This is an optimization exercise on Yosys and OpenROAD, whose aim is a short achievable clock period and few clock cycles, not a production implementation. RTL that was checked went through simulation tests only; none was proved equivalent to the original. The series may have gaps, and a smaller design here may also do less where the tests do not look. Function not checked in runs 8 and 9: the RTL went through the layout flow alone.

[design/flow/design.v]
`timescale 1ns / 1ps
module RegisterFile (
    input  wire        clk,
    input  wire        clr,
    input  wire        we,
    input  wire [4:0]  wa,
    input  wire [31:0] wd,
    input  wire [31:1] sel1,
    input  wire [31:1] sel2,
    output reg  [31:0] rd1,
    output reg  [31:0] rd2
);
    reg [31:0] r [1:31];
    integer i;
    always @(posedge clk) begin
        for (i = 1; i < 32; i = i + 1) begin
            if (clr)
                r[i] <= 32'b0;
            else if (we && wa == i)
                r[i] <= wd;
        end
    end
    always @(*) begin
        rd1 = 32'b0;
        rd2 = 32'b0;
        for (i = 1; i < 32; i = i + 1) begin
            rd1 = rd1 | ({32{sel1[i]}} & r[i]);
            rd2 = rd2 | ({32{sel2[i]}} & r[i]);
        end
    end
endmodule
`timescale 1ns / 1ps
module TopLevelProcessor (
    input  wire        clk,
    input  wire        rst,
    output wire [31:0] imem_addr,
    input  wire [31:0] imem_rdata,
    output wire        dmem_we,
    output wire        dmem_re,
    output wire [31:0] dmem_addr,
    output wire [31:0] dmem_wdata,
    input  wire [31:0] dmem_rdata
);
    localparam NB = 4;    
    localparam NW = 2;    
    integer k;
    reg rst_q;
    always @(posedge clk) rst_q <= rst;
    reg  [31:0] pc_f;
    reg  [31:0]   ir;
    reg  [31:0]   pc_x;
    reg           v_x;
    reg           x_op, x_imm, x_ld, x_st, x_br, x_sub, x_wr;
    reg  [31:0]   x_immls;           
    reg  [31:1]   x_s1, x_s2;        
    reg           x_fw1, x_fw2;      
    reg           x_ldh;             
    reg           x_bh;              
    reg  [NW-1:0] x_bi;              
    reg         m_we, m_re, m_wen, m_ld;
    reg  [4:0]  m_rd;
    reg  [31:0] m_addr, m_wdata, m_res;
    reg            bv   [0:NB-1];
    reg  [9:0]     btag [0:NB-1];
    reg  [9:0]     btgt [0:NB-1];
    reg  [NW-1:0]  bptr;
    reg            u_v, u_set;
    reg  [NW-1:0]  u_idx;
    reg  [9:0]     u_tag, u_tgt;
    reg            p_hit;
    reg  [NW-1:0]  p_idx;
    reg  [9:0]     p_low;
    always @(*) begin
        p_hit = 1'b0;
        p_idx = {NW{1'b0}};
        p_low = 10'd0;
        for (k = 0; k < NB; k = k + 1) begin
            if (bv[k] && btag[k] == pc_f[11:2]) begin
                p_hit = 1'b1;
                p_idx = k[NW-1:0];
                p_low = p_low | btgt[k];
            end
        end
    end
    wire [31:0] p_tgt = {pc_f[31:12], p_low, pc_f[1:0]};
    wire [31:0] fi    = imem_rdata;
    wire [6:0]  f_opc = fi[6:0];
    wire [4:0]  f_rs1 = fi[19:15];
    wire [4:0]  f_rs2 = fi[24:20];
    wire f_op  = (f_opc == 7'b0110011);
    wire f_imm = (f_opc == 7'b0010011);
    wire f_ld  = (f_opc == 7'b0000011);
    wire f_st  = (f_opc == 7'b0100011);
    wire f_br  = (f_opc == 7'b1100011);
    wire f_use1 = f_op | f_imm | f_ld | f_st | f_br;
    wire f_use2 = f_op | f_st | f_br;
    wire f_wr  = (f_op | f_imm | f_ld) && (fi[11:7] != 5'd0);
    wire [31:0] f_immls = f_st ? {{20{fi[31]}}, fi[31:25], fi[11:7]}
                               : {{20{fi[31]}}, fi[31:20]};
    wire f_sub = fi[30] && (fi[14:12] == 3'b000);
    reg  [31:1] f_s1, f_s2;
    always @(*) begin
        for (k = 1; k < 32; k = k + 1) begin
            f_s1[k] = (f_rs1 == k);
            f_s2[k] = (f_rs2 == k);
        end
    end
    wire [2:0] f3 = ir[14:12];
    wire [4:0] rd = ir[11:7];
    wire [31:0] imm_b = {{19{ir[31]}}, ir[31], ir[7], ir[30:25], ir[11:8], 1'b0};
    wire [31:0] wb_data = m_ld ? dmem_rdata : m_res;
    wire [31:0] rf1, rf2;
    RegisterFile u_rf (
        .clk  (clk), .clr (rst_q),
        .we   (m_wen), .wa (m_rd), .wd (wb_data),
        .sel1 (x_s1), .sel2 (x_s2),
        .rd1  (rf1), .rd2 (rf2)
    );
    wire stall = v_x && x_ldh;
    wire go    = v_x && !x_ldh;
    wire [31:0] a = x_fw1 ? m_res : rf1;
    wire [31:0] b = x_fw2 ? m_res : rf2;
    wire [31:0] sum_rr = a + (x_sub ? ~b : b) + {31'b0, x_sub};
    wire [31:0] sum_ri = a + x_immls;
    reg  [31:0] op_res;
    always @(*) begin
        case (f3)
            3'b001:  op_res = a << b[4:0];
            3'b100:  op_res = a ^ b;
            3'b101:  op_res = a >> b[4:0];
            3'b110:  op_res = a | b;
            3'b111:  op_res = a & b;
            default: op_res = sum_rr;
        endcase
    end
    wire [31:0] res = x_op ? op_res : sum_ri;
    wire        taken  = x_br && (a == b);
    wire [31:0] target = pc_x + imm_b;
    wire [31:0] pc_x4  = pc_x + 32'd4;
    wire        bad_t  = go && (pc_f != target);    
    wire        bad_n  = go && (pc_f != pc_x4);     
    wire        redir  = taken ? bad_t : bad_n;
    wire [31:0] pred   = p_hit ? p_tgt : pc_f + 32'd4;
    wire [31:0] next_t = bad_t ? target : pred;
    wire [31:0] next_n = bad_n ? pc_x4  : pred;
    always @(posedge clk) begin
        if (rst) begin
            pc_f <= 32'b0;
            v_x  <= 1'b0;
            m_we <= 1'b0;
            m_re <= 1'b0;
            u_v  <= 1'b0;
            bptr <= {NW{1'b0}};
            for (k = 0; k < NB; k = k + 1) bv[k] <= 1'b0;
        end else begin
            if (!stall) begin
                pc_f <= taken ? next_t : next_n;
                v_x  <= !redir;
            end
            m_we <= go && x_st;
            m_re <= go && x_ld;
            u_v  <= redir && (taken || x_bh);
            if (redir && taken && !x_bh)
                bptr <= bptr + 1'b1;
            if (u_v)
                bv[u_idx] <= u_set;
        end
    end
    always @(posedge clk) begin
        u_set <= taken;
        u_idx <= x_bh ? x_bi : bptr;
        u_tag <= pc_x[11:2];
        u_tgt <= target[11:2];
        if (u_v && u_set) begin
            btag[u_idx] <= u_tag;
            btgt[u_idx] <= u_tgt;
        end
        if (!stall) begin
            ir      <= fi;
            pc_x    <= pc_f;
            x_op    <= f_op;
            x_imm   <= f_imm;
            x_ld    <= f_ld;
            x_st    <= f_st;
            x_br    <= f_br;
            x_sub   <= f_sub;
            x_wr    <= f_wr;
            x_immls <= f_immls;
            x_s1    <= f_s1;
            x_s2    <= f_s2;
            x_bh    <= p_hit;
            x_bi    <= p_idx;
        end
        x_fw1 <= go && x_wr && !x_ld && (rd == f_rs1);
        x_fw2 <= go && x_wr && !x_ld && (rd == f_rs2);
        x_ldh <= go && x_wr &&  x_ld && ((rd == f_rs1 && f_use1) || (rd == f_rs2 && f_use2));
        m_wen   <= go && x_wr;
        m_ld    <= go && x_ld;
        m_rd    <= rd;
        m_addr  <= sum_ri;
        m_wdata <= b;
        m_res   <= res;
    end
    assign imem_addr  = pc_f;
    assign dmem_we    = m_we;
    assign dmem_re    = m_re;
    assign dmem_addr  = m_addr;
    assign dmem_wdata = m_wdata;
endmodule
[design/flow/flow/run.sh]
#!/bin/bash
# The standard layout (standard.sh: standard synthesis, floorplan, place,
# CTS, route, finish), with the timing repair steps asked to leave extra setup
# slack so that they keep optimising the design's real paths. The SDC,
# clock period and every other setting are the standard flow's own.
set -euo pipefail
export SETUP_SLACK_MARGIN=${SETUP_MARGIN_NS:-20.5}
bash standard.sh > standard_flow.log 2>&1
[design/flow/standard.sh]
#!/bin/bash
# synth_recipe.tcl (not shown) runs the flow's synth.tcl, then flattens the netlist and writes it again
# the make line also repeats each setting of config.mk as NAME=value (left out here)
make -C /OpenROAD-flow-scripts/flow DESIGN_CONFIG=/design/flow/config.mk WORK_HOME=/design/flow/orfs CLKGATE_MAP_FILE= SYNTH_SCRIPT=/design/flow/synth_recipe.tcl "${@:-finish}"
[design/flow/config.mk]
export PLATFORM = sky130hd
export DESIGN_NAME = TopLevelProcessor
export DESIGN_NICKNAME = TopLevelProcessor
export VERILOG_FILES = /design/flow/design.v
export SDC_FILE = /design/flow/constraint.sdc
export NUM_CORES = 4
export LEC_CHECK = 0
export CAP_MARGIN = 20
export CORE_MARGIN = 2
export CORE_UTILIZATION = 40
export CTS_CLUSTER_DIAMETER = 100
export CTS_CLUSTER_SIZE = 20
export PLACE_DENSITY = 0.6
export SLEW_MARGIN = 20
[design/flow/constraint.sdc]
create_clock -name core_clock -period 27.0 [get_ports {clk}]
set_input_delay 5.4000 -clock core_clock [delete_from_list [all_inputs] [get_ports {clk}]]
set_output_delay 5.4000 -clock core_clock [all_outputs]
set_load 0.01 [all_outputs]
**Run 1: top view of the die**

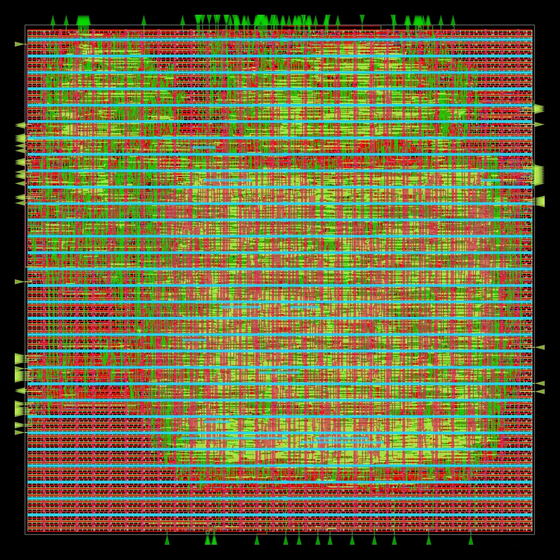
Final Core Density: 44.2%
DIE WIDTH: 423 um

**Run 1: sequential cells colored by netlist name**

Other sequential cells in the stronger gray, the rest of the logic in the fainter gray.
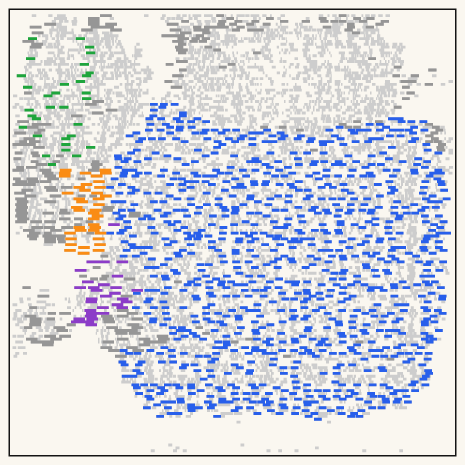
| signal | color | placed flops |
|---|---|---|
| pc_f | green | 32 |
| btgt | orange | 40 |
| x_s1 | purple | 31 |
| u_rf.r | blue | 992 |
Seq area share: 38.4%
FF+latch area: 29600 um^2

**Run 1: I/O pins on the die edge**

Scale bar: 100 um. Pins as bars across the die edge, other pins in gray.
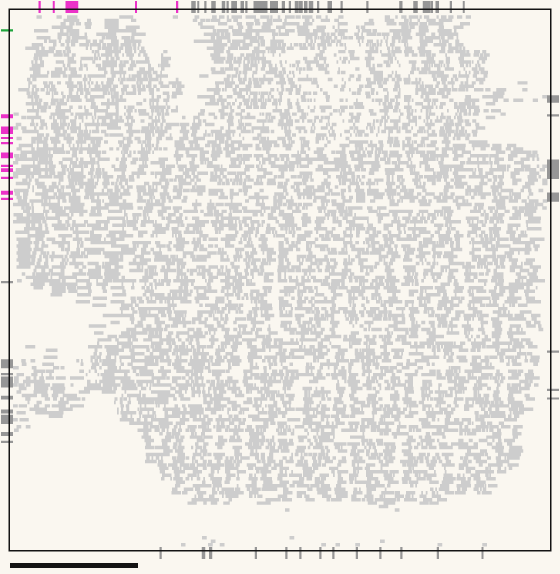
| port | color | pins | direction | edge |
|---|---|---|---|---|
| clk | green | 1 | input | west |
| imem_addr | magenta | 32 | output | 18 west, 14 north |

==> impl_metrics.toml, run 1 <==
[worst_setup_path]
worstPathRequired_ns = 21.60
cp.arrival_ns = 1.33
crit_family = "flip-flops"
critical_path_class = "reg2out"
end_kind = "output port"
crit_path_max_incr_delay_ns = 0.33
cp_slowest_cell = "dfxtp_2"
cp_num_buf_inv = 2
crit_fanout = 2
crit_chain = "buf_8 -> buf_6"
cp-start-kind = "flop"

[placement]
place_congestion = 1.00
dpl.cell_count = 9812
dp_hpwl_um = 212000
io_buffers = 163
place_ws_ns = 19.67

[clock_tree]
clockRootBuffer = "clkbuf_16"
cts_tree = "done"
clock-sinks = 1367
clockBufferDepth = 3
clk_latency_ns = 0.78
cts_buffers = 82
hold_buffers = 0
clk_pin_slew_worst_paths_ns = 0.09
htree_levels = 3

[global_route]
grt_pass1_vias = 64600
antenna_found_initial = 16
grt_use_total_pct = 38.3
grt_max_degree = 188
grt_pass1_wl_um = 495000
grt_overflow = 0

[yosys]
yosysWarnings = 3
synth-async-reset-ratio_pct = 0
synth.avg_cell_area_um2 = 8.93
syn-num-nets = 8085
synth_cell_type_count = 100
ys_seq_elements = 1367
synth_area_um2 = 70200
syn_inst = 7858
ys.flop_type = "dfxtp_1"
synth_edf_count = 207
yosysSeqAreaShare_pct = 41.9

[timing]
rsz0062_at_grt = "yes"
fin_crit_ns = 6.73
tightestPinTransition_ns = 1.26
hold_violations = 0
slew_headroom_pct = 15.7
setup_viol = 0
hold_slack_ns = 0.478
setup_slack_ns = 20.27
layout_worst_path_cycle_share_pct = 24.9
max_freq_ghz = 0.149
slew_viol_final = 0
skew_ns = 0.0702
tns_ns = 0

[routing]
dr_total_vias = 71000
firstDrtPassIters = 12
drt-vias-per-instance = 7.11
wire_per_inst_um = 35.9
drt_iter0_markers = 14800
wl_met3_um = 55800
wl_met2_um = 140000
top_layer_used = "met5"
met1_length_um = 133000
drtAntennaViolNets = 0
routed_wl_um = 359000
drc = 0

[floorplan]
io_pins = 164
core_um2 = 174000
rows = 153
die-area_um2 = 179000
start_util_pct = 40.3

[flow_run]
maxCapViolations = 0

[finish]
nets = 7846
drive_above_1_share_pct = 9.53
finalNonFillerCells = 9995
area_delta_synth_final_pct = 9.81

[min_path]
hold_class = "reg2reg"

[status]
status = "complete, no violations"
Testbench counts for the RTL of run 1, summed over its fixed seeds: cycles 14,986.
[run 1: per-stage QoR]
| step | utilization, % | area (um^2) |
|---|---|---|
| 2_1_floorplan | - | 70200 |
| 3_3_place_gp | 42.5 | 74000 |
| 3_5_place_dp | 42.5 | 74000 |
| 4_1_cts | 44.0 | 76700 |
| 5_1_grt | 44.2 | 77000 |
| 6_report | 44.2 | 77100 |
[run 1: cell usage after synthesis, drive strengths merged (27+ instances only)]
cell	count	area, um^2
and2	48	303
a211oi	1024	7700
nand4	179	1130
and3	41	257
a221oi	348	3050
edfxtp	207	6220
a31oi	38	253
nor2b	34	213
nor2	1225	4610
o32a	62	621
inv	129	484
buf	97	465
mux2i	174	1740
xor2	93	815
o21ai	171	860
a21o	46	345
nand2b	43	269
nand3	147	736
ha	158	1980
xnor2	157	1380
a22o	338	2960
nor3	72	388
clkbuf	675	2530
nor4	27	188
dfxtp	1160	23200
a22oi	340	2550
a21oi	248	1240
nand2	294	1110
[run 1: worst paths after layout]
path | cells after the start | to | startpoint | slack [ns]
max | 2 | imem_addr[22] | pc_f[22] | 20.27
min | 2 | u_idx[0] | x_bi[0] | 0.48
max reg2reg | 13 | pc_f[22] | x_s1[23] | 20.33
min reg2reg | 2 | u_idx[0] | x_bi[0] | 0.48
[run 1: final cells by class]
cell class | count | area, um^2
flip-flops and latches | 1367 | 29600
clock buffers | 104 | 2230
clock inverters | 13 | 165
diodes | 18 | 45.0
repair inverters | 1 | 5.00
multi-input cells | 5589 | 37700
repair buffers | 448 | 3880
fillers | 17100 | 97100
well taps | 2325 | 2910
inverters | 130 | 503
[run 1: state kept, by name (all words and copies together) (netlist names), 4 cells and up]
name / cells
u_rf.r: 992
btag: 40
btgt: 40
m_addr: 32
m_res: 32
m_wdata: 32
pc_f: 32
pc_x: 32
x_s1: 31
x_s2: 31
ir: 14
u_tag: 10
u_tgt: 10
x_immls: 6
m_rd: 5
bv: 4
[run 1: cell families (layout without fill, tap and decap cells)]
kind of cell             Yosys count  in the layout  synth area share [%]
AO/OA/AOI/OAI                   2782           2782                  29.9
AND/OR/NAND/NOR                 2188           2188                  14.0
flip-flops                      1367           1367                  41.9
buffers and inverters            902            696                  4.97
XOR/XNOR                         259            259                  3.41
multiplexers                     199            199                  2.88
adder cells (fa/ha/maj)          161            161                  2.90
other                              0             18                     0
[run 1: per-layer routing]
layer  vias to the layer above  global-route usage [%]
met5                         -                   0.591
met4                        25                    25.4
met3                      1697                    15.1
met2                      6269                    52.4
met1                     33700                    49.2
li1                      29400                       -
[run 1: placed cells by master, fill, tap and decap left out, types with 147 or more instances in the layout]
master	count
a211oi_1	1021
a21oi_1	246
a221oi_1	347
a22o_1	338
a22oi_1	339
buf_4	265
dfxtp_1	1081
edfxtp_1	207
ha_1	158
nand2_1	290
nand3_1	147
nand4_1	177
nor2_1	1191
o21ai_0	157
xnor2_1	157
[run 1: worst min-delay path: stages, from the launching register on]
cell and delay [ns]:
edfxtp_1 0.34, nand2_1 0.05, nand2_1 0.06
[run 1: what timing repair did]
item                       4_1_cts  5_1_grt
pin swaps                        0        1
setup endpoints to repair      132      125
gates cloned                     0        1
buffers inserted                39        7
resized for setup              545       61
==> run 2: a larger rewrite; changed files in full <==
==> design/flow/design.v <==
`timescale 1ns / 1ps
module FastAdd #(parameter W = 13, parameter L = 4) (
    input  wire [W-1:0] a,
    input  wire [W-1:0] b,
    output wire [W-1:0] s,
    output wire         co
);
    wire [W-1:0] g [0:L];
    wire [W-1:0] p [0:L];
    assign g[0] = a & b;
    assign p[0] = a ^ b;
    genvar i, j;
    generate
        for (i = 0; i < L; i = i + 1) begin : lvl
            for (j = 0; j < W; j = j + 1) begin : bit_
                if (j >= (1 << i)) begin : m
                    assign g[i+1][j] = g[i][j] | (p[i][j] & g[i][j - (1 << i)]);
                    assign p[i+1][j] = p[i][j] & p[i][j - (1 << i)];
                end else begin : c
                    assign g[i+1][j] = g[i][j];
                    assign p[i+1][j] = p[i][j];
                end
            end
        end
    endgenerate
    assign s  = p[0] ^ {g[L][W-2:0], 1'b0};
    assign co = g[L][W-1];
endmodule
module IncDec #(parameter W = 19) (
    input  wire [W-1:0] x,
    output wire [W-1:0] p1,
    output wire [W-1:0] m1
);
    assign p1 = x + 1'b1;
    assign m1 = x - 1'b1;
endmodule
module NextPc (
    input  wire        late,
    input  wire [31:0] late_pc,
    input  wire        use_f,
    input  wire        sign,
    input  wire [12:0] f_lo,
    input  wire        f_co,
    input  wire [18:0] pc_hi,
    input  wire [18:0] pc_hi_p1,
    input  wire [18:0] pc_hi_m1,
    input  wire [31:0] early_pc,
    output wire [31:0] pc_next
);
    wire [18:0] f_hi  = (sign == f_co) ? pc_hi : (f_co ? pc_hi_p1 : pc_hi_m1);
    wire [31:0] inner = use_f ? {f_hi, f_lo} : early_pc;
    assign pc_next = late ? late_pc : inner;
endmodule
`timescale 1ns / 1ps
module TopLevelProcessor (
    input  wire        clk,
    input  wire        rst,
    output wire [31:0] imem_addr,
    input  wire [31:0] imem_rdata,
    output wire        dmem_we,
    output wire        dmem_re,
    output wire [31:0] dmem_addr,
    output wire [31:0] dmem_wdata,
    input  wire [31:0] dmem_rdata
);
    localparam NB = 4;    
    localparam NW = 2;    
    integer k;
    reg rst_q;
    always @(posedge clk) rst_q <= rst;
    reg  [31:0] pc_f;
    reg  [31:0]   ir;
    reg  [31:0]   pc_x;
    reg           v_x;
    reg           x_op, x_imm, x_ld, x_st, x_br, x_sub, x_wr;
    reg  [31:0]   x_immls;           
    reg  [31:1]   x_s1, x_s2;        
    reg           x_fw1, x_fw2;      
    reg           x_ldh;             
    reg           x_bh;              
    reg  [NW-1:0] x_bi;              
    reg         m_we, m_re, m_wen, m_ld;
    reg  [4:0]  m_rd;
    reg  [31:0] m_addr, m_wdata, m_res;
    reg            bv   [0:NB-1];
    reg  [9:0]     btag [0:NB-1];
    reg  [9:0]     btgt [0:NB-1];
    reg  [NW-1:0]  bptr;
    reg            u_v, u_set;
    reg  [NW-1:0]  u_idx;
    reg  [9:0]     u_tag, u_tgt;
    reg            p_hit;
    reg  [NW-1:0]  p_idx;
    reg  [9:0]     p_low;
    always @(*) begin
        p_hit = 1'b0;
        p_idx = {NW{1'b0}};
        p_low = 10'd0;
        for (k = 0; k < NB; k = k + 1) begin
            if (bv[k] && btag[k] == pc_f[11:2]) begin
                p_hit = 1'b1;
                p_idx = k[NW-1:0];
                p_low = p_low | btgt[k];
            end
        end
    end
    wire [31:0] p_tgt = {pc_f[31:12], p_low, pc_f[1:0]};
    wire [31:0] fi    = imem_rdata;
    wire [6:0]  f_opc = fi[6:0];
    wire [4:0]  f_rs1 = fi[19:15];
    wire [4:0]  f_rs2 = fi[24:20];
    wire f_op  = (f_opc == 7'b0110011);
    wire f_imm = (f_opc == 7'b0010011);
    wire f_ld  = (f_opc == 7'b0000011);
    wire f_st  = (f_opc == 7'b0100011);
    wire f_br  = (f_opc == 7'b1100011);
    wire f_use1 = f_op | f_imm | f_ld | f_st | f_br;
    wire f_use2 = f_op | f_st | f_br;
    wire f_wr  = (f_op | f_imm | f_ld) && (fi[11:7] != 5'd0);
    wire [31:0] f_immls = f_st ? {{20{fi[31]}}, fi[31:25], fi[11:7]}
                               : {{20{fi[31]}}, fi[31:20]};
    wire f_sub = fi[30] && (fi[14:12] == 3'b000);
    reg  [31:1] f_s1, f_s2;
    always @(*) begin
        for (k = 1; k < 32; k = k + 1) begin
            f_s1[k] = (f_rs1 == k);
            f_s2[k] = (f_rs2 == k);
        end
    end
    wire f_jmp = f_br && (f_rs1 == f_rs2);
    wire [31:0] f_immb = {{19{fi[31]}}, fi[31], fi[7], fi[30:25], fi[11:8], 1'b0};
    wire [12:0] f_lo;
    wire        f_co;
    FastAdd #(.W(13), .L(4)) u_flo (.a(pc_f[12:0]), .b(f_immb[12:0]), .s(f_lo), .co(f_co));
    wire [18:0] pc_hi_p1, pc_hi_m1;
    IncDec #(.W(19)) u_fhi (.x(pc_f[31:13]), .p1(pc_hi_p1), .m1(pc_hi_m1));
    wire [2:0] f3 = ir[14:12];
    wire [4:0] rd = ir[11:7];
    wire [31:0] imm_b = {{19{ir[31]}}, ir[31], ir[7], ir[30:25], ir[11:8], 1'b0};
    wire [31:0] wb_data = m_ld ? dmem_rdata : m_res;
    reg  [31:0] rf [1:31];
    always @(posedge clk) begin
        for (k = 1; k < 32; k = k + 1) begin
            if (rst_q)
                rf[k] <= 32'b0;
            else if (m_wen && m_rd == k)
                rf[k] <= wb_data;
        end
    end
    reg  [31:0] rf1, rf2;
    always @(*) begin
        rf1 = 32'b0;
        rf2 = 32'b0;
        for (k = 1; k < 32; k = k + 1) begin
            rf1 = rf1 | ({32{x_s1[k]}} & rf[k]);
            rf2 = rf2 | ({32{x_s2[k]}} & rf[k]);
        end
    end
    wire stall = v_x && x_ldh;
    wire go    = v_x && !x_ldh;
    wire [31:0] a = x_fw1 ? m_res : rf1;
    wire [31:0] b = x_fw2 ? m_res : rf2;
    wire [31:0] sum_rr = a + (x_sub ? ~b : b) + {31'b0, x_sub};
    wire [31:0] sum_ri = a + x_immls;
    reg  [31:0] op_res;
    always @(*) begin
        case (f3)
            3'b001:  op_res = a << b[4:0];
            3'b100:  op_res = a ^ b;
            3'b101:  op_res = a >> b[4:0];
            3'b110:  op_res = a | b;
            3'b111:  op_res = a & b;
            default: op_res = sum_rr;
        endcase
    end
    wire [31:0] res = x_op ? op_res : sum_ri;
    wire        taken  = x_br && (a == b);
    wire [31:0] target = pc_x + imm_b;
    wire [31:0] pc_x4  = pc_x + 32'd4;
    wire        bad_t  = go && (pc_f != target);    
    wire        bad_n  = go && (pc_f != pc_x4);     
    wire        redir  = taken ? bad_t : bad_n;
    wire [31:0] base   = p_hit ? p_tgt : pc_f + 32'd4;
    wire        late   = rst || redir;
    wire [31:0] late_pc = rst ? 32'b0 : (taken ? target : pc_x4);
    wire        use_f  = f_jmp && !stall;
    wire [31:0] early_pc = stall ? pc_f : base;
    wire [31:0] pc_next;
    NextPc u_npc (
        .late (late), .late_pc (late_pc),
        .use_f (use_f), .sign (fi[31]), .f_lo (f_lo), .f_co (f_co),
        .pc_hi (pc_f[31:13]), .pc_hi_p1 (pc_hi_p1), .pc_hi_m1 (pc_hi_m1),
        .early_pc (early_pc),
        .pc_next (pc_next)
    );
    always @(posedge clk) pc_f <= pc_next;
    always @(posedge clk) begin
        if (rst) begin
            v_x  <= 1'b0;
            m_we <= 1'b0;
            m_re <= 1'b0;
            u_v  <= 1'b0;
            bptr <= {NW{1'b0}};
            for (k = 0; k < NB; k = k + 1) bv[k] <= 1'b0;
        end else begin
            if (!stall)
                v_x  <= !redir;
            m_we <= go && x_st;
            m_re <= go && x_ld;
            u_v  <= redir && (taken || x_bh);
            if (redir && taken && !x_bh)
                bptr <= bptr + 1'b1;
            if (u_v)
                bv[u_idx] <= u_set;
        end
    end
    always @(posedge clk) begin
        u_set <= taken;
        u_idx <= x_bh ? x_bi : bptr;
        u_tag <= pc_x[11:2];
        u_tgt <= target[11:2];
        if (u_v && u_set) begin
            btag[u_idx] <= u_tag;
            btgt[u_idx] <= u_tgt;
        end
        if (!stall) begin
            ir      <= fi;
            pc_x    <= pc_f;
            x_op    <= f_op;
            x_imm   <= f_imm;
            x_ld    <= f_ld;
            x_st    <= f_st;
            x_br    <= f_br;
            x_sub   <= f_sub;
            x_wr    <= f_wr;
            x_immls <= f_immls;
            x_s1    <= f_s1;
            x_s2    <= f_s2;
            x_bh    <= p_hit;
            x_bi    <= p_idx;
        end
        x_fw1 <= go && x_wr && !x_ld && (rd == f_rs1);
        x_fw2 <= go && x_wr && !x_ld && (rd == f_rs2);
        x_ldh <= go && x_wr &&  x_ld && ((rd == f_rs1 && f_use1) || (rd == f_rs2 && f_use2));
        m_wen   <= go && x_wr;
        m_ld    <= go && x_ld;
        m_rd    <= rd;
        m_addr  <= sum_ri;
        m_wdata <= b;
        m_res   <= res;
    end
    assign imem_addr  = pc_f;
    assign dmem_we    = m_we;
    assign dmem_re    = m_re;
    assign dmem_addr  = m_addr;
    assign dmem_wdata = m_wdata;
endmodule
==> design/flow/flow/run.sh <==
#!/bin/bash
# The standard layout (standard.sh: standard synthesis, floorplan, place,
# CTS, route, finish) with two changes to how it is made: the timing repair
# steps are asked to leave extra setup slack so that they keep optimising the
# design's real paths, and the port buffers are a plain buffer cell that the
# repair steps can size. The SDC, clock period and every other setting are
# the standard flow's own. The make output goes to standard_flow.log; each ORFS step logs
# to orfs/logs/.
set -euo pipefail
export SETUP_SLACK_MARGIN=${SETUP_MARGIN_NS:-20.4}
export BUFFER_PORTS_ARGS="-buffer_cell sky130_fd_sc_hd__buf_4"
bash standard.sh > standard_flow.log 2>&1
==> design/flow/config.mk <==
export PLATFORM = sky130hd
export DESIGN_NAME = TopLevelProcessor
export DESIGN_NICKNAME = TopLevelProcessor
export VERILOG_FILES = /design/flow/design.v
export SDC_FILE = /design/flow/constraint.sdc
export NUM_CORES = 4
export LEC_CHECK = 0
export CAP_MARGIN = 20
export CORE_MARGIN = 2
export CORE_UTILIZATION = 25
export CTS_CLUSTER_DIAMETER = 100
export CTS_CLUSTER_SIZE = 20
export PLACE_DENSITY = 0.45
export SLEW_MARGIN = 20
export SYNTH_HIERARCHICAL = 1
export SYNTH_MINIMUM_KEEP_SIZE = 0
==> impl_metrics.toml, run 2 <==
[timing]
tns_ns = 0
hold_violations = 0
setup_slack_ns = 20.13
setup_viol = 0
layout_worst_path_cycle_share_pct = 25.5
skew_ns = 0.101
tightestPinTransition_ns = 1.23
fin_crit_ns = 6.87
max_freq_ghz = 0.146
slew_viol_final = 0
slew_headroom_pct = 17.9
rsz0062_at_grt = "yes"

[floorplan]
core_um2 = 282000
start_util_pct = 25.2
die-area_um2 = 288000
io_pins = 164

[finish]
area_delta_synth_final_pct = 18.6
drive_above_1_share_pct = 14.6
final_cell_mix = "nor2_1 (1200), dfxtp_1 (1058), a211oi_1 (1023)"
fillers = 29400
reg_top3 = "rf (992), btag (40), btgt (40)"
largest_reg_flops = 992
multi_input_area_um2 = 39600
regMostFlops = "rf"
nets = 8103
layout_commonest_cell = "nor2_1"

[clock_tree]
clockBufferDepth = 3
cts_buffers = 91
clock-sinks = 1367
htree_levels = 3
clockRootBuffer = "clkbuf_16"
cts_tree = "done"
clk_pin_slew_worst_paths_ns = 0.09
clk_latency_ns = 0.82
hold_buffers = 0

[placement]
place_congestion = 0.983
place_ws_ns = 17.56
dpl.cell_count = 11400
dp_hpwl_um = 254000
io_buffers = 163

[yosys]
yosys.area.top_type = "dfxtp_1"
synth-async-reset-ratio_pct = 0
synth_area_leaders = "dfxtp_1 (33%), a211oi_1 (11%), edfxtp_1 (8.8%)"
syn_inst = 7930
synth_edf_count = 207
ys.flop_type = "dfxtp_1"
synth.avg_cell_area_um2 = 8.95
synth_top_area_share_pct = 32.7
syn-num-nets = 8173
synth_common_cells = "nor2_1 (1237), dfxtp_1 (1160), a211oi_1 (1025)"
yosysSeqAreaShare_pct = 41.5
synth_cell_type_count = 114
synth_area_um2 = 71000
yosysWarnings = 9
yosysMostFrequentCell = "nor2_1"
ys_seq_elements = 1367

[routing]
firstDrtPassIters = 10
drt_iter0_markers = 12200
wl_met2_um = 163000
top_layer_used = "met5"
drt-vias-per-instance = 6.11
met1_length_um = 166000
wl_met3_um = 51300
drtAntennaViolNets = 0
wire_per_inst_um = 35.1
drc = 0
dr_total_vias = 71300
routed_wl_um = 410000

[worst_setup_path]
cp_slowest_cell = "dfxtp_2"
end_kind = "flop"
cp.arrival_ns = 7.59
critical_path_class = "reg2reg"
crit_fanout = 17
crit_chain = "inv_4 -> buf_4 -> o32a_1 -> buf_4 -> ha_4 -> nor4_4 -> nand4_1 -> or3_4 -> buf_16 -> mux2i_4 -> xor2_1 -> nand3_1 -> or4_4 -> nor4_4 -> nand4_1 -> or4_4 -> a211oi_4 -> o21bai_4 -> buf_12 -> nor2_4 -> buf_12 -> a22oi_1 -> o21ai_2"
worstPathRequired_ns = 27.72
cp-start-kind = "flop"
crit_family = "simple AND/OR/NAND/NOR gates"
crit_path_max_incr_delay_ns = 0.95
cp_num_buf_inv = 6

[global_route]
grt_use_total_pct = 26.9
grt_pass1_vias = 65700
antenna_found_initial = 25
grt_pass1_wl_um = 551000
grt_max_degree = 97
grt_overflow = 0

[status]
status = "complete, no violations"

[min_path]
hold_class = "reg2reg"

[flow_run]
maxCapViolations = 0
Testbench counts for the RTL of run 2, summed over its fixed seeds: cycles 14,746.
## run 2: cell count changes in the layout (fill, tap and decap cells not counted), sizes merged, moves of 20 or more
| cell | delta |
|---|---|
| nand4 | -24 |
| clkdlybuf4s50 | -64 |
| nor3 | +38 |
| and2 | -20 |
| inv | +30 |
| o32a | -26 |
| nand2 | -43 |
| mux2i | +53 |
| buf | +199 |
## run 2: cells by family after synthesis
group | synth area share, %
AO/OA/AOI/OAI | 29.5
XOR/XNOR | 3.37
adder cells (fa/ha/maj) | 3.16
buffers and inverters | 5.08
flip-flops | 41.5
multiplexers | 3.80
other | 0.00528
AND/OR/NAND/NOR | 13.7
## run 2: timing repair
action / in CTS / in global routing
endpoints found under the setup margin: 143 / 136
hold endpoints to repair: 0 / 0
cloned: 21 / 9
resized for setup: 428 / 271
pin swaps: 20 / 52
buffers inserted: 69 / 39
## run 2: per-stage QoR
step	cell area (um^2)	hold WS, ns	util [%]
floorplan	71300	0.422	-
global placement	76800	0.449	27.2
detailed placement	76900	0.461	27.2
CTS	82400	0.487	29.2
global route	84200	0.502	29.8
finish	84200	0.487	29.8
## run 2: worst paths after layout
path             from         end  slack (ns)  cells after the start
max             x_fw1    pc_f[17]       20.13                     23
min          u_tgt[0]  btgt[2][0]        0.49                      0
max reg2reg     x_fw1    pc_f[17]       20.13                     23
min reg2reg  u_tgt[0]  btgt[2][0]        0.49                      0
## run 2: per-layer routing
| layer | up-vias | track usage [%] |
|---|---|---|
| met3 | 1320 | 9.38 |
| met2 | 5252 | 38.1 |
| met1 | 34800 | 35.6 |
| met4 | 30 | 14.6 |
| met5 | - | 0 |
| li1 | 29900 | - |
## run 2: cell type report
| type | instances | share of cell area [%] |
|---|---|---|
| inverter | 152 | 0.694 |
| clock inverter | 34 | 0.632 |
| timing repair buffer | 603 | 7.94 |
| clock buffer | 111 | 2.87 |
| tap | 3743 | 5.56 |
| antenna | 10 | 0.0297 |
| multi-input combinational | 5645 | 47.1 |
| sequential | 1367 | 35.2 |
## run 2: per-module statistics from Yosys (local to each module, per instance), a selection
module / cells / flops+latches
NextPc: 153 / 0
TopLevelProcessor: 7597 / 1367
**Run 2: sequential cells colored by netlist name**

Other sequential cells in the stronger gray, the rest of the logic in the fainter gray.
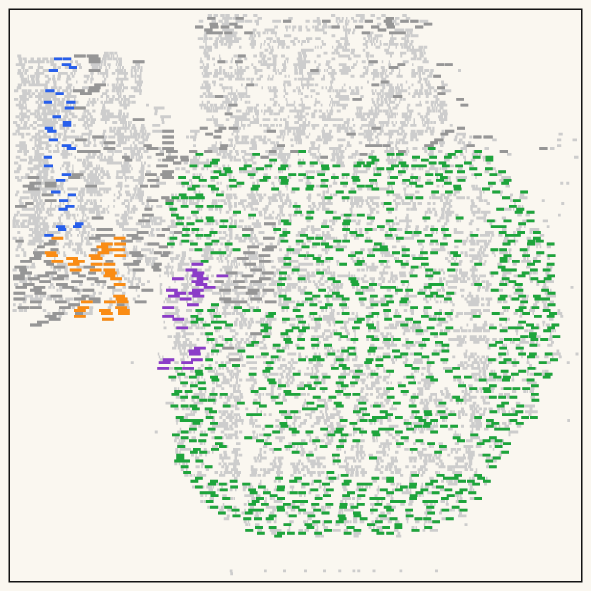
| signal | color | placed flops |
|---|---|---|
| btgt | orange | 40 |
| x_s1 | purple | 31 |
| rf | green | 992 |
| pc_f | blue | 32 |
Seq area share: 35.2%
Final Core Density: 29.8%
FF+latch area: 29700 um^2

**Run 2: I/O pins on the die edge**

Scale bar: 200 um. Pins as bars across the die edge, other pins in gray.
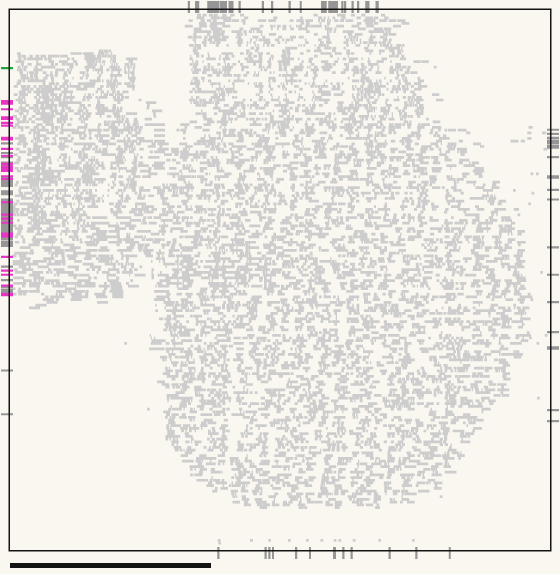
| port | color | pins | direction | edge |
|---|---|---|---|---|
| clk | green | 1 | input | west |
| imem_addr | magenta | 32 | output | west |
DIE WIDTH: 537 um
die height: 537 um

**Run 2: top view of the die**

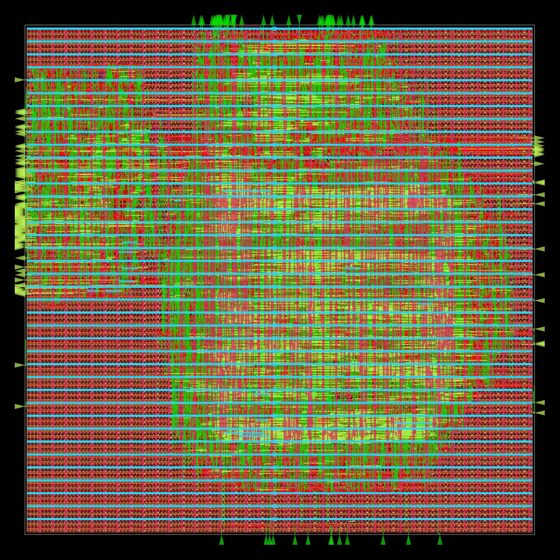
Placement Rows: 195
fin area: 84200 um^2
Layout Cells excl Fill: 11700

==> run 3, diff against run 2 <==
--- a/design/flow/design.v
+++ b/design/flow/design.v
@@ -26,30 +26,24 @@
     assign s  = p[0] ^ {g[L][W-2:0], 1'b0};
     assign co = g[L][W-1];
 endmodule
-module IncDec #(parameter W = 19) (
-    input  wire [W-1:0] x,
-    output wire [W-1:0] p1,
-    output wire [W-1:0] m1
-);
-    assign p1 = x + 1'b1;
-    assign m1 = x - 1'b1;
-endmodule
 module NextPc (
     input  wire        late,
     input  wire [31:0] late_pc,
     input  wire        use_f,
-    input  wire        sign,
-    input  wire [12:0] f_lo,
-    input  wire        f_co,
-    input  wire [18:0] pc_hi,
-    input  wire [18:0] pc_hi_p1,
-    input  wire [18:0] pc_hi_m1,
+    input  wire [31:0] f_tgt,
     input  wire [31:0] early_pc,
     output wire [31:0] pc_next
 );
-    wire [18:0] f_hi  = (sign == f_co) ? pc_hi : (f_co ? pc_hi_p1 : pc_hi_m1);
-    wire [31:0] inner = use_f ? {f_hi, f_lo} : early_pc;
+    wire [31:0] inner = use_f ? f_tgt : early_pc;
     assign pc_next = late ? late_pc : inner;
+endmodule
+module Hold #(parameter W = 31) (
+    input  wire         hold,
+    input  wire [W-1:0] q,
+    input  wire [W-1:0] d,
+    output wire [W-1:0] o
+);
+    assign o = hold ? q : d;
 endmodule
 `timescale 1ns / 1ps
 module TopLevelProcessor (
@@ -132,8 +126,6 @@
     wire [12:0] f_lo;
     wire        f_co;
     FastAdd #(.W(13), .L(4)) u_flo (.a(pc_f[12:0]), .b(f_immb[12:0]), .s(f_lo), .co(f_co));
-    wire [18:0] pc_hi_p1, pc_hi_m1;
-    IncDec #(.W(19)) u_fhi (.x(pc_f[31:13]), .p1(pc_hi_p1), .m1(pc_hi_m1));
     wire [2:0] f3 = ir[14:12];
     wire [4:0] rd = ir[11:7];
     wire [31:0] imm_b = {{19{ir[31]}}, ir[31], ir[7], ir[30:25], ir[11:8], 1'b0};
@@ -157,6 +149,9 @@
         end
     end
     wire stall = v_x && x_ldh;
+    wire [31:1] s1_n, s2_n;
+    Hold #(.W(31)) u_h1 (.hold(stall), .q(x_s1), .d(f_s1), .o(s1_n));
+    Hold #(.W(31)) u_h2 (.hold(stall), .q(x_s2), .d(f_s2), .o(s2_n));
     wire go    = v_x && !x_ldh;
     wire [31:0] a = x_fw1 ? m_res : rf1;
     wire [31:0] b = x_fw2 ? m_res : rf2;
@@ -174,7 +169,11 @@
         endcase
     end
     wire [31:0] res = x_op ? op_res : sum_ri;
-    wire        taken  = x_br && (a == b);
+    wire        e_rr   = (rf1 == rf2);
+    wire        e_mr   = (m_res == rf2);
+    wire        e_rm   = (rf1 == m_res);
+    wire        eq     = x_fw1 ? (x_fw2 || e_mr) : (x_fw2 ? e_rm : e_rr);
+    wire        taken  = x_br && eq;
     wire [31:0] target = pc_x + imm_b;
     wire [31:0] pc_x4  = pc_x + 32'd4;
     wire        bad_t  = go && (pc_f != target);    
@@ -188,8 +187,7 @@
     wire [31:0] pc_next;
     NextPc u_npc (
         .late (late), .late_pc (late_pc),
-        .use_f (use_f), .sign (fi[31]), .f_lo (f_lo), .f_co (f_co),
-        .pc_hi (pc_f[31:13]), .pc_hi_p1 (pc_hi_p1), .pc_hi_m1 (pc_hi_m1),
+        .use_f (use_f), .f_tgt ({pc_f[31:13], f_lo}),
         .early_pc (early_pc),
         .pc_next (pc_next)
     );
@@ -234,11 +232,11 @@
             x_sub   <= f_sub;
             x_wr    <= f_wr;
             x_immls <= f_immls;
-            x_s1    <= f_s1;
-            x_s2    <= f_s2;
             x_bh    <= p_hit;
             x_bi    <= p_idx;
         end
+        x_s1 <= s1_n;
+        x_s2 <= s2_n;
         x_fw1 <= go && x_wr && !x_ld && (rd == f_rs1);
         x_fw2 <= go && x_wr && !x_ld && (rd == f_rs2);
         x_ldh <= go && x_wr &&  x_ld && ((rd == f_rs1 && f_use1) || (rd == f_rs2 && f_use2));
**Run 3: close-up of the layout**

Scale bar: 5 um. Region (392, 392) to (412, 412) um. Cells in gray, sequential cells in the stronger gray; small squares are vias.
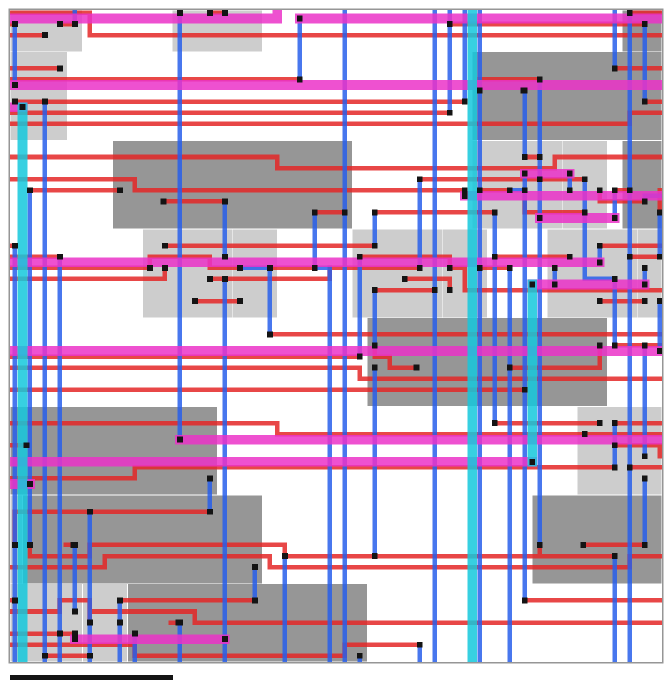
| layer | color |
|---|---|
| M3 | magenta |
| M2 | blue |
| M1 | red |
| M4 | cyan |
most frequent: dfxtp_1 (7), a211oi_1 (6), nor2_1 (5)
cells with their middle in the window: 19
netlist names of flops here include: rf (7)
sequential cells in the window: 7

**Run 3: I/O pins on the die edge**

Scale bar: 200 um. Pins as bars across the die edge, other pins in gray.
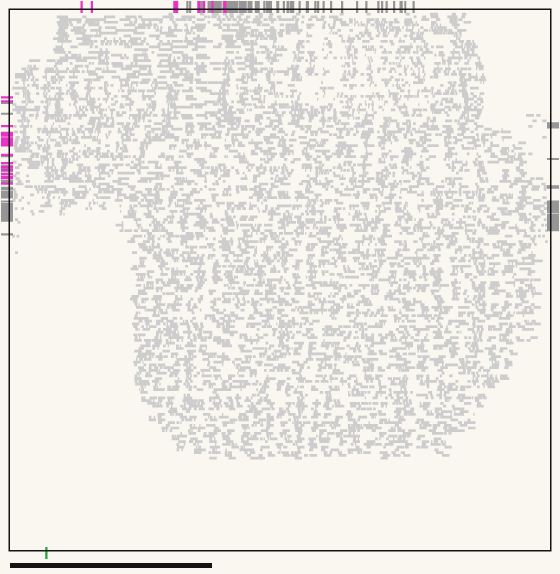
| port | color | pins | direction | edge |
|---|---|---|---|---|
| imem_addr | magenta | 32 | output | 20 west, 12 north |
| clk | green | 1 | input | south |
Port Buffers: 163
DIE WIDTH: 536 um

==> impl_metrics.toml, run 3 <==
[yosys]
synth_area_um2 = 70700
synth.avg_cell_area_um2 = 8.73
yosysWarnings = 9
syn_inst = 8098

[clock_tree]
htree_levels = 3
cts_tree = "done"
hold_buffers = 0
clk_pin_slew_worst_paths_ns = 0.10
cts_buffers = 83
clk_latency_ns = 0.78
clockRootBuffer = "clkbuf_16"
clockBufferDepth = 3

[worst_setup_path]
r2r_cells = 22
cp-start-kind = "flop"
cp_num_buf_inv = 1
rr_endpoint = "pc_f[26]"
worstPathRequired_ns = 21.60
critical_path_class = "reg2out"
crit_fanout = 1
end_kind = "output port"
crit_path_end = "dmem_wdata[15]"
cp_slowest_cell = "dfxtp_4"
path_depth = 1
r2r_slack_ns = 20.43
crit_path_max_incr_delay_ns = 0.42
crit_chain = "buf_6"
crit_family = "flip-flops"
rr_startpoint = "x_s2[1]"

[routing]
firstDrtPassIters = 12
wire_per_inst_um = 35.0
drt-vias-per-instance = 6.13
drt_iter0_markers = 12400
drtAntennaViolNets = 0
routed_wl_um = 408000

[finish]
stdcell_area_um2 = 80200
area_delta_synth_final_pct = 13.5
multi_input_area_um2 = 39300
nets = 8106
regMostFlops = "rf"
layout_commonest_cell = "nor2_1"
largest_reg_flops = 992
finalNonFillerCells = 11600
fillers = 29800
final_cell_mix = "nor2_1 (1264), dfxtp_1 (1062), a211oi_1 (1010)"
drive_above_1_share_pct = 12.8
reg_top3 = "rf (992), btag (40), btgt (40)"

[floorplan]
start_util_pct = 25.1
core_um2 = 282000
rows = 195
io_pins = 164
die-area_um2 = 287000

[global_route]
antenna_found_initial = 22
grt_pass1_vias = 65900
grt_pass1_wl_um = 554000
grt_max_degree = 93
grt_overflow = 0

[timing]
tightestPinTransition_ns = 1.15
slew_viol_final = 0
rsz0062_at_grt = "yes"
layout_worst_path_cycle_share_pct = 24.8
hold_violations = 0
setup_viol = 0
max_freq_ghz = 0.149
fin_crit_ns = 6.71

[min_path]
hp-start = "x_bi[1]"
hold_class = "reg2reg"

[status]
status = "complete, no violations"

[flow_run]
maxCapViolations = 0

[placement]
dpl_cell_area_um2 = 76100
dpl.cell_count = 11500
Testbench counts for the RTL of run 3, summed over its fixed seeds: cycles 14,746.
**Run 3: sequential cells colored by netlist name**

Other sequential cells in the stronger gray, the rest of the logic in the fainter gray.
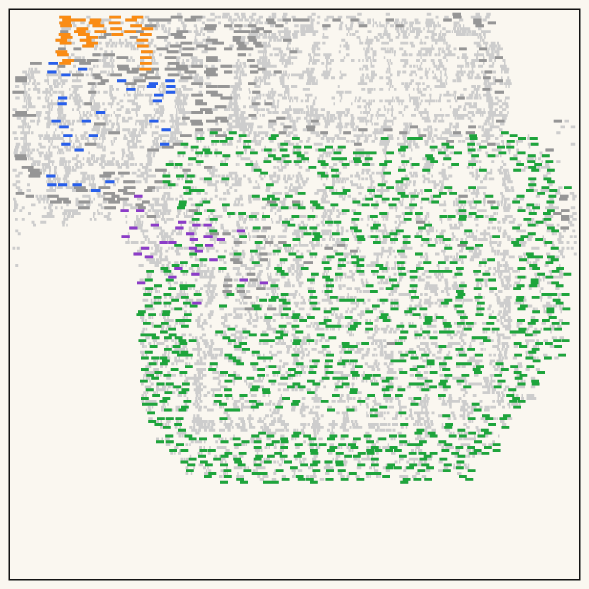
| signal | color | placed flops |
|---|---|---|
| x_s1 | purple | 31 |
| rf | green | 992 |
| pc_f | blue | 32 |
| btgt | orange | 40 |

## run 3: stage by stage
step	worst slack, ns	hold slack, ns
floorplan	20.08	0.409
global placement	19.37	0.453
detailed placement	19.40	0.453
CTS	20.25	0.475
global route	20.25	0.496
finish	20.29	0.462
## run 3: repair_timing
action,4_1_cts,5_1_grt
gates resized for setup,315,85
endpoints found under the hold margin,0,0
endpoints found under the setup margin,150,145
pin swaps,1,7
setup buffers,23,3
## run 3: layout make-up
cell class              instances  share of cell area [%]
diodes                         14                  0.0437
clock buffers                  98                    2.71
clock inverters                14                   0.279
inverters                     128                   0.613
multi-input cells            5833                    48.9
flip-flops and latches       1367                    36.3
well taps                    3743                    5.84
repair buffers                452                    5.26
## run 3: routing by layer
metal,routed length [um],vias to the layer above,GRT usage (%),share of wire [%]
met5,247,-,0.183,0.061
met4,24700,28,13.1,6.1
met3,46800,1273,7.86,11
met2,164000,5129,38.9,40
met1,172000,35000,37.3,42
li1,-,29900,-,-
## run 3: worst min-delay path by stage
stage	end	slack (ns)	depth (start not counted)
2_1_floorplan	u_tag[9]	0.41	0
3_3_place_gp	btgt[2][2]	0.45	0
3_5_place_dp	u_idx[1]	0.45	2
4_1_cts	u_idx[1]	0.48	2
5_1_grt	u_idx[1]	0.50	2
6_report	u_idx[1]	0.46	2
**Run 3: top view of the die**

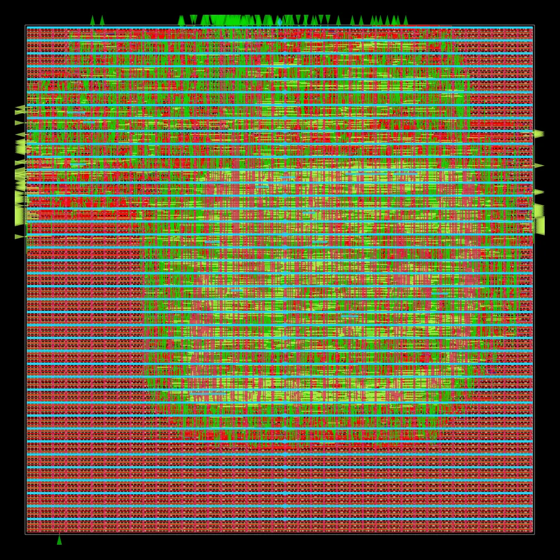

==> run 4, diff against run 3 <==
--- a/design/flow/design.v
+++ b/design/flow/design.v
@@ -29,11 +29,15 @@
 module NextPc (
     input  wire        late,
     input  wire [31:0] late_pc,
-    input  wire        use_f,
+    input  wire        stall,
+    input  wire        f_jmp,
+    input  wire        f_zjmp,
+    input  wire        x_zero,
     input  wire [31:0] f_tgt,
     input  wire [31:0] early_pc,
     output wire [31:0] pc_next
 );
+    wire        use_f = (f_jmp || (f_zjmp && x_zero)) && !stall;
     wire [31:0] inner = use_f ? f_tgt : early_pc;
     assign pc_next = late ? late_pc : inner;
 endmodule
@@ -44,6 +48,13 @@
     output wire [W-1:0] o
 );
     assign o = hold ? q : d;
+endmodule
+module SumZero (
+    input  wire [31:0] a,
+    input  wire [31:0] b,
+    output wire        z
+);
+    assign z = (((a ^ b) ^ {(a[30:0] | b[30:0]), 1'b0}) == 32'd0);
 endmodule
 `timescale 1ns / 1ps
 module TopLevelProcessor (
@@ -182,12 +193,16 @@
     wire [31:0] base   = p_hit ? p_tgt : pc_f + 32'd4;
     wire        late   = rst || redir;
     wire [31:0] late_pc = rst ? 32'b0 : (taken ? target : pc_x4);
-    wire        use_f  = f_jmp && !stall;
+    wire sum_zero;
+    SumZero u_sz (.a(a), .b(x_immls), .z(sum_zero));
+    wire x_zero = go && x_wr && x_imm && sum_zero;
+    wire f_zjmp = f_br && ((f_rs2 == 5'd0 && f_rs1 == rd) || (f_rs1 == 5'd0 && f_rs2 == rd));
     wire [31:0] early_pc = stall ? pc_f : base;
     wire [31:0] pc_next;
     NextPc u_npc (
         .late (late), .late_pc (late_pc),
-        .use_f (use_f), .f_tgt ({pc_f[31:13], f_lo}),
+        .stall (stall), .f_jmp (f_jmp), .f_zjmp (f_zjmp), .x_zero (x_zero),
+        .f_tgt ({pc_f[31:13], f_lo}),
         .early_pc (early_pc),
         .pc_next (pc_next)
     );
**Run 4: top view of the die**

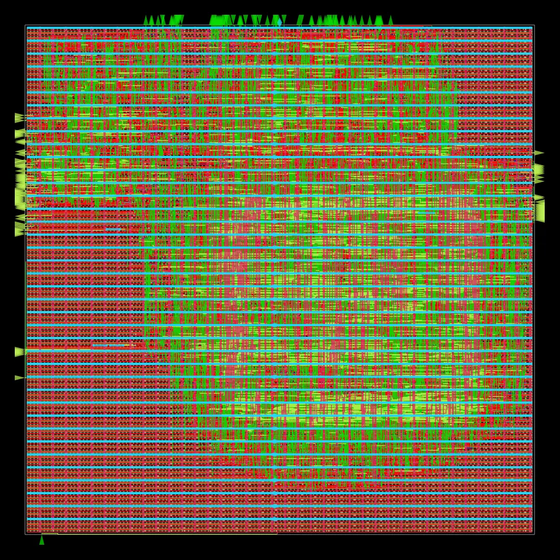
die footprint: 287000 um^2
die height: 536 um
DIE WIDTH: 536 um
IO Pins: 164
Post-Route WL: 414000 um

**Run 4: I/O pins on the die edge**

Scale bar: 200 um. Pins as bars across the die edge, other pins in gray.
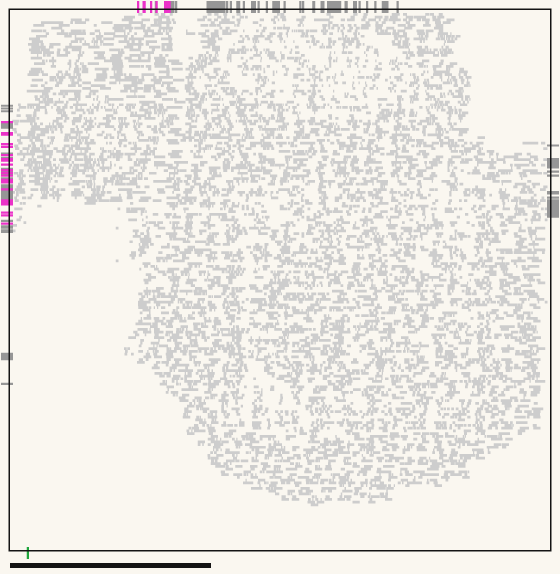
| port | color | pins | direction | edge |
|---|---|---|---|---|
| clk | green | 1 | input | south |
| imem_addr | magenta | 32 | output | 23 west, 9 north |
all pins by edge: 80 north, 57 west, 26 east, 1 south

**Run 4: close-up of the layout**

Scale bar: 5 um. Region (392, 392) to (412, 412) um. Cells in gray, sequential cells in the stronger gray; small squares are vias.
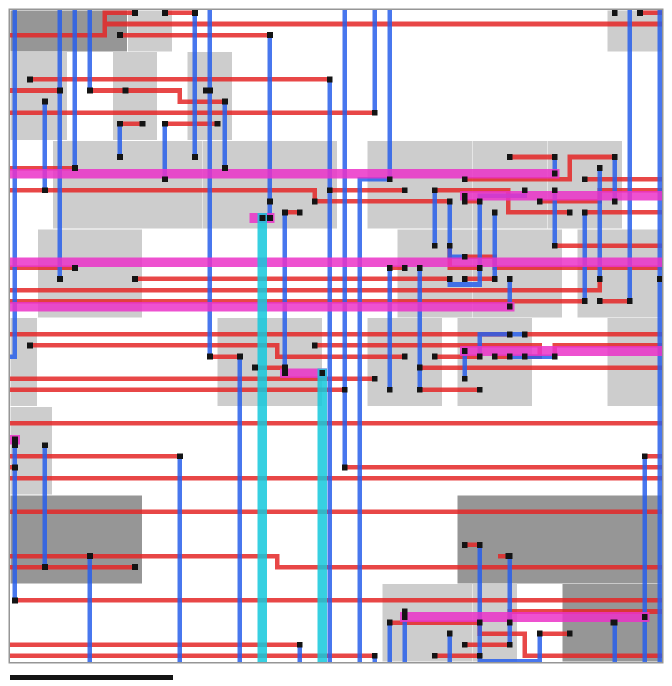
| layer | color |
|---|---|
| M2 | blue |
| M4 | cyan |
| M3 | magenta |
| M1 | red |
netlist names of flops here include: rf (2)
sequential cells in the window: 2
most frequent: nor4_1 (4), xor2_1 (3)
cells with their middle in the window: 19

==> impl_metrics.toml, run 4 <==
[clock_tree]
clock-sinks = 1368
clockRootBuffer = "clkbuf_16"
clockBufferDepth = 3
clk_pin_slew_worst_paths_ns = 0.09
clk_latency_ns = 0.84
cts_tree = "done"
hold_buffers = 0
htree_levels = 3
cts_buffers = 91

[status]
status = "complete, no violations"

[timing]
slew_headroom_pct = 17.4
skew_ns = 0.0989
max_freq_ghz = 0.147
slew_viol_final = 0
rsz0062_at_grt = "yes"
layout_worst_path_cycle_share_pct = 25.1
hold_violations = 0
hold_slack_ns = 0.468
fin_crit_ns = 6.78
setup_viol = 0
tightestPinTransition_ns = 1.23
tns_ns = 0

[yosys]
synth_area_um2 = 70800
syn_inst = 8043
yosysWarnings = 9
synth.avg_cell_area_um2 = 8.80
syn-num-nets = 8315

[floorplan]
rows = 195
core_um2 = 282000
start_util_pct = 25.1

[placement]
io_buffers = 163
place_congestion = 0.971
dpl.cell_count = 11400
dp_hpwl_um = 273000

[min_path]
hold_depth = 2
min_to = "u_idx[0]"
hold_class = "reg2reg"
hp-start = "x_bi[0]"

[worst_setup_path]
end_kind = "output port"
r2r_cells = 21
critical_path_class = "reg2out"
r2r_slack_ns = 20.43
crit_fanout = 2
worstPathRequired_ns = 21.60
startpoint = "pc_f[6]"
cp.arrival_ns = 1.38
cp-start-kind = "flop"
rr_startpoint = "x_s2[23]"
rr_endpoint = "pc_f[8]"

[routing]
wire_per_inst_um = 35.5
drt_iter0_markers = 11300
drtAntennaViolNets = 0
drt-vias-per-instance = 6.02
drc = 0
firstDrtPassIters = 13
dr_total_vias = 70200

[global_route]
grt_pass1_wl_um = 560000
antenna_found_initial = 22
grt_overflow = 0
grt_pass1_vias = 65100
grt_use_total_pct = 27.7
grt_max_degree = 190

[finish]
drive_above_1_share_pct = 13.6
largest_reg_flops = 992
final_cell_mix = "nor2_1 (1267), dfxtp_1 (1060), a211oi_1 (1022)"
area_delta_synth_final_pct = 15.0
layout_commonest_cell = "nor2_1"
finalNonFillerCells = 11700
nets = 8139
regMostFlops = "rf"
reg_top3 = "rf (992), btag (40), btgt (40)"

[flow_run]
maxCapViolations = 0
Testbench counts for the RTL of run 4, summed over its fixed seeds: cycles 14,566.
run 4: changes by cell type in the layout (fill, tap and decap cells not counted), moves of 25 or more:
cell / previous run / this run
ha_1: 169 / 202
inv_1: 122 / 184
mux2i_1: 128 / 103
a221o_1: 4 / 37
xnor2_1: 179 / 210
nand2_1: 371 / 321
a22oi_1: 697 / 629
o21ai_1: 34 / 5
run 4: critical path: stages (launching register included):
cell and delay, ns:
dfxtp_2 0.33, buf_8 0.12, buf_6 0.11
run 4: how the worst max path moves through the flow:
stage	endpoint	depth (start not counted)	slack, ns
after floorplan	pc_f[30]	11	19.80
after global placement	pc_f[7]	22	18.02
after detailed placement	pc_f[8]	22	18.22
after CTS	imem_addr[6]	2	20.16
after global routing	imem_addr[6]	2	20.16
final	imem_addr[6]	2	20.22
run 4: layout make-up:
| cell class | count | area (um^2) |
|---|---|---|
| fill | 29900 | 200000 |
| multi-input combinational | 5752 | 39400 |
| sequential | 1368 | 29200 |
| tap | 3743 | 4680 |
| timing repair buffer | 461 | 4420 |
| clock buffer | 103 | 2340 |
| inverter | 193 | 726 |
| clock inverter | 38 | 529 |
| antenna | 8 | 20.0 |
run 4: stage by stage:
| step | instance area (um^2) | utilization, % | setup slack (ns) |
|---|---|---|---|
| final | 81400 | 28.9 | 20.22 |
| after global routing | 81400 | 28.9 | 20.16 |
| after CTS | 80600 | 28.6 | 20.16 |
| after detailed placement | 76400 | 27.1 | 18.22 |
| after global placement | 76100 | 27.0 | 18.02 |
| after floorplan | 70900 | - | 19.80 |
run 4: layer usage:
| metal | vias to the layer above | GRT usage [%] | part of all wire [%] | wire (um) |
|---|---|---|---|---|
| met5 | - | 0 | 0.014 | 57 |
| met4 | 8 | 13.6 | 6.1 | 25200 |
| met3 | 1171 | 6.49 | 10 | 42600 |
| met2 | 4769 | 40.8 | 42 | 172000 |
| met1 | 34400 | 37.6 | 42 | 174000 |
| li1 | 29800 | - | - | - |
run 4: timing repair:
| action | in CTS | in global routing |
|---|---|---|
| pin swaps | 10 | 14 |
| setup endpoints to repair | 149 | 141 |
| buffers inserted | 38 | 24 |
| cloned | 4 | 0 |
| gates resized for setup | 344 | 128 |
==> run 5, diff against run 4 <==
--- a/design/flow/design.v
+++ b/design/flow/design.v
@@ -29,15 +29,11 @@
 module NextPc (
     input  wire        late,
     input  wire [31:0] late_pc,
-    input  wire        stall,
-    input  wire        f_jmp,
-    input  wire        f_zjmp,
-    input  wire        x_zero,
+    input  wire        use_f,
     input  wire [31:0] f_tgt,
     input  wire [31:0] early_pc,
     output wire [31:0] pc_next
 );
-    wire        use_f = (f_jmp || (f_zjmp && x_zero)) && !stall;
     wire [31:0] inner = use_f ? f_tgt : early_pc;
     assign pc_next = late ? late_pc : inner;
 endmodule
@@ -48,13 +44,6 @@
     output wire [W-1:0] o
 );
     assign o = hold ? q : d;
-endmodule
-module SumZero (
-    input  wire [31:0] a,
-    input  wire [31:0] b,
-    output wire        z
-);
-    assign z = (((a ^ b) ^ {(a[30:0] | b[30:0]), 1'b0}) == 32'd0);
 endmodule
 `timescale 1ns / 1ps
 module TopLevelProcessor (
@@ -150,22 +139,22 @@
                 rf[k] <= wb_data;
         end
     end
-    reg  [31:0] rf1, rf2;
-    always @(*) begin
-        rf1 = 32'b0;
-        rf2 = 32'b0;
+    reg  [31:0] a, b;
+    always @(*) begin
+        a = {32{x_fw1}} & m_res;
+        b = {32{x_fw2}} & m_res;
         for (k = 1; k < 32; k = k + 1) begin
-            rf1 = rf1 | ({32{x_s1[k]}} & rf[k]);
-            rf2 = rf2 | ({32{x_s2[k]}} & rf[k]);
+            a = a | ({32{x_s1[k]}} & rf[k]);
+            b = b | ({32{x_s2[k]}} & rf[k]);
         end
     end
     wire stall = v_x && x_ldh;
+    wire go    = v_x && !x_ldh;
+    wire fw1_n = go && x_wr && !x_ld && (rd == f_rs1);
+    wire fw2_n = go && x_wr && !x_ld && (rd == f_rs2);
     wire [31:1] s1_n, s2_n;
-    Hold #(.W(31)) u_h1 (.hold(stall), .q(x_s1), .d(f_s1), .o(s1_n));
-    Hold #(.W(31)) u_h2 (.hold(stall), .q(x_s2), .d(f_s2), .o(s2_n));
-    wire go    = v_x && !x_ldh;
-    wire [31:0] a = x_fw1 ? m_res : rf1;
-    wire [31:0] b = x_fw2 ? m_res : rf2;
+    Hold #(.W(31)) u_h1 (.hold(stall), .q(x_s1), .d(f_s1 & {31{!fw1_n}}), .o(s1_n));
+    Hold #(.W(31)) u_h2 (.hold(stall), .q(x_s2), .d(f_s2 & {31{!fw2_n}}), .o(s2_n));
     wire [31:0] sum_rr = a + (x_sub ? ~b : b) + {31'b0, x_sub};
     wire [31:0] sum_ri = a + x_immls;
     reg  [31:0] op_res;
@@ -180,10 +169,7 @@
         endcase
     end
     wire [31:0] res = x_op ? op_res : sum_ri;
-    wire        e_rr   = (rf1 == rf2);
-    wire        e_mr   = (m_res == rf2);
-    wire        e_rm   = (rf1 == m_res);
-    wire        eq     = x_fw1 ? (x_fw2 || e_mr) : (x_fw2 ? e_rm : e_rr);
+    wire        eq     = (a == b);
     wire        taken  = x_br && eq;
     wire [31:0] target = pc_x + imm_b;
     wire [31:0] pc_x4  = pc_x + 32'd4;
@@ -193,16 +179,12 @@
     wire [31:0] base   = p_hit ? p_tgt : pc_f + 32'd4;
     wire        late   = rst || redir;
     wire [31:0] late_pc = rst ? 32'b0 : (taken ? target : pc_x4);
-    wire sum_zero;
-    SumZero u_sz (.a(a), .b(x_immls), .z(sum_zero));
-    wire x_zero = go && x_wr && x_imm && sum_zero;
-    wire f_zjmp = f_br && ((f_rs2 == 5'd0 && f_rs1 == rd) || (f_rs1 == 5'd0 && f_rs2 == rd));
+    wire        use_f  = f_jmp && !stall;
     wire [31:0] early_pc = stall ? pc_f : base;
     wire [31:0] pc_next;
     NextPc u_npc (
         .late (late), .late_pc (late_pc),
-        .stall (stall), .f_jmp (f_jmp), .f_zjmp (f_zjmp), .x_zero (x_zero),
-        .f_tgt ({pc_f[31:13], f_lo}),
+        .use_f (use_f), .f_tgt ({pc_f[31:13], f_lo}),
         .early_pc (early_pc),
         .pc_next (pc_next)
     );
@@ -252,8 +234,8 @@
         end
         x_s1 <= s1_n;
         x_s2 <= s2_n;
-        x_fw1 <= go && x_wr && !x_ld && (rd == f_rs1);
-        x_fw2 <= go && x_wr && !x_ld && (rd == f_rs2);
+        x_fw1 <= fw1_n;
+        x_fw2 <= fw2_n;
         x_ldh <= go && x_wr &&  x_ld && ((rd == f_rs1 && f_use1) || (rd == f_rs2 && f_use2));
         m_wen   <= go && x_wr;
         m_ld    <= go && x_ld;
--- a/design/flow/config.mk
+++ b/design/flow/config.mk
@@ -7,10 +7,10 @@
 export LEC_CHECK = 0
 export CAP_MARGIN = 20
 export CORE_MARGIN = 2
-export CORE_UTILIZATION = 25
+export CORE_UTILIZATION = 35
 export CTS_CLUSTER_DIAMETER = 100
 export CTS_CLUSTER_SIZE = 20
-export PLACE_DENSITY = 0.45
+export PLACE_DENSITY = 0.55
 export SLEW_MARGIN = 20
 export SYNTH_HIERARCHICAL = 1
 export SYNTH_MINIMUM_KEEP_SIZE = 0
**Run 5: the metal 3 layer**

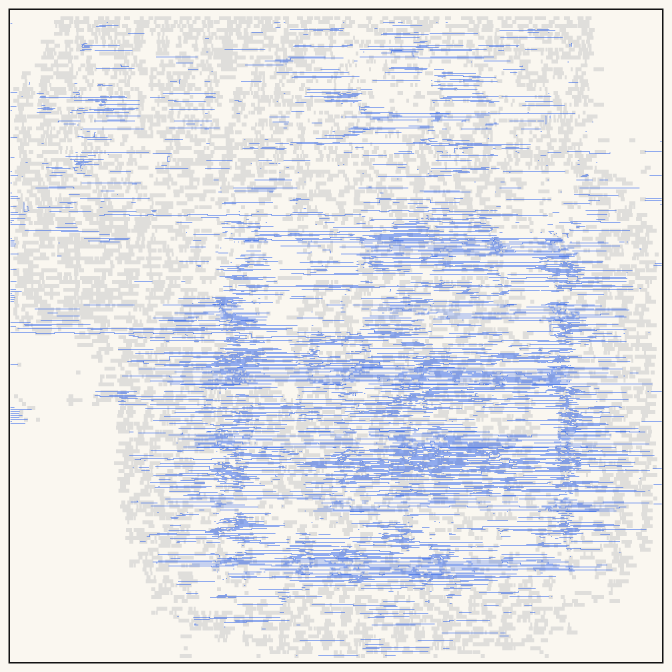
share of all routed wire: 11%
nets with wire on the layer: 1156
Post-Route WL: 392000 um
met3 Use GR: 9.61%
Via Count: 70200

**Run 5: top view of the die**

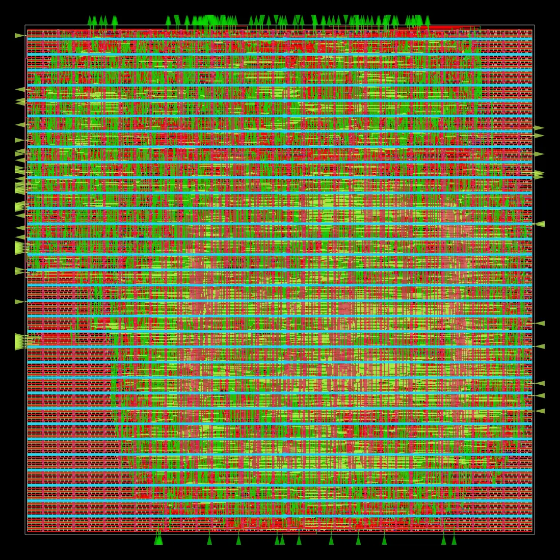
Placement Rows: 163
fin area: 78700 um^2
die height: 450 um
Layout Cells excl Fill: 10400

==> impl_metrics.toml, run 5 <==
[routing]
drt-vias-per-instance = 6.73
drtAntennaViolNets = 0
wire_per_inst_um = 37.6
firstDrtPassIters = 8
drt_iter0_markers = 12500

[floorplan]
die-area_um2 = 203000
start_util_pct = 35.3
io_pins = 164
die_x_um = 450

[timing]
tightestPinTransition_ns = 1.18
hold_violations = 0
skew_ns = 0.0624
layout_worst_path_cycle_share_pct = 25.0
setup_viol = 0
fin_crit_ns = 6.74
setup_slack_ns = 20.26
max_freq_ghz = 0.148
rsz0062_at_grt = "yes"
slew_viol_final = 0

[min_path]
hp-start = "x_bi[0]"
hold_depth = 1
hold_class = "reg2reg"

[global_route]
use_met1_pct = 49.9
grt_most_used_layer = "met2"
grt_max_degree = 91
met2_usage_pct = 53.8
grt_overflow = 0
grt_pass1_vias = 65200
grt_pass1_wl_um = 536000
grt_use_total_pct = 37.1
antenna_found_initial = 7

[worst_setup_path]
rr_endpoint = "pc_f[24]"
crit_chain = "buf_8 -> buf_6"
r2r_cells = 21
cp.arrival_ns = 1.34
worstPathRequired_ns = 21.60
cp-start-kind = "flop"
r2r_slack_ns = 20.40
cp_slowest_cell = "dfxtp_2"
end_kind = "output port"
crit_path_max_incr_delay_ns = 0.33

[clock_tree]
hold_buffers = 0
cts_tree = "done"
cts_buffers = 88
clockRootBuffer = "clkbuf_16"
clk_pin_slew_worst_paths_ns = 0.09
clockBufferDepth = 3
clk_latency_ns = 0.81

[finish]
layout_commonest_cell = "nor2_1"
final_cell_mix = "nor2_1 (1190), dfxtp_1 (1059), a211oi_1 (1024)"
reg_top3 = "rf (992), btag (40), btgt (40)"
drive_above_1_share_pct = 13.3
nets = 7973
regMostFlops = "rf"
largest_reg_flops = 992

[yosys]
syn-num-nets = 8166
syn_inst = 7925
yosysWarnings = 9
synth.avg_cell_area_um2 = 8.80

[placement]
io_buffers = 163
dp_hpwl_um = 248000
place_ws_ns = 18.77
place_congestion = 0.989

[status]
status = "complete, no violations"
Testbench counts for the RTL of run 5, summed over its fixed seeds: cycles 14,746.
**Run 5: I/O pins on the die edge**

Scale bar: 100 um. Pins as bars across the die edge, other pins in gray.
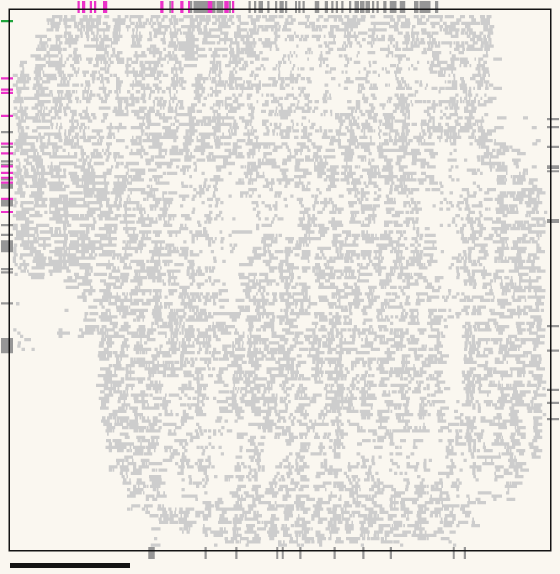
| port | color | pins | direction | edge |
|---|---|---|---|---|
| imem_addr | magenta | 32 | output | 20 north, 12 west |
| clk | green | 1 | input | west |
all pins by edge: 91 north, 46 west, 14 south, 13 east

[run 5: cell count changes in the layout (fill, tap and decap cells not counted), moves of 33 or more]
cell	change
a22oi_1	+311
a22o_1	-96
nand4_1	+95
a221oi_1	-90
mux2i_1	+90
nor2_1	-77
inv_1	-71
a222oi_1	-66
and2_1	-55
nand2_1	-54
xnor2_1	-42
xor2_1	-40
ha_1	-36
a221o_1	-33
[run 5: what timing repair did]
item / 4_1_cts / 5_1_grt
setup endpoints to repair: 138 / 133
pin swaps: 5 / 10
gates cloned: 1 / 1
resized for setup: 394 / 88
setup buffers: 34 / 35
[run 5: critical path: cells and delay by family (launching register included)]
kind                   cells  cell delay [ns]
buffers and inverters      2             0.23
flip-flops                 1             0.33
[run 5: stage by stage]
stage | util, % | instance area, um^2 | hold WS, ns | std cells
global placement | 37.3 | 73700 | 0.450 | 10200
CTS | 39.5 | 78000 | 0.481 | 10400
global route | 39.8 | 78700 | 0.498 | 10400
finish | 39.8 | 78700 | 0.487 | 10400
floorplan | - | 69800 | 0.371 | 7925
detailed placement | 37.3 | 73700 | 0.461 | 10200
[run 5: cell type report]
cell class | instances | area, um^2
tap | 2640 | 3300
inverter | 121 | 500
clock inverter | 28 | 365
antenna | 14 | 35.0
clock buffer | 106 | 2350
timing repair buffer | 467 | 4480
multi-input combinational | 5686 | 38400
timing repair inverter | 1 | 8.76
fill | 19700 | 119000
sequential | 1367 | 29200
[run 5: how the worst max path moves through the flow]
| stage | start | to | cells past startpoint |
|---|---|---|---|
| after floorplan | imem_rdata[9] | pc_f[12] | 9 |
| after global placement | x_s2[7] | pc_f[29] | 22 |
| after detailed placement | x_s2[7] | pc_f[12] | 22 |
| after CTS | pc_f[3] | imem_addr[3] | 2 |
| after global routing | pc_f[3] | imem_addr[3] | 2 |
| final | pc_f[3] | imem_addr[3] | 2 |
[run 5: layer usage]
metal	part of all wire [%]	routed length, um	vias up
met4	6.8	26600	0
li1	-	-	29600
met3	11	44500	1294
met2	41	162000	5029
met1	41	160000	34300
met5	0	0	-
**Run 5: close-up of the layout**

Scale bar: 5 um. Region (328, 328) to (348, 348) um. Cells in gray, sequential cells in the stronger gray; small squares are vias.
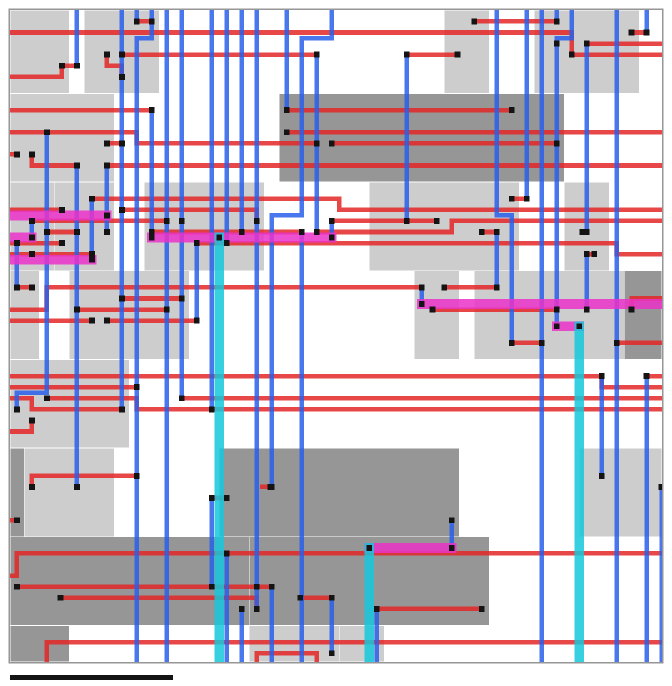

==> run 6, diff against run 5 <==
--- a/design/flow/config.mk
+++ b/design/flow/config.mk
@@ -7,10 +7,10 @@
 export LEC_CHECK = 0
 export CAP_MARGIN = 20
 export CORE_MARGIN = 2
-export CORE_UTILIZATION = 35
+export CORE_UTILIZATION = 40
 export CTS_CLUSTER_DIAMETER = 100
 export CTS_CLUSTER_SIZE = 20
-export PLACE_DENSITY = 0.55
+export PLACE_DENSITY = 0.6
 export SLEW_MARGIN = 20
 export SYNTH_HIERARCHICAL = 1
 export SYNTH_MINIMUM_KEEP_SIZE = 0
**Run 6: close-up of the layout**

Scale bar: 5 um. Region (306, 306) to (326, 326) um. Cells in gray, sequential cells in the stronger gray; small squares are vias.
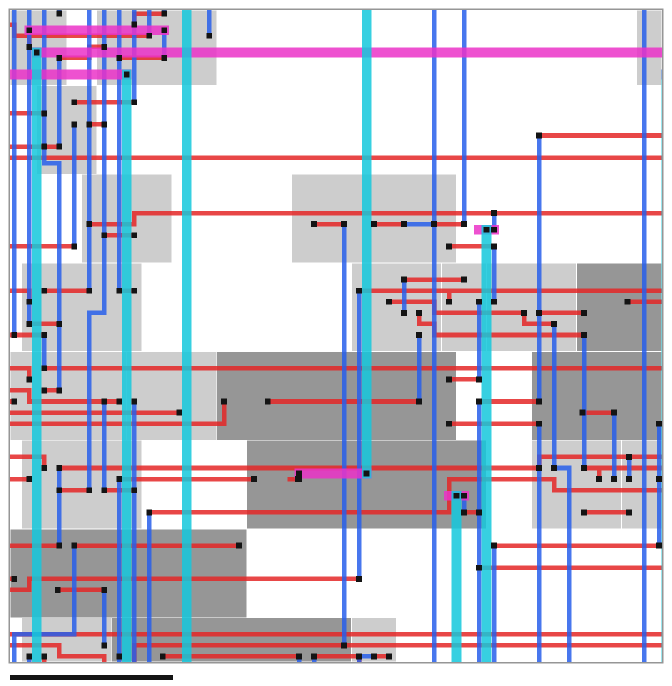
| layer | color |
|---|---|
| M4 | cyan |
| M2 | blue |
| M1 | red |
| M3 | magenta |
sequential cells in the window: 5
cells with their middle in the window: 21
most frequent: dfxtp_1 (5), mux2i_1 (4)
netlist names of flops here include: rf (4), m_res (1)

**Run 6: I/O pins on the die edge**

Scale bar: 100 um. Pins as bars across the die edge, other pins in gray.
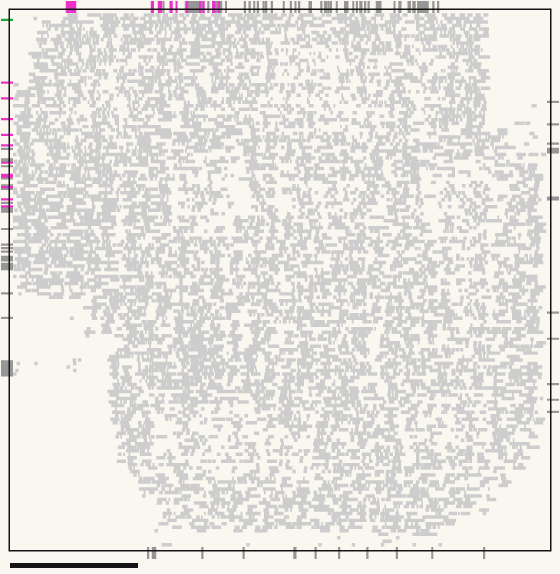
| port | color | pins | direction | edge |
|---|---|---|---|---|
| clk | green | 1 | input | west |
| imem_addr | magenta | 32 | output | 21 north, 11 west |
all pins by edge: 92 north, 45 west, 14 south, 13 east
die height: 422 um
DIE WIDTH: 422 um

==> impl_metrics.toml, run 6 <==
[timing]
skew_ns = 0.0876
setup_slack_ns = 20.26
slew_headroom_pct = 19.6
fin_crit_ns = 6.74
rsz0062_at_grt = "yes"
hold_violations = 0
setup_viol = 0
layout_worst_path_cycle_share_pct = 25.0

[worst_setup_path]
critical_path_class = "reg2out"
cp_slowest_cell = "dfxtp_2"
path_depth = 2
end_kind = "output port"
crit_fanout = 2
startpoint = "pc_f[4]"
r2r_slack_ns = 20.49
cp_num_buf_inv = 2
crit_family = "flip-flops"
r2r_cells = 22
rr_startpoint = "x_s2[28]"
cp.arrival_ns = 1.34
worstPathRequired_ns = 21.60

[clock_tree]
clockBufferDepth = 3
htree_levels = 3
clock-sinks = 1367
cts_buffers = 81

[yosys]
synth.avg_cell_area_um2 = 8.80
syn_inst = 7925
synth_area_um2 = 69700
syn-num-nets = 8166

[finish]
regMostFlops = "rf"
area_delta_synth_final_pct = 12.5
reg_top3 = "rf (992), btag (40), btgt (40)"
drive_above_1_share_pct = 13.4
final_cell_mix = "nor2_1 (1192), dfxtp_1 (1062), a211oi_1 (1024)"
nets = 7994
largest_reg_flops = 992

[placement]
place_ws_ns = 19.00
place_congestion = 1.02
io_buffers = 163

[status]
status = "complete, no violations"

[global_route]
grt_pass1_vias = 64800
grt_overflow = 0
grt_use_total_pct = 39.1

[routing]
drc = 0
routed_wl_um = 365000

[floorplan]
io_pins = 164
start_util_pct = 40.2
core_um2 = 173000
**Run 6: top view of the die**

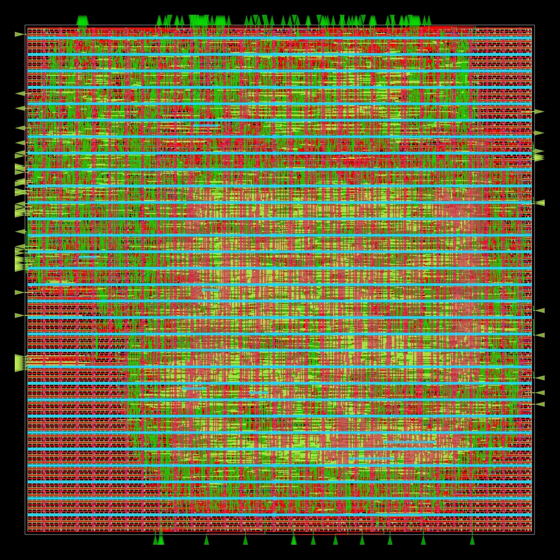
fin area: 78400 um^2
Layout Cells excl Fill: 10100
die footprint: 178000 um^2
Placement Rows: 153

run 6: worst min-delay path by stage:
stage,start,to,slack (ns),cells past startpoint
2_1_floorplan,pc_x[7],u_tag[5],0.37,0
3_3_place_gp,u_tgt[5],btgt[2][5],0.46,0
3_5_place_dp,x_bi[1],u_idx[1],0.46,1
4_1_cts,x_s1[31],x_s1[31],0.48,1
5_1_grt,pc_f[9],pc_x[9],0.50,0
6_report,x_st,m_we,0.49,1
run 6: stage by stage:
step | utilization [%] | hold WS, ns
detailed placement | 42.2 | 0.462
finish | 45.2 | 0.487
global route | 45.2 | 0.497
CTS | 44.3 | 0.484
floorplan | - | 0.371
global placement | 42.2 | 0.457
run 6: final cells by class:
class                   count  area share (%)
repair buffers            494            6.21
inverters                 121           0.633
well taps                2325            3.71
clock inverters            14           0.270
repair inverters            2          0.0223
diodes                     16          0.0510
flip-flops and latches   1367            37.2
clock buffers              95            2.74
multi-input cells        5686            49.1
run 6: what timing repair did:
item                                    4_1_cts  5_1_grt
endpoints found under the setup margin      135      157
gates cloned                                  0        6
hold endpoints to repair                      0        0
gates resized for setup                     325      218
buffers inserted                             35       67
pin swaps                                     5       20
run 6: metal layers:
metal / global-route usage (%) / vias to the layer above / share of wire (%)
met4: 24.5 / 14 / 8.6
met1: 51.3 / 34000 / 39
met2: 55.2 / 5799 / 40
met5: 0.591 / - / 0.041
met3: 12.4 / 1692 / 13
li1: - / 29600 / -
==> run 7, diff against run 6 <==
--- a/design/flow/design.v
+++ b/design/flow/design.v
@@ -67,7 +67,7 @@
     reg  [31:0]   pc_x;
     reg           v_x;
     reg           x_op, x_imm, x_ld, x_st, x_br, x_sub, x_wr;
-    reg  [31:0]   x_immls;           
+    reg  [10:0]   x_immls;           
     reg  [31:1]   x_s1, x_s2;        
     reg           x_fw1, x_fw2;      
     reg           x_ldh;             
@@ -111,8 +111,7 @@
     wire f_use1 = f_op | f_imm | f_ld | f_st | f_br;
     wire f_use2 = f_op | f_st | f_br;
     wire f_wr  = (f_op | f_imm | f_ld) && (fi[11:7] != 5'd0);
-    wire [31:0] f_immls = f_st ? {{20{fi[31]}}, fi[31:25], fi[11:7]}
-                               : {{20{fi[31]}}, fi[31:20]};
+    wire [10:0] f_immls = f_st ? {fi[30:25], fi[11:7]} : fi[30:20];
     wire f_sub = fi[30] && (fi[14:12] == 3'b000);
     reg  [31:1] f_s1, f_s2;
     always @(*) begin
@@ -152,11 +151,17 @@
     wire go    = v_x && !x_ldh;
     wire fw1_n = go && x_wr && !x_ld && (rd == f_rs1);
     wire fw2_n = go && x_wr && !x_ld && (rd == f_rs2);
+    localparam XW = 32 + 32 + 7 + 11 + 1 + NW;
+    wire [XW-1:0] xn;
+    Hold #(.W(XW)) u_hx (.hold(stall),
+        .q({ir, pc_x, x_op, x_imm, x_ld, x_st, x_br, x_sub, x_wr, x_immls, x_bh, x_bi}),
+        .d({fi, pc_f, f_op, f_imm, f_ld, f_st, f_br, f_sub, f_wr, f_immls, p_hit, p_idx}),
+        .o(xn));
     wire [31:1] s1_n, s2_n;
     Hold #(.W(31)) u_h1 (.hold(stall), .q(x_s1), .d(f_s1 & {31{!fw1_n}}), .o(s1_n));
     Hold #(.W(31)) u_h2 (.hold(stall), .q(x_s2), .d(f_s2 & {31{!fw2_n}}), .o(s2_n));
     wire [31:0] sum_rr = a + (x_sub ? ~b : b) + {31'b0, x_sub};
-    wire [31:0] sum_ri = a + x_immls;
+    wire [31:0] sum_ri = a + {{21{ir[31]}}, x_immls};
     reg  [31:0] op_res;
     always @(*) begin
         case (f3)
@@ -218,20 +223,7 @@
             btag[u_idx] <= u_tag;
             btgt[u_idx] <= u_tgt;
         end
-        if (!stall) begin
-            ir      <= fi;
-            pc_x    <= pc_f;
-            x_op    <= f_op;
-            x_imm   <= f_imm;
-            x_ld    <= f_ld;
-            x_st    <= f_st;
-            x_br    <= f_br;
-            x_sub   <= f_sub;
-            x_wr    <= f_wr;
-            x_immls <= f_immls;
-            x_bh    <= p_hit;
-            x_bi    <= p_idx;
-        end
+        {ir, pc_x, x_op, x_imm, x_ld, x_st, x_br, x_sub, x_wr, x_immls, x_bh, x_bi} <= xn;
         x_s1 <= s1_n;
         x_s2 <= s2_n;
         x_fw1 <= fw1_n;
--- a/design/flow/config.mk
+++ b/design/flow/config.mk
@@ -7,10 +7,10 @@
 export LEC_CHECK = 0
 export CAP_MARGIN = 20
 export CORE_MARGIN = 2
-export CORE_UTILIZATION = 40
+export CORE_UTILIZATION = 25
 export CTS_CLUSTER_DIAMETER = 100
 export CTS_CLUSTER_SIZE = 20
-export PLACE_DENSITY = 0.6
+export PLACE_DENSITY = 0.45
 export SLEW_MARGIN = 20
 export SYNTH_HIERARCHICAL = 1
 export SYNTH_MINIMUM_KEEP_SIZE = 0
**Run 7: close-up of the layout**

Scale bar: 5 um. Region (389, 389) to (409, 409) um. Cells in gray, sequential cells in the stronger gray; small squares are vias.
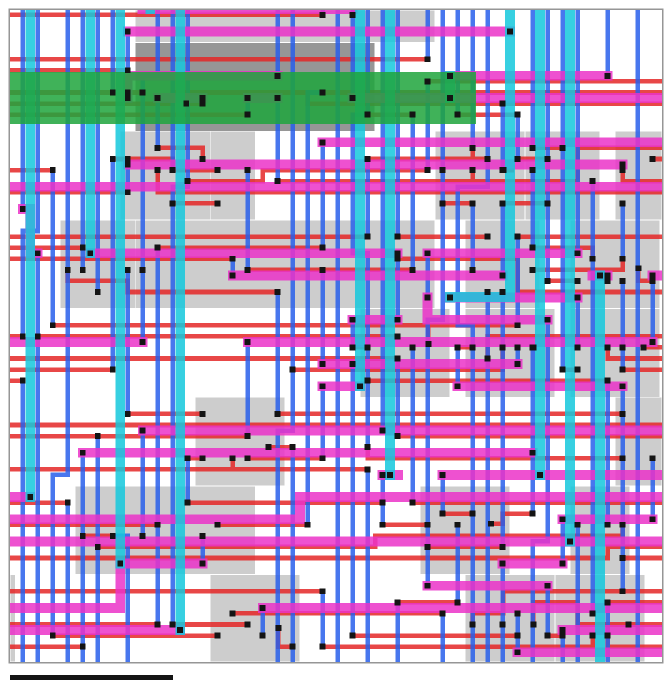
| layer | color |
|---|---|
| M4 | cyan |
| M5 | green |
| M1 | red |
| M2 | blue |
| M3 | magenta |
sequential cells in the window: 1
netlist names of flops here include: rf (1)
most frequent: a22oi_1 (12), nand4_1 (3)
cells with their middle in the window: 21

**Run 7: the metal 3 layer**

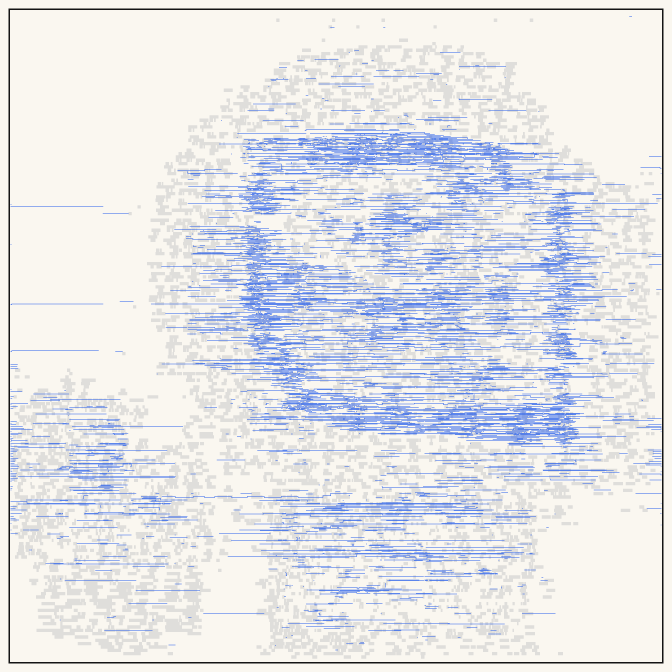
main direction: horizontal
longest straight run: 253 um
wire length on this layer: 50.0 mm
nets with wire on the layer: 1390
Post-Route WL: 428000 um
Via Count: 72000
met3 Use GR: 8.68%

**Run 7: sequential cells colored by netlist name**

Other sequential cells in the stronger gray, the rest of the logic in the fainter gray.
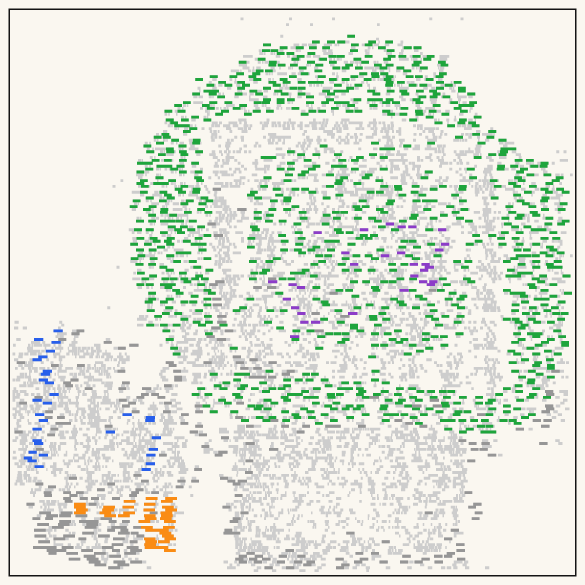
| signal | color | placed flops |
|---|---|---|
| x_s1 | purple | 31 |
| pc_f | blue | 32 |
| rf | green | 992 |
| btgt | orange | 40 |

==> impl_metrics.toml, run 7 <==
[status]
status = "complete, no violations"

[global_route]
grt_max_degree = 210
grt_use_total_pct = 28.5
grt_pass1_vias = 65600
antenna_found_initial = 23
grt_overflow = 0
grt_pass1_wl_um = 571000

[min_path]
hold_class = "reg2reg"
hold_depth = 0

[worst_setup_path]
crit_fanout = 2
rr_startpoint = "x_s1[28]"
crit_family = "flip-flops"
crit_path_end = "imem_addr[1]"
rr_endpoint = "pc_f[23]"
worstPathRequired_ns = 21.60
cp-start-kind = "flop"
r2r_slack_ns = 20.30
cp.arrival_ns = 1.33
cp_num_buf_inv = 1
crit_chain = "buf_6"
path_depth = 1
r2r_cells = 23
critical_path_class = "reg2out"
crit_path_max_incr_delay_ns = 0.41
cp_slowest_cell = "dfxtp_4"
end_kind = "output port"

[finish]
nets = 8154
final_cell_mix = "nor2_1 (1199), dfxtp_1 (1123), a211oi_1 (1015)"
layout_commonest_cell = "nor2_1"
postLayoutCoreUtil_pct = 29.7
regMostFlops = "rf"
area_delta_synth_final_pct = 18.0
drive_above_1_share_pct = 15.9
largest_reg_flops = 992
reg_top3 = "rf (992), btag (40), btgt (40)"

[timing]
hold_violations = 0
layout_worst_path_cycle_share_pct = 24.9
max_freq_ghz = 0.149
skew_ns = 0.0876
tns_ns = 0
slew_headroom_pct = 10.7
slew_viol_final = 0
setup_viol = 0
fin_crit_ns = 6.73
rsz0062_at_grt = "yes"
tightestPinTransition_ns = 1.33

[routing]
drt-vias-per-instance = 6.16
firstDrtPassIters = 11
drc = 0
wire_per_inst_um = 36.6
drtAntennaViolNets = 0
drt_iter0_markers = 12200

[floorplan]
core_um2 = 277000
rows = 193
die-area_um2 = 283000
die-height_um = 532
die_x_um = 532
start_util_pct = 25.2
io_pins = 164

[yosys]
synth.avg_cell_area_um2 = 8.75
syn-num-nets = 8200
syn_inst = 7959
yosysWarnings = 9
synth_area_um2 = 69700

[placement]
place_congestion = 1.02
io_buffers = 163
dp_hpwl_um = 280000

[clock_tree]
clk_pin_slew_worst_paths_ns = 0.09
cts_tree = "done"
clock-sinks = 1373
clockBufferDepth = 3
clockRootBuffer = "clkbuf_16"
cts_buffers = 92
clk_latency_ns = 0.82

[flow_run]
maxCapViolations = 0
Testbench counts for the RTL of run 7, summed over its fixed seeds: cycles 14,746.
run 7: worst min-delay path by stage:
stage | slack, ns | to | start
6_report | 0.46 | u_tag[6] | pc_x[8]
5_1_grt | 0.46 | u_tag[6] | pc_x[8]
4_1_cts | 0.46 | u_tag[6] | pc_x[8]
3_5_place_dp | 0.44 | u_tag[6] | pc_x[8]
3_3_place_gp | 0.44 | u_tag[6] | pc_x[8]
2_1_floorplan | 0.38 | u_tag[1] | pc_x[3]
run 7: layer usage:
| layer | vias up | track usage (%) | share of wire, % |
|---|---|---|---|
| met5 | - | 0.253 | 0.035 |
| met4 | 16 | 16.0 | 7.3 |
| met3 | 1422 | 8.68 | 12 |
| met2 | 5442 | 40.4 | 40 |
| met1 | 35200 | 38.2 | 41 |
| li1 | 30000 | - | - |
run 7: repair_timing:
action / CTS / global route
hold endpoints to repair: 0 / 0
endpoints found under the setup margin: 165 / 157
pin swaps: 19 / 39
cloned: 3 / 7
buffers inserted: 54 / 89
gates resized for setup: 432 / 183
run 7: final cells by class:
type / instances / area [um^2]
multi-input cells: 5720 / 39400
repair buffers: 607 / 6160
diodes: 12 / 30.0
clock buffers: 109 / 2450
flip-flops and latches: 1373 / 28700
fillers: 29200 / 195000
inverters: 119 / 463
well taps: 3705 / 4640
clock inverters: 36 / 477
run 7: through the flow:
stage               setup slack [ns]  instance area, um^2  instances  hold slack (ns)
floorplan                      20.08                69800       7959            0.380
global route                   20.22                82200      11700            0.460
detailed placement             18.25                75600      11400            0.436
CTS                            20.21                80500      11600            0.458
global placement               18.27                75500      11400            0.437
finish                         20.27                82200      11700            0.458
**Run 7: I/O pins on the die edge**

Scale bar: 200 um. Pins as bars across the die edge, other pins in gray.
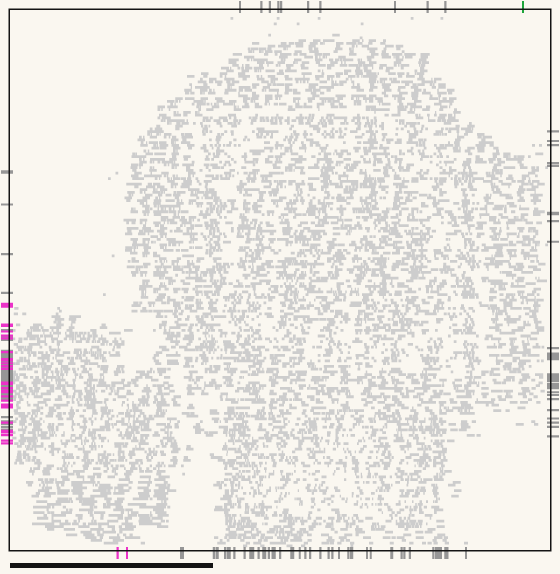

==> run 8: a larger rewrite; changed files in full <==
removed: design/flow/flow/run.sh
removed: design/flow/standard.sh
==> design/flow/design.v <==
`timescale 1ns / 1ps
module RegisterFile (
    input  wire        clk,
    input  wire        rst,
    input  wire        we,
    input  wire [4:0]  wa,
    input  wire [31:0] wd,
    input  wire [4:0]  ra1,
    input  wire [4:0]  ra2,
    output wire [31:0] rd1,
    output wire [31:0] rd2
);
    wire [31:0] q [0:31];
    assign q[0] = 32'b0;
    genvar i;
    generate
        for (i = 1; i < 32; i = i + 1) begin : g_reg
            reg [31:0] r;
            always @(posedge clk or posedge rst) begin
                if (rst)
                    r <= 32'b0;
                else if (we && wa == i)
                    r <= wd;
            end
            assign q[i] = r;
        end
    endgenerate
    assign rd1 = q[ra1];
    assign rd2 = q[ra2];
endmodule
`timescale 1ns / 1ps
module TopLevelProcessor (
    input  wire        clk,
    input  wire        rst,
    output wire [31:0] imem_addr,
    input  wire [31:0] imem_rdata,
    output wire        dmem_we,
    output wire        dmem_re,
    output wire [31:0] dmem_addr,
    output wire [31:0] dmem_wdata,
    input  wire [31:0] dmem_rdata
);
    reg  [31:0] pc_f;
    reg  [31:0] ir;
    reg  [31:0] pc_x;
    reg         v_x;
    reg         m_we, m_re, m_wen, m_ld;
    reg  [4:0]  m_rd;
    reg  [31:0] m_addr, m_wdata, m_res;
    wire [6:0] opcode = ir[6:0];
    wire [2:0] f3     = ir[14:12];
    wire [4:0] rs1    = ir[19:15];
    wire [4:0] rs2    = ir[24:20];
    wire [4:0] rd     = ir[11:7];
    wire is_op  = (opcode == 7'b0110011);
    wire is_imm = (opcode == 7'b0010011);
    wire is_ld  = (opcode == 7'b0000011);
    wire is_st  = (opcode == 7'b0100011);
    wire is_br  = (opcode == 7'b1100011);
    wire [31:0] imm_i = {{20{ir[31]}}, ir[31:20]};
    wire [31:0] imm_s = {{20{ir[31]}}, ir[31:25], ir[11:7]};
    wire [31:0] imm_b = {{19{ir[31]}}, ir[31], ir[7], ir[30:25], ir[11:8], 1'b0};
    wire use1 = is_op | is_imm | is_ld | is_st | is_br;
    wire use2 = is_op | is_st | is_br;
    wire [31:0] wb_data = m_ld ? dmem_rdata : m_res;
    wire [31:0] rf1, rf2;
    RegisterFile u_rf (
        .clk (clk), .rst (rst),
        .we  (m_wen), .wa (m_rd), .wd (wb_data),
        .ra1 (rs1), .ra2 (rs2),
        .rd1 (rf1), .rd2 (rf2)
    );
    wire hit1 = m_wen && (m_rd == rs1);
    wire hit2 = m_wen && (m_rd == rs2);
    wire stall = v_x && m_ld && ((hit1 && use1) || (hit2 && use2));
    wire [31:0] a = (hit1 && !m_ld) ? m_res : rf1;
    wire [31:0] b = (hit2 && !m_ld) ? m_res : rf2;
    wire        sub     = ir[30] && (f3 == 3'b000);
    wire [31:0] sum_rr  = a + (sub ? ~b : b) + {31'b0, sub};
    wire [31:0] sum_ri  = a + (is_st ? imm_s : imm_i);
    reg  [31:0] op_res;
    always @(*) begin
        case (f3)
            3'b001:  op_res = a << b[4:0];
            3'b100:  op_res = a ^ b;
            3'b101:  op_res = a >> b[4:0];
            3'b110:  op_res = a | b;
            3'b111:  op_res = a & b;
            default: op_res = sum_rr;
        endcase
    end
    wire [31:0] res = is_op ? op_res : sum_ri;
    wire go    = v_x && !stall;
    wire taken = go && is_br && (a == b);
    wire [31:0] target = pc_x + imm_b;
    always @(posedge clk or posedge rst) begin
        if (rst) begin
            pc_f  <= 32'b0;
            v_x   <= 1'b0;
            m_we  <= 1'b0;
            m_re  <= 1'b0;
            m_wen <= 1'b0;
            m_ld  <= 1'b0;
        end else begin
            if (taken)
                pc_f <= target;
            else if (!stall)
                pc_f <= pc_f + 32'd4;
            if (taken)
                v_x <= 1'b0;
            else if (!stall)
                v_x <= 1'b1;
            m_we  <= go && is_st;
            m_re  <= go && is_ld;
            m_wen <= go && (is_op || is_imm || is_ld) && (rd != 5'd0);
            m_ld  <= go && is_ld;
        end
    end
    always @(posedge clk) begin
        if (!stall) begin
            ir   <= imem_rdata;
            pc_x <= pc_f;
        end
        m_rd    <= rd;
        m_addr  <= sum_ri;
        m_wdata <= b;
        m_res   <= res;
    end
    assign imem_addr  = pc_f;
    assign dmem_we    = m_we;
    assign dmem_re    = m_re;
    assign dmem_addr  = m_addr;
    assign dmem_wdata = m_wdata;
endmodule
==> design/flow/run.sh <==
#!/bin/bash
# synth_recipe.tcl (not shown) runs the flow's synth.tcl, then flattens the netlist and writes it again
# the make line also repeats each setting of config.mk as NAME=value (left out here)
make -C /OpenROAD-flow-scripts/flow DESIGN_CONFIG=/design/flow/config.mk WORK_HOME=/design/flow/orfs CLKGATE_MAP_FILE= SYNTH_SCRIPT=/design/flow/synth_recipe.tcl finish
==> design/flow/config.mk <==
export PLATFORM = sky130hd
export DESIGN_NAME = TopLevelProcessor
export DESIGN_NICKNAME = TopLevelProcessor
export VERILOG_FILES = /design/flow/design.v
export SDC_FILE = /design/flow/constraint.sdc
export NUM_CORES = 4
export LEC_CHECK = 0
export CAP_MARGIN = 20
export CORE_MARGIN = 2
export CORE_UTILIZATION = 20
export PLACE_DENSITY = 0.35
export SLEW_MARGIN = 20
**Run 8: I/O pins on the die edge**

Scale bar: 200 um. Pins as bars across the die edge, other pins in gray.
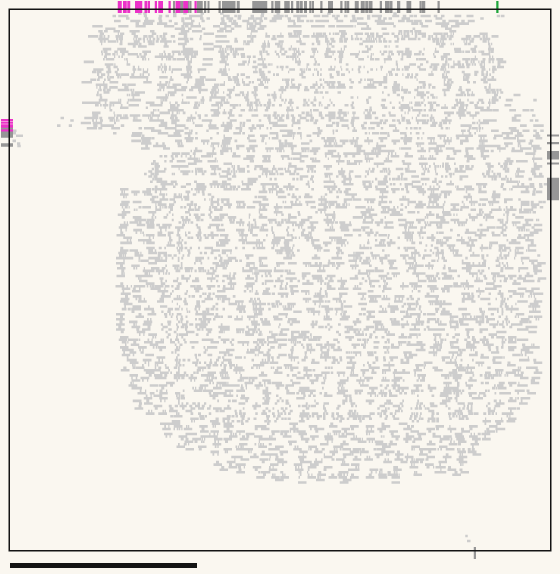
| port | color | pins | direction | edge |
|---|---|---|---|---|
| clk | green | 1 | input | north |
| imem_addr | magenta | 32 | output | 27 north, 5 west |
all pins by edge: 123 north, 26 east, 14 west, 1 south
DIE WIDTH: 576 um
die height: 576 um

**Run 8: close-up of the layout**

Scale bar: 5 um. Region (422, 422) to (442, 442) um. Cells in gray, sequential cells in the stronger gray; small squares are vias.
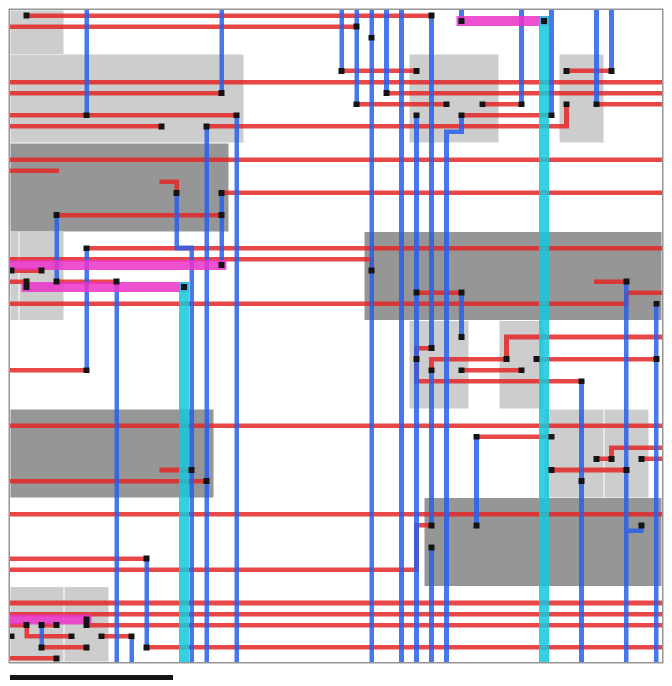
| layer | color |
|---|---|
| M4 | cyan |
| M2 | blue |
| M1 | red |
| M3 | magenta |
most frequent: dfrtp_1 (4), nand2_1 (3)
sequential cells in the window: 4
cells with their middle in the window: 14
netlist names of flops here include: u_rf.g_reg.r (4)

**Run 8: top view of the die**

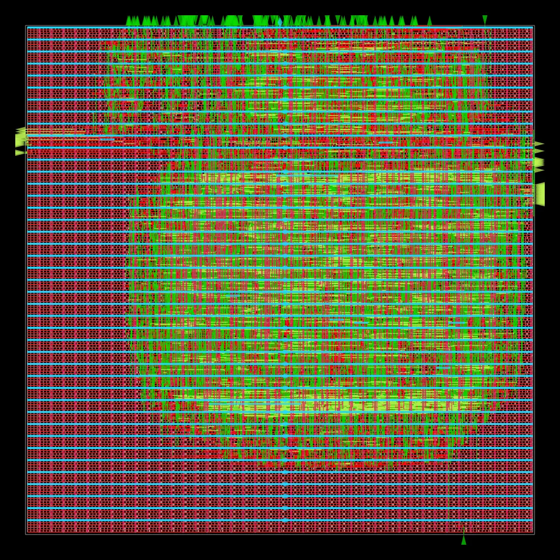
Post-Route WL: 418000 um
fin area: 78700 um^2
Placement Rows: 210

==> impl_metrics.toml, run 8 <==
[placement]
io_buffers = 163
dpl.cell_count = 11600
dp_hpwl_um = 268000
place_congestion = 0.917

[timing]
skew_ns = 0.0598
max_freq_ghz = 0.112
fin_crit_ns = 8.90
slew_viol_final = 0
setup_viol = 0
tightestPinTransition_ns = 1.27
layout_worst_path_cycle_share_pct = 33.0
tns_ns = 0
hold_violations = 0

[clock_tree]
clockBufferDepth = 3
cts_setup_buffers = 0
cts_tree = "done"
cts_buffers = 154
hold_buffers = 0

[yosys]
synth.avg_cell_area_um2 = 8.76
synth_cell_type_count = 104
ys_seq_elements = 1193
yosysSeqAreaShare_pct = 45.3
syn-num-nets = 7699
synth_area_um2 = 65500
synth_top_area_share_pct = 39.3

[floorplan]
io_pins = 164
start_util_pct = 20.1
die-area_um2 = 332000

[global_route]
grt_pass1_wl_um = 559000
use_met1_pct = 33.7
grt_pass1_vias = 61900
globalRouteMet3Util_pct = 5.72
grt_max_degree = 143

[worst_setup_path]
startpoint = "ir[19]"
crit_fanout = 27
worstPathRequired_ns = 27.76
critical_path_class = "reg2reg"
end_kind = "flop"
rr_startpoint = "ir[19]"
r2r_slack_ns = 18.10
cp-start-kind = "flop"

[routing]
drtAntennaViolNets = 0
drt-vias-per-instance = 5.52
dr_total_vias = 65700
drt_iter0_markers = 9917

[status]
status = "complete, no violations"

[min_path]
min_to = "pc_f[0]"
hold_depth = 2
hp-start = "pc_x[0]"

[finish]
nets = 7631
-- run 8: kinds of logic (layout without fill, tap and decap cells) --
| logic type | count (synthesis) | in the layout | share of synthesized area, % |
|---|---|---|---|
| simple gates | 2597 | 2597 | 18.6 |
| compound gates | 2408 | 2408 | 23.3 |
| flops | 1193 | 1193 | 45.3 |
| buf+inv | 784 | 848 | 4.74 |
| mux | 219 | 219 | 3.54 |
| fa+ha+maj | 160 | 160 | 3.09 |
| xor+xnor | 112 | 112 | 1.50 |
| other cells | 0 | 16 | 0 |
-- run 8: worst max-delay path, cell delays in order, from the launching register on --
cell and delay (ns):
edfxtp_1 0.33, buf_4 0.49, nor3b_2 0.30, buf_4 0.51, and2_2 0.69, buf_4 0.54
a22oi_1 0.13, and4_1 0.23, a31oi_1 0.71, a21oi_1 0.33, inv_1 0.24, ha_1 0.22
o21ai_0 0.15, a2111oi_0 0.49, o21ai_0 0.22, a21boi_0 0.68, o211ai_1 0.41, o211ai_1 0.55
nand3_1 0.27, nand3b_1 0.18, xor2_1 0.25, nor2_1 0.09, or4_1 0.55, o211ai_1 0.11
-- run 8: metrics by stage --
stage / instance area (um^2) / hold WS, ns / setup slack [ns] / util [%]
after floorplan: 65500 / 0.382 / 7.43 / -
after global placement: 73000 / 0.427 / 17.39 / 22.3
after detailed placement: 73100 / 0.438 / 17.36 / 22.4
after CTS: 78500 / 0.446 / 18.24 / 24.0
after global routing: 78700 / 0.481 / 17.76 / 24.1
final: 78700 / 0.446 / 18.10 / 24.1
-- run 8: routing by layer --
metal | wire [um] | vias up
met2 | 175000 | 3995
met1 | 182000 | 33500
met4 | 22100 | 18
li1 | - | 27300
met5 | 269 | -
met3 | 38200 | 856
-- run 8: cell type report --
| type | count | area (um^2) | area share, % |
|---|---|---|---|
| Tap cell | 4346 | 5440 | 6.91 |
| Clock inverter | 65 | 942 | 1.20 |
| Sequential cell | 1193 | 29700 | 37.7 |
| Timing Repair Buffer | 446 | 3910 | 4.97 |
| Antenna cell | 16 | 40.0 | 0.0509 |
| Clock buffer | 223 | 4510 | 5.73 |
| Multi-Input combinational cell | 5496 | 33700 | 42.9 |
| Inverter | 114 | 437 | 0.555 |
-- run 8: worst max path at each step --
stage / end / slack (ns)
final: m_res[29] / 18.10
after global routing: u_rf.g_reg[3].r[0] / 17.76
after CTS: u_rf.g_reg[10].r[4] / 18.24
after detailed placement: u_rf.g_reg[14].r[2] / 17.36
after global placement: u_rf.g_reg[26].r[4] / 17.39
after floorplan: m_ld / 7.43
**Run 8: sequential cells colored by netlist name**

Other sequential cells in the stronger gray, the rest of the logic in the fainter gray.
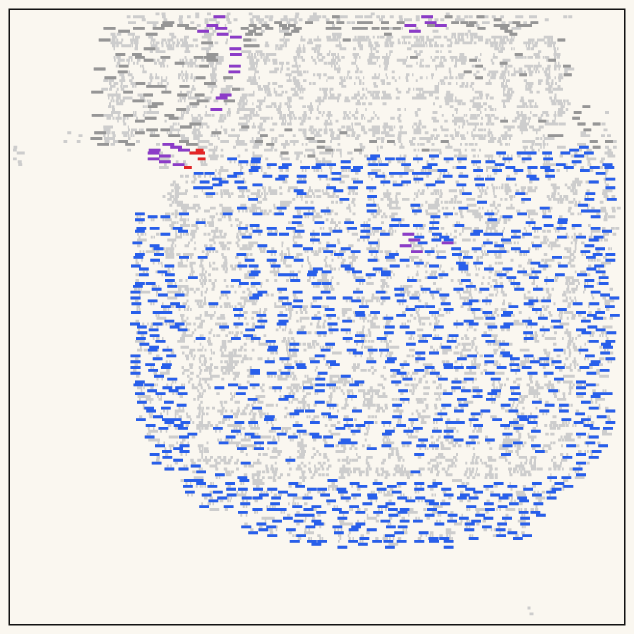

## Run 9: large edit since run 8, in outline
design/flow/design.v: 134 -> 435 lines; modules unchanged: 0
  FullAdder: new, 12 lines
  ALU: new, 66 lines
  ALUControl: new, 36 lines
  MainControl: new, 81 lines
  RegisterFile: edited, 29 -> 29 lines
  ProgramCounter: new, 13 lines
  pcAdder: new, 6 lines
  immGen: new, 33 lines
  branchAdder: new, 7 lines
  mux2: new, 15 lines
  TopLevelProcessor: edited, 103 -> 126 lines
==> module TopLevelProcessor as of run 9 <==
module TopLevelProcessor (
    input  wire        clk,
    input  wire        rst,
    output wire [31:0] imem_addr,
    input  wire [31:0] imem_rdata,
    output wire        dmem_we,
    output wire        dmem_re,
    output wire [31:0] dmem_addr,
    output wire [31:0] dmem_wdata,
    input  wire [31:0] dmem_rdata
);
    wire [31:0] PC;
    wire [31:0] PC_Plus4;
    wire [31:0] BranchTarget;
    wire [31:0] PC_Next;
    wire        PCSrc;
    wire [31:0] instruction;
    wire [6:0]  opcode;
    wire [4:0]  rs1_addr;
    wire [4:0]  rs2_addr;
    wire [4:0]  rd_addr;
    wire [2:0]  funct3;
    wire [6:0]  funct7;
    assign opcode    = instruction[6:0];
    assign rd_addr   = instruction[11:7];
    assign funct3    = instruction[14:12];
    assign rs1_addr  = instruction[19:15];
    assign rs2_addr  = instruction[24:20];
    assign funct7    = instruction[31:25];
    wire        RegWrite;
    wire        ALUSrc;
    wire        MemRead;
    wire        MemWrite;
    wire        MemtoReg;
    wire        Branch;
    wire [1:0]  ALUOp;
    wire [3:0]  ALUControl;
    wire [31:0] ReadData1;
    wire [31:0] ReadData2;
    wire [31:0] WriteData;
    wire [31:0] imm_out;
    wire [31:0] ALU_B;
    wire [31:0] ALUResult;
    wire        Zero;
    wire [31:0] MemReadData;
    assign PCSrc = Branch & Zero;
    ProgramCounter u_pc (
        .clk     (clk),
        .rst     (rst),
        .PC_Next (PC_Next),
        .PC      (PC)
    );
    pcAdder u_pcAdder (
        .PC       (PC),
        .PC_Plus4 (PC_Plus4)
    );
    immGen u_immGen (
        .instruction (instruction),
        .imm_out     (imm_out)
    );
    branchAdder u_branchAdder (
        .PC           (PC),
        .imm          (imm_out),
        .BranchTarget (BranchTarget)
    );
    mux2 u_mux_pc (
        .sel (PCSrc),
        .in0 (PC_Plus4),
        .in1 (BranchTarget),
        .out (PC_Next)
    );
    assign imem_addr   = PC;
    assign instruction = imem_rdata;
    MainControl u_main_ctrl (
        .opcode   (opcode),
        .RegWrite (RegWrite),
        .ALUSrc   (ALUSrc),
        .MemRead  (MemRead),
        .MemWrite (MemWrite),
        .MemtoReg (MemtoReg),
        .Branch   (Branch),
        .ALUOp    (ALUOp)
    );
    ALUControl u_alu_ctrl (
        .ALUOp      (ALUOp),
        .funct3     (funct3),
        .funct7     (funct7),
        .ALUControl (ALUControl)
    );
    RegisterFile u_regfile (
        .clk         (clk),
        .rst         (rst),
        .WriteEnable (RegWrite),
        .rs1         (rs1_addr),
        .rs2         (rs2_addr),
        .rd          (rd_addr),
        .WriteData   (WriteData),
        .ReadData1   (ReadData1),
        .ReadData2   (ReadData2)
    );
    mux2 u_mux_alusrc (
        .sel (ALUSrc),
        .in0 (ReadData2),
        .in1 (imm_out),
        .out (ALU_B)
    );
    ALU u_alu (
        .A          (ReadData1),
        .B          (ALU_B),
        .ALUControl (ALUControl),
        .ALUResult  (ALUResult),
        .Zero       (Zero),
        .blt        ()
    );
    assign dmem_we     = MemWrite;
    assign dmem_re     = MemRead;
    assign dmem_addr   = ALUResult;
    assign dmem_wdata  = ReadData2;
    assign MemReadData = dmem_rdata;
    mux2 u_mux_wb (
        .sel (MemtoReg),
        .in0 (ALUResult),
        .in1 (MemReadData),
        .out (WriteData)
    );
endmodule
**Run 9: sequential cells colored by netlist name**

Other cells in gray.
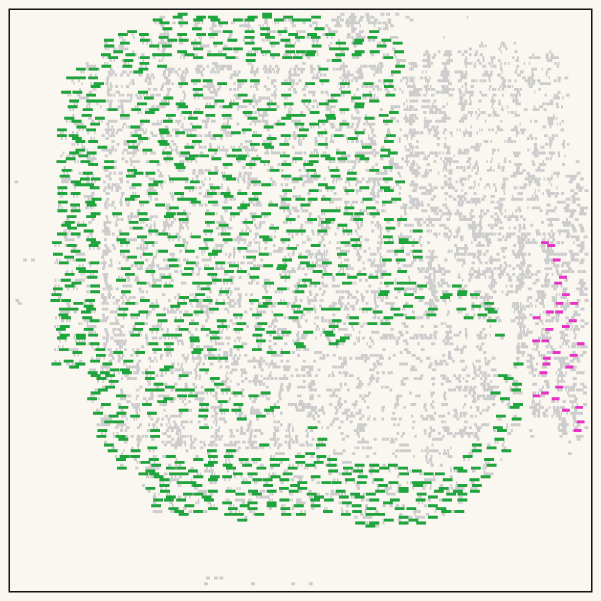
| signal | color | placed flops |
|---|---|---|
| u_regfile.regs | green | 992 |
| u_pc.PC | magenta | 31 |
FF+latch area: 25400 um^2
Seq area share: 34.7%
Final Core Density: 25.0%

**Run 9: the metal 3 layer**

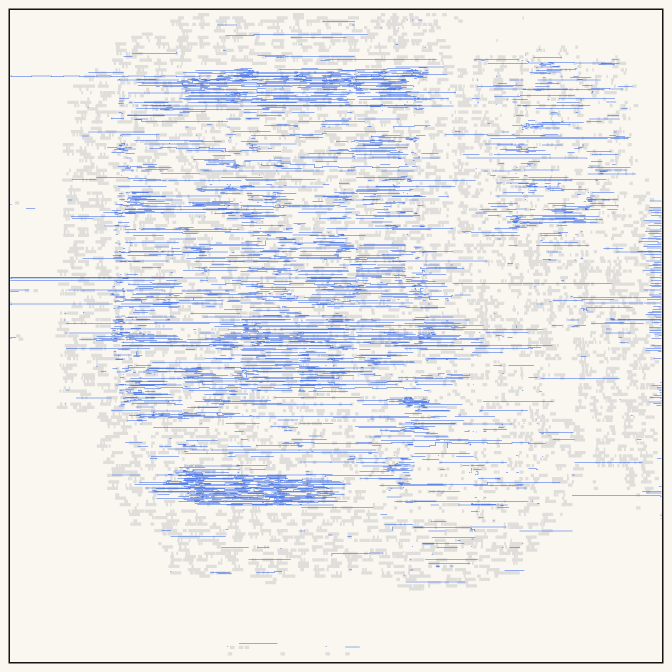
share of all routed wire: 9.6%
wire length on this layer: 42.1 mm
nets with wire on the layer: 1100

**Run 9: I/O pins on the die edge**

Scale bar: 200 um. Pins as bars across the die edge, other pins in gray.
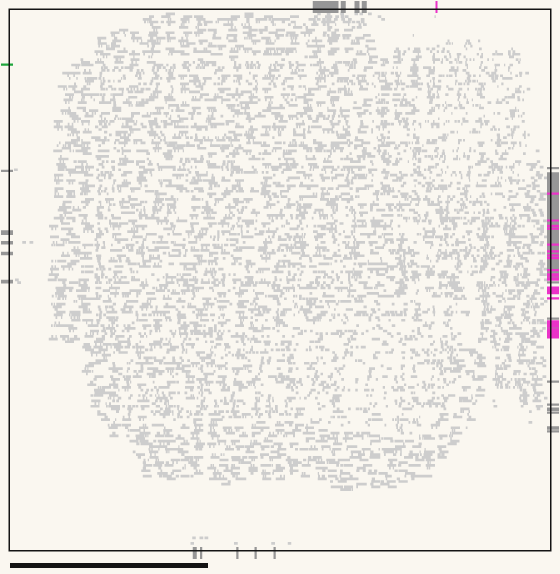
| port | color | pins | direction | edge |
|---|---|---|---|---|
| imem_addr | magenta | 32 | output | 31 east, 1 north |
| clk | green | 1 | input | west |
all pins by edge: 110 east, 36 north, 11 west, 7 south
Port Buffers: 162
die height: 547 um
DIE WIDTH: 547 um

==> impl_metrics.toml, run 9 <==
[min_path]
hp-start = "u_regfile.regs[8][1]"
min_to = "u_regfile.regs[8][1]"
hold_class = "reg2reg"
hold_depth = 2

[timing]
layout_worst_path_cycle_share_pct = 98.7
setup_viol = 0
max_freq_ghz = 0.0375
hold_violations = 0
setup_slack_ns = 0.338
fin_crit_ns = 26.66
skew_ns = 0.0693
slew_viol_final = 0
slew_headroom_pct = 16.8

[yosys]
ys_seq_elements = 1023
synth_common_cells = "nand2_1 (1425), o21ai_0 (1056), dfrtp_1 (992)"
yosysWarnings = 9
yosysMostFrequentCell = "nand2_1"
ys.flop_type = "dfrtp_1"
synth.avg_cell_area_um2 = 8.46
synth_top_area_share_pct = 42.2
synth_cell_type_count = 98
synth_area_leaders = "dfrtp_1 (42%), nand2_1 (9.1%), o21ai_0 (9.0%)"
yosys.area.top_type = "dfrtp_1"

[clock_tree]
clockBufferDepth = 3
htree_levels = 4
cts_buffers = 132
clockRootBuffer = "clkbuf_16"
clock-sinks = 1023
clk_pin_slew_worst_paths_ns = 0.05

[status]
status = "complete, no violations"

[finish]
regMostFlops = "u_regfile.regs"
multi_input_area_um2 = 31900
stdcell_area_um2 = 73400
drive_above_1_share_pct = 14.4
final_cell_mix = "nand2_1 (1401), o21ai_0 (1050), dfrtp_1 (992)"
nets = 7405
area_delta_synth_final_pct = 24.6

[worst_setup_path]
worstPathRequired_ns = 21.60
rr_startpoint = "u_regfile.regs[4][0]"
crit_fanout = 11
r2r_slack_ns = 9.92
cp_num_buf_inv = 8
path_depth = 51
cp.arrival_ns = 21.26
cpMostUsedCell = "fa_2"
crit_family = "adder cells"

[floorplan]
rows = 199
start_util_pct = 20.1

[global_route]
grt_pass1_vias = 59900
antenna_found_initial = 55
grt_use_total_pct = 28.5

[placement]
place_ws_ns = -1.93
dpl_cell_area_um2 = 68600

[routing]
drtAntennaViolNets = 0
firstDrtPassIters = 8
run 9: cell count changes after synthesis, sizes merged, moves of 170 or more:
cell / before / now
a21oi: 816 / 243
a22oi: 511 / 681
nand2: 628 / 1425
nand3: 478 / 167
nor2: 825 / 211
o21ai: 533 / 1060
run 9: logic make-up (layout without fill, tap and decap cells):
kind of cell,count (synthesis),in the layout,synth area share (%)
adders and majority gates,129,129,3.14
buffers and inverters,724,1070,4.84
other,1,28,0.00637
xor gates and xnor gates,86,86,1.28
and+or+nand+nor,2404,2404,18.4
AOI/OAI and AO/OA,2432,2432,26.3
DFF,1023,1023,43.2
muxes,162,162,2.91
run 9: what timing repair did:
| action | CTS | global route |
|---|---|---|
| endpoints found under the setup margin | 4 | 3 |
| setup buffers | 1 | 0 |
| gates resized for setup | 30 | 10 |
| pin swaps | 17 | 24 |
run 9: cell type report:
type | instances | area share [%]
multi-input combinational | 5214 | 43.5
sequential | 1023 | 34.7
timing repair buffer | 742 | 8.38
tap | 3919 | 6.68
clock buffer | 185 | 5.13
clock inverter | 46 | 1.04
inverter | 97 | 0.506
antenna | 27 | 0.0921
run 9: worst max path at each step:
stage / startpoint / endpoint / slack [ns]
floorplan: imem_rdata[21] / dmem_addr[31] / 0.01
global placement: imem_rdata[23] / dmem_addr[31] / -2.01
detailed placement: imem_rdata[23] / dmem_addr[31] / -1.93
CTS: imem_rdata[23] / dmem_addr[31] / 0.05
global route: imem_rdata[23] / dmem_addr[31] / -0.006
finish: imem_rdata[23] / dmem_addr[31] / 0.34
run 9: metal layers:
layer	part of all wire, %	GRT usage, %
met2	43	42.2
met1	43	38.4
met4	5.2	13.0
met3	9.6	7.45
met5	0.082	0.475
run 9: worst register-to-register path: cells and delay by family (launching register included):
kind,cells,cell delay (ns)
and+or+nand+nor,3,0.93
adders and majority gates,30,11.71
DFF,1,0.57
AOI/OAI and AO/OA,9,1.82
buffers and inverters,5,0.84
muxes,2,0.59
xor gates and xnor gates,3,0.48

==> notes/layouts.md <==
Pictures saved along the way, in no particular order.

Sequential cells colored by netlist name.
Other sequential cells in the stronger gray, the rest of the logic in the fainter gray.
picture 1
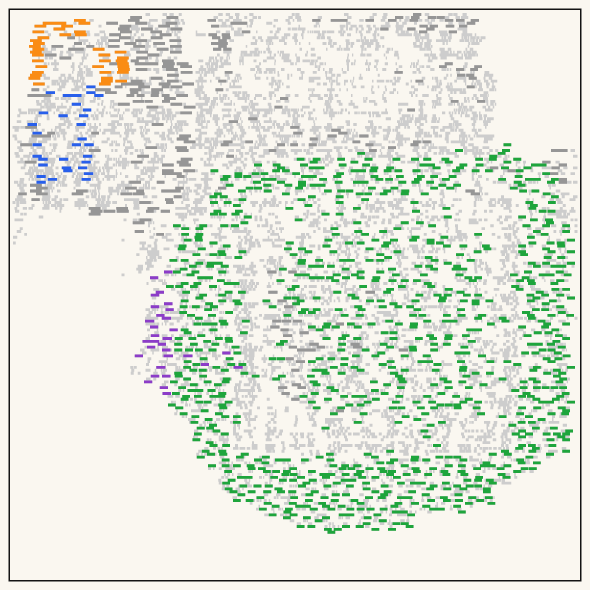
picture 2
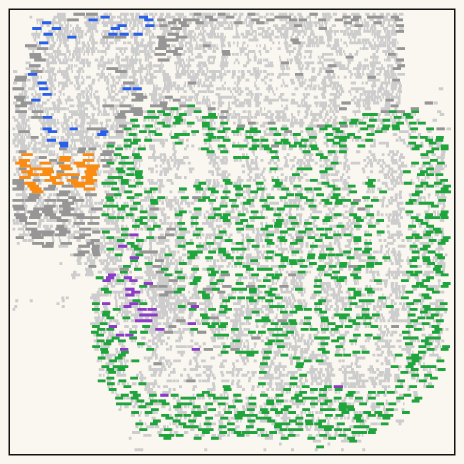
- run 6 = picture 2
- run 4 = picture 1
- most cells: picture 1

Key to picture 1:
| signal | color | placed flops |
|---|---|---|
| x_s1 | purple | 31 |
| rf | green | 992 |
| btgt | orange | 40 |
| pc_f | blue | 32 |
not colored: 273

port drivers added, routing unchanged:
How much do the figures lean on ideal ports? The routed layouts below were timed once more, with nothing changed but the port constraints.
Step 1 sets driving cells, clkbuf_16 on the clock port and buf_2 on the other inputs (assumed; they add their load-dependent delay and slew).
Step 2 also shifts input and output timing later by t, the mid clock arrival at the registers, as if the neighbouring blocks saw the same clock.
Three values: ideal ports, drivers, drivers and shift; two values: the first two.
| run | shift t [ns] | setup slack, ns | latest minus earliest clock arrival (ns) |
|---|---|---|---|
| run 1 | 0.835 | 20.274 / 20.189 / 19.815 | 0.072 / 0.071 |
| run 2 | 0.876 | 20.128 / 20.128 / 19.369 | 0.118 / 0.118 |
| run 3 | 0.853 | 20.293 / 20.192 / 19.700 | 0.079 / 0.079 |
| run 4 | 0.885 | 20.220 / 20.121 / 19.555 | 0.101 / 0.102 |
| run 5 | 0.867 | 20.260 / 20.170 / 19.661 | 0.077 / 0.077 |
| run 6 | 0.841 | 20.262 / 20.167 / 19.653 | 0.089 / 0.089 |
| run 7 | 0.891 | 20.268 / 20.154 / 19.546 | 0.093 / 0.094 |
| run 8 | 0.929 | 18.103 / 18.103 / 17.351 | 0.063 / 0.063 |
| run 9 | 0.910 | 0.338 / 0.307 / 0.307 | 0.069 / 0.070 |
After both steps setup and hold are still met in every run listed. For run 2, which loses most, drivers alone change the setup slack by 0.000 ns; drivers and shift together by -0.759 ns. Setup slack includes reset recovery checks.
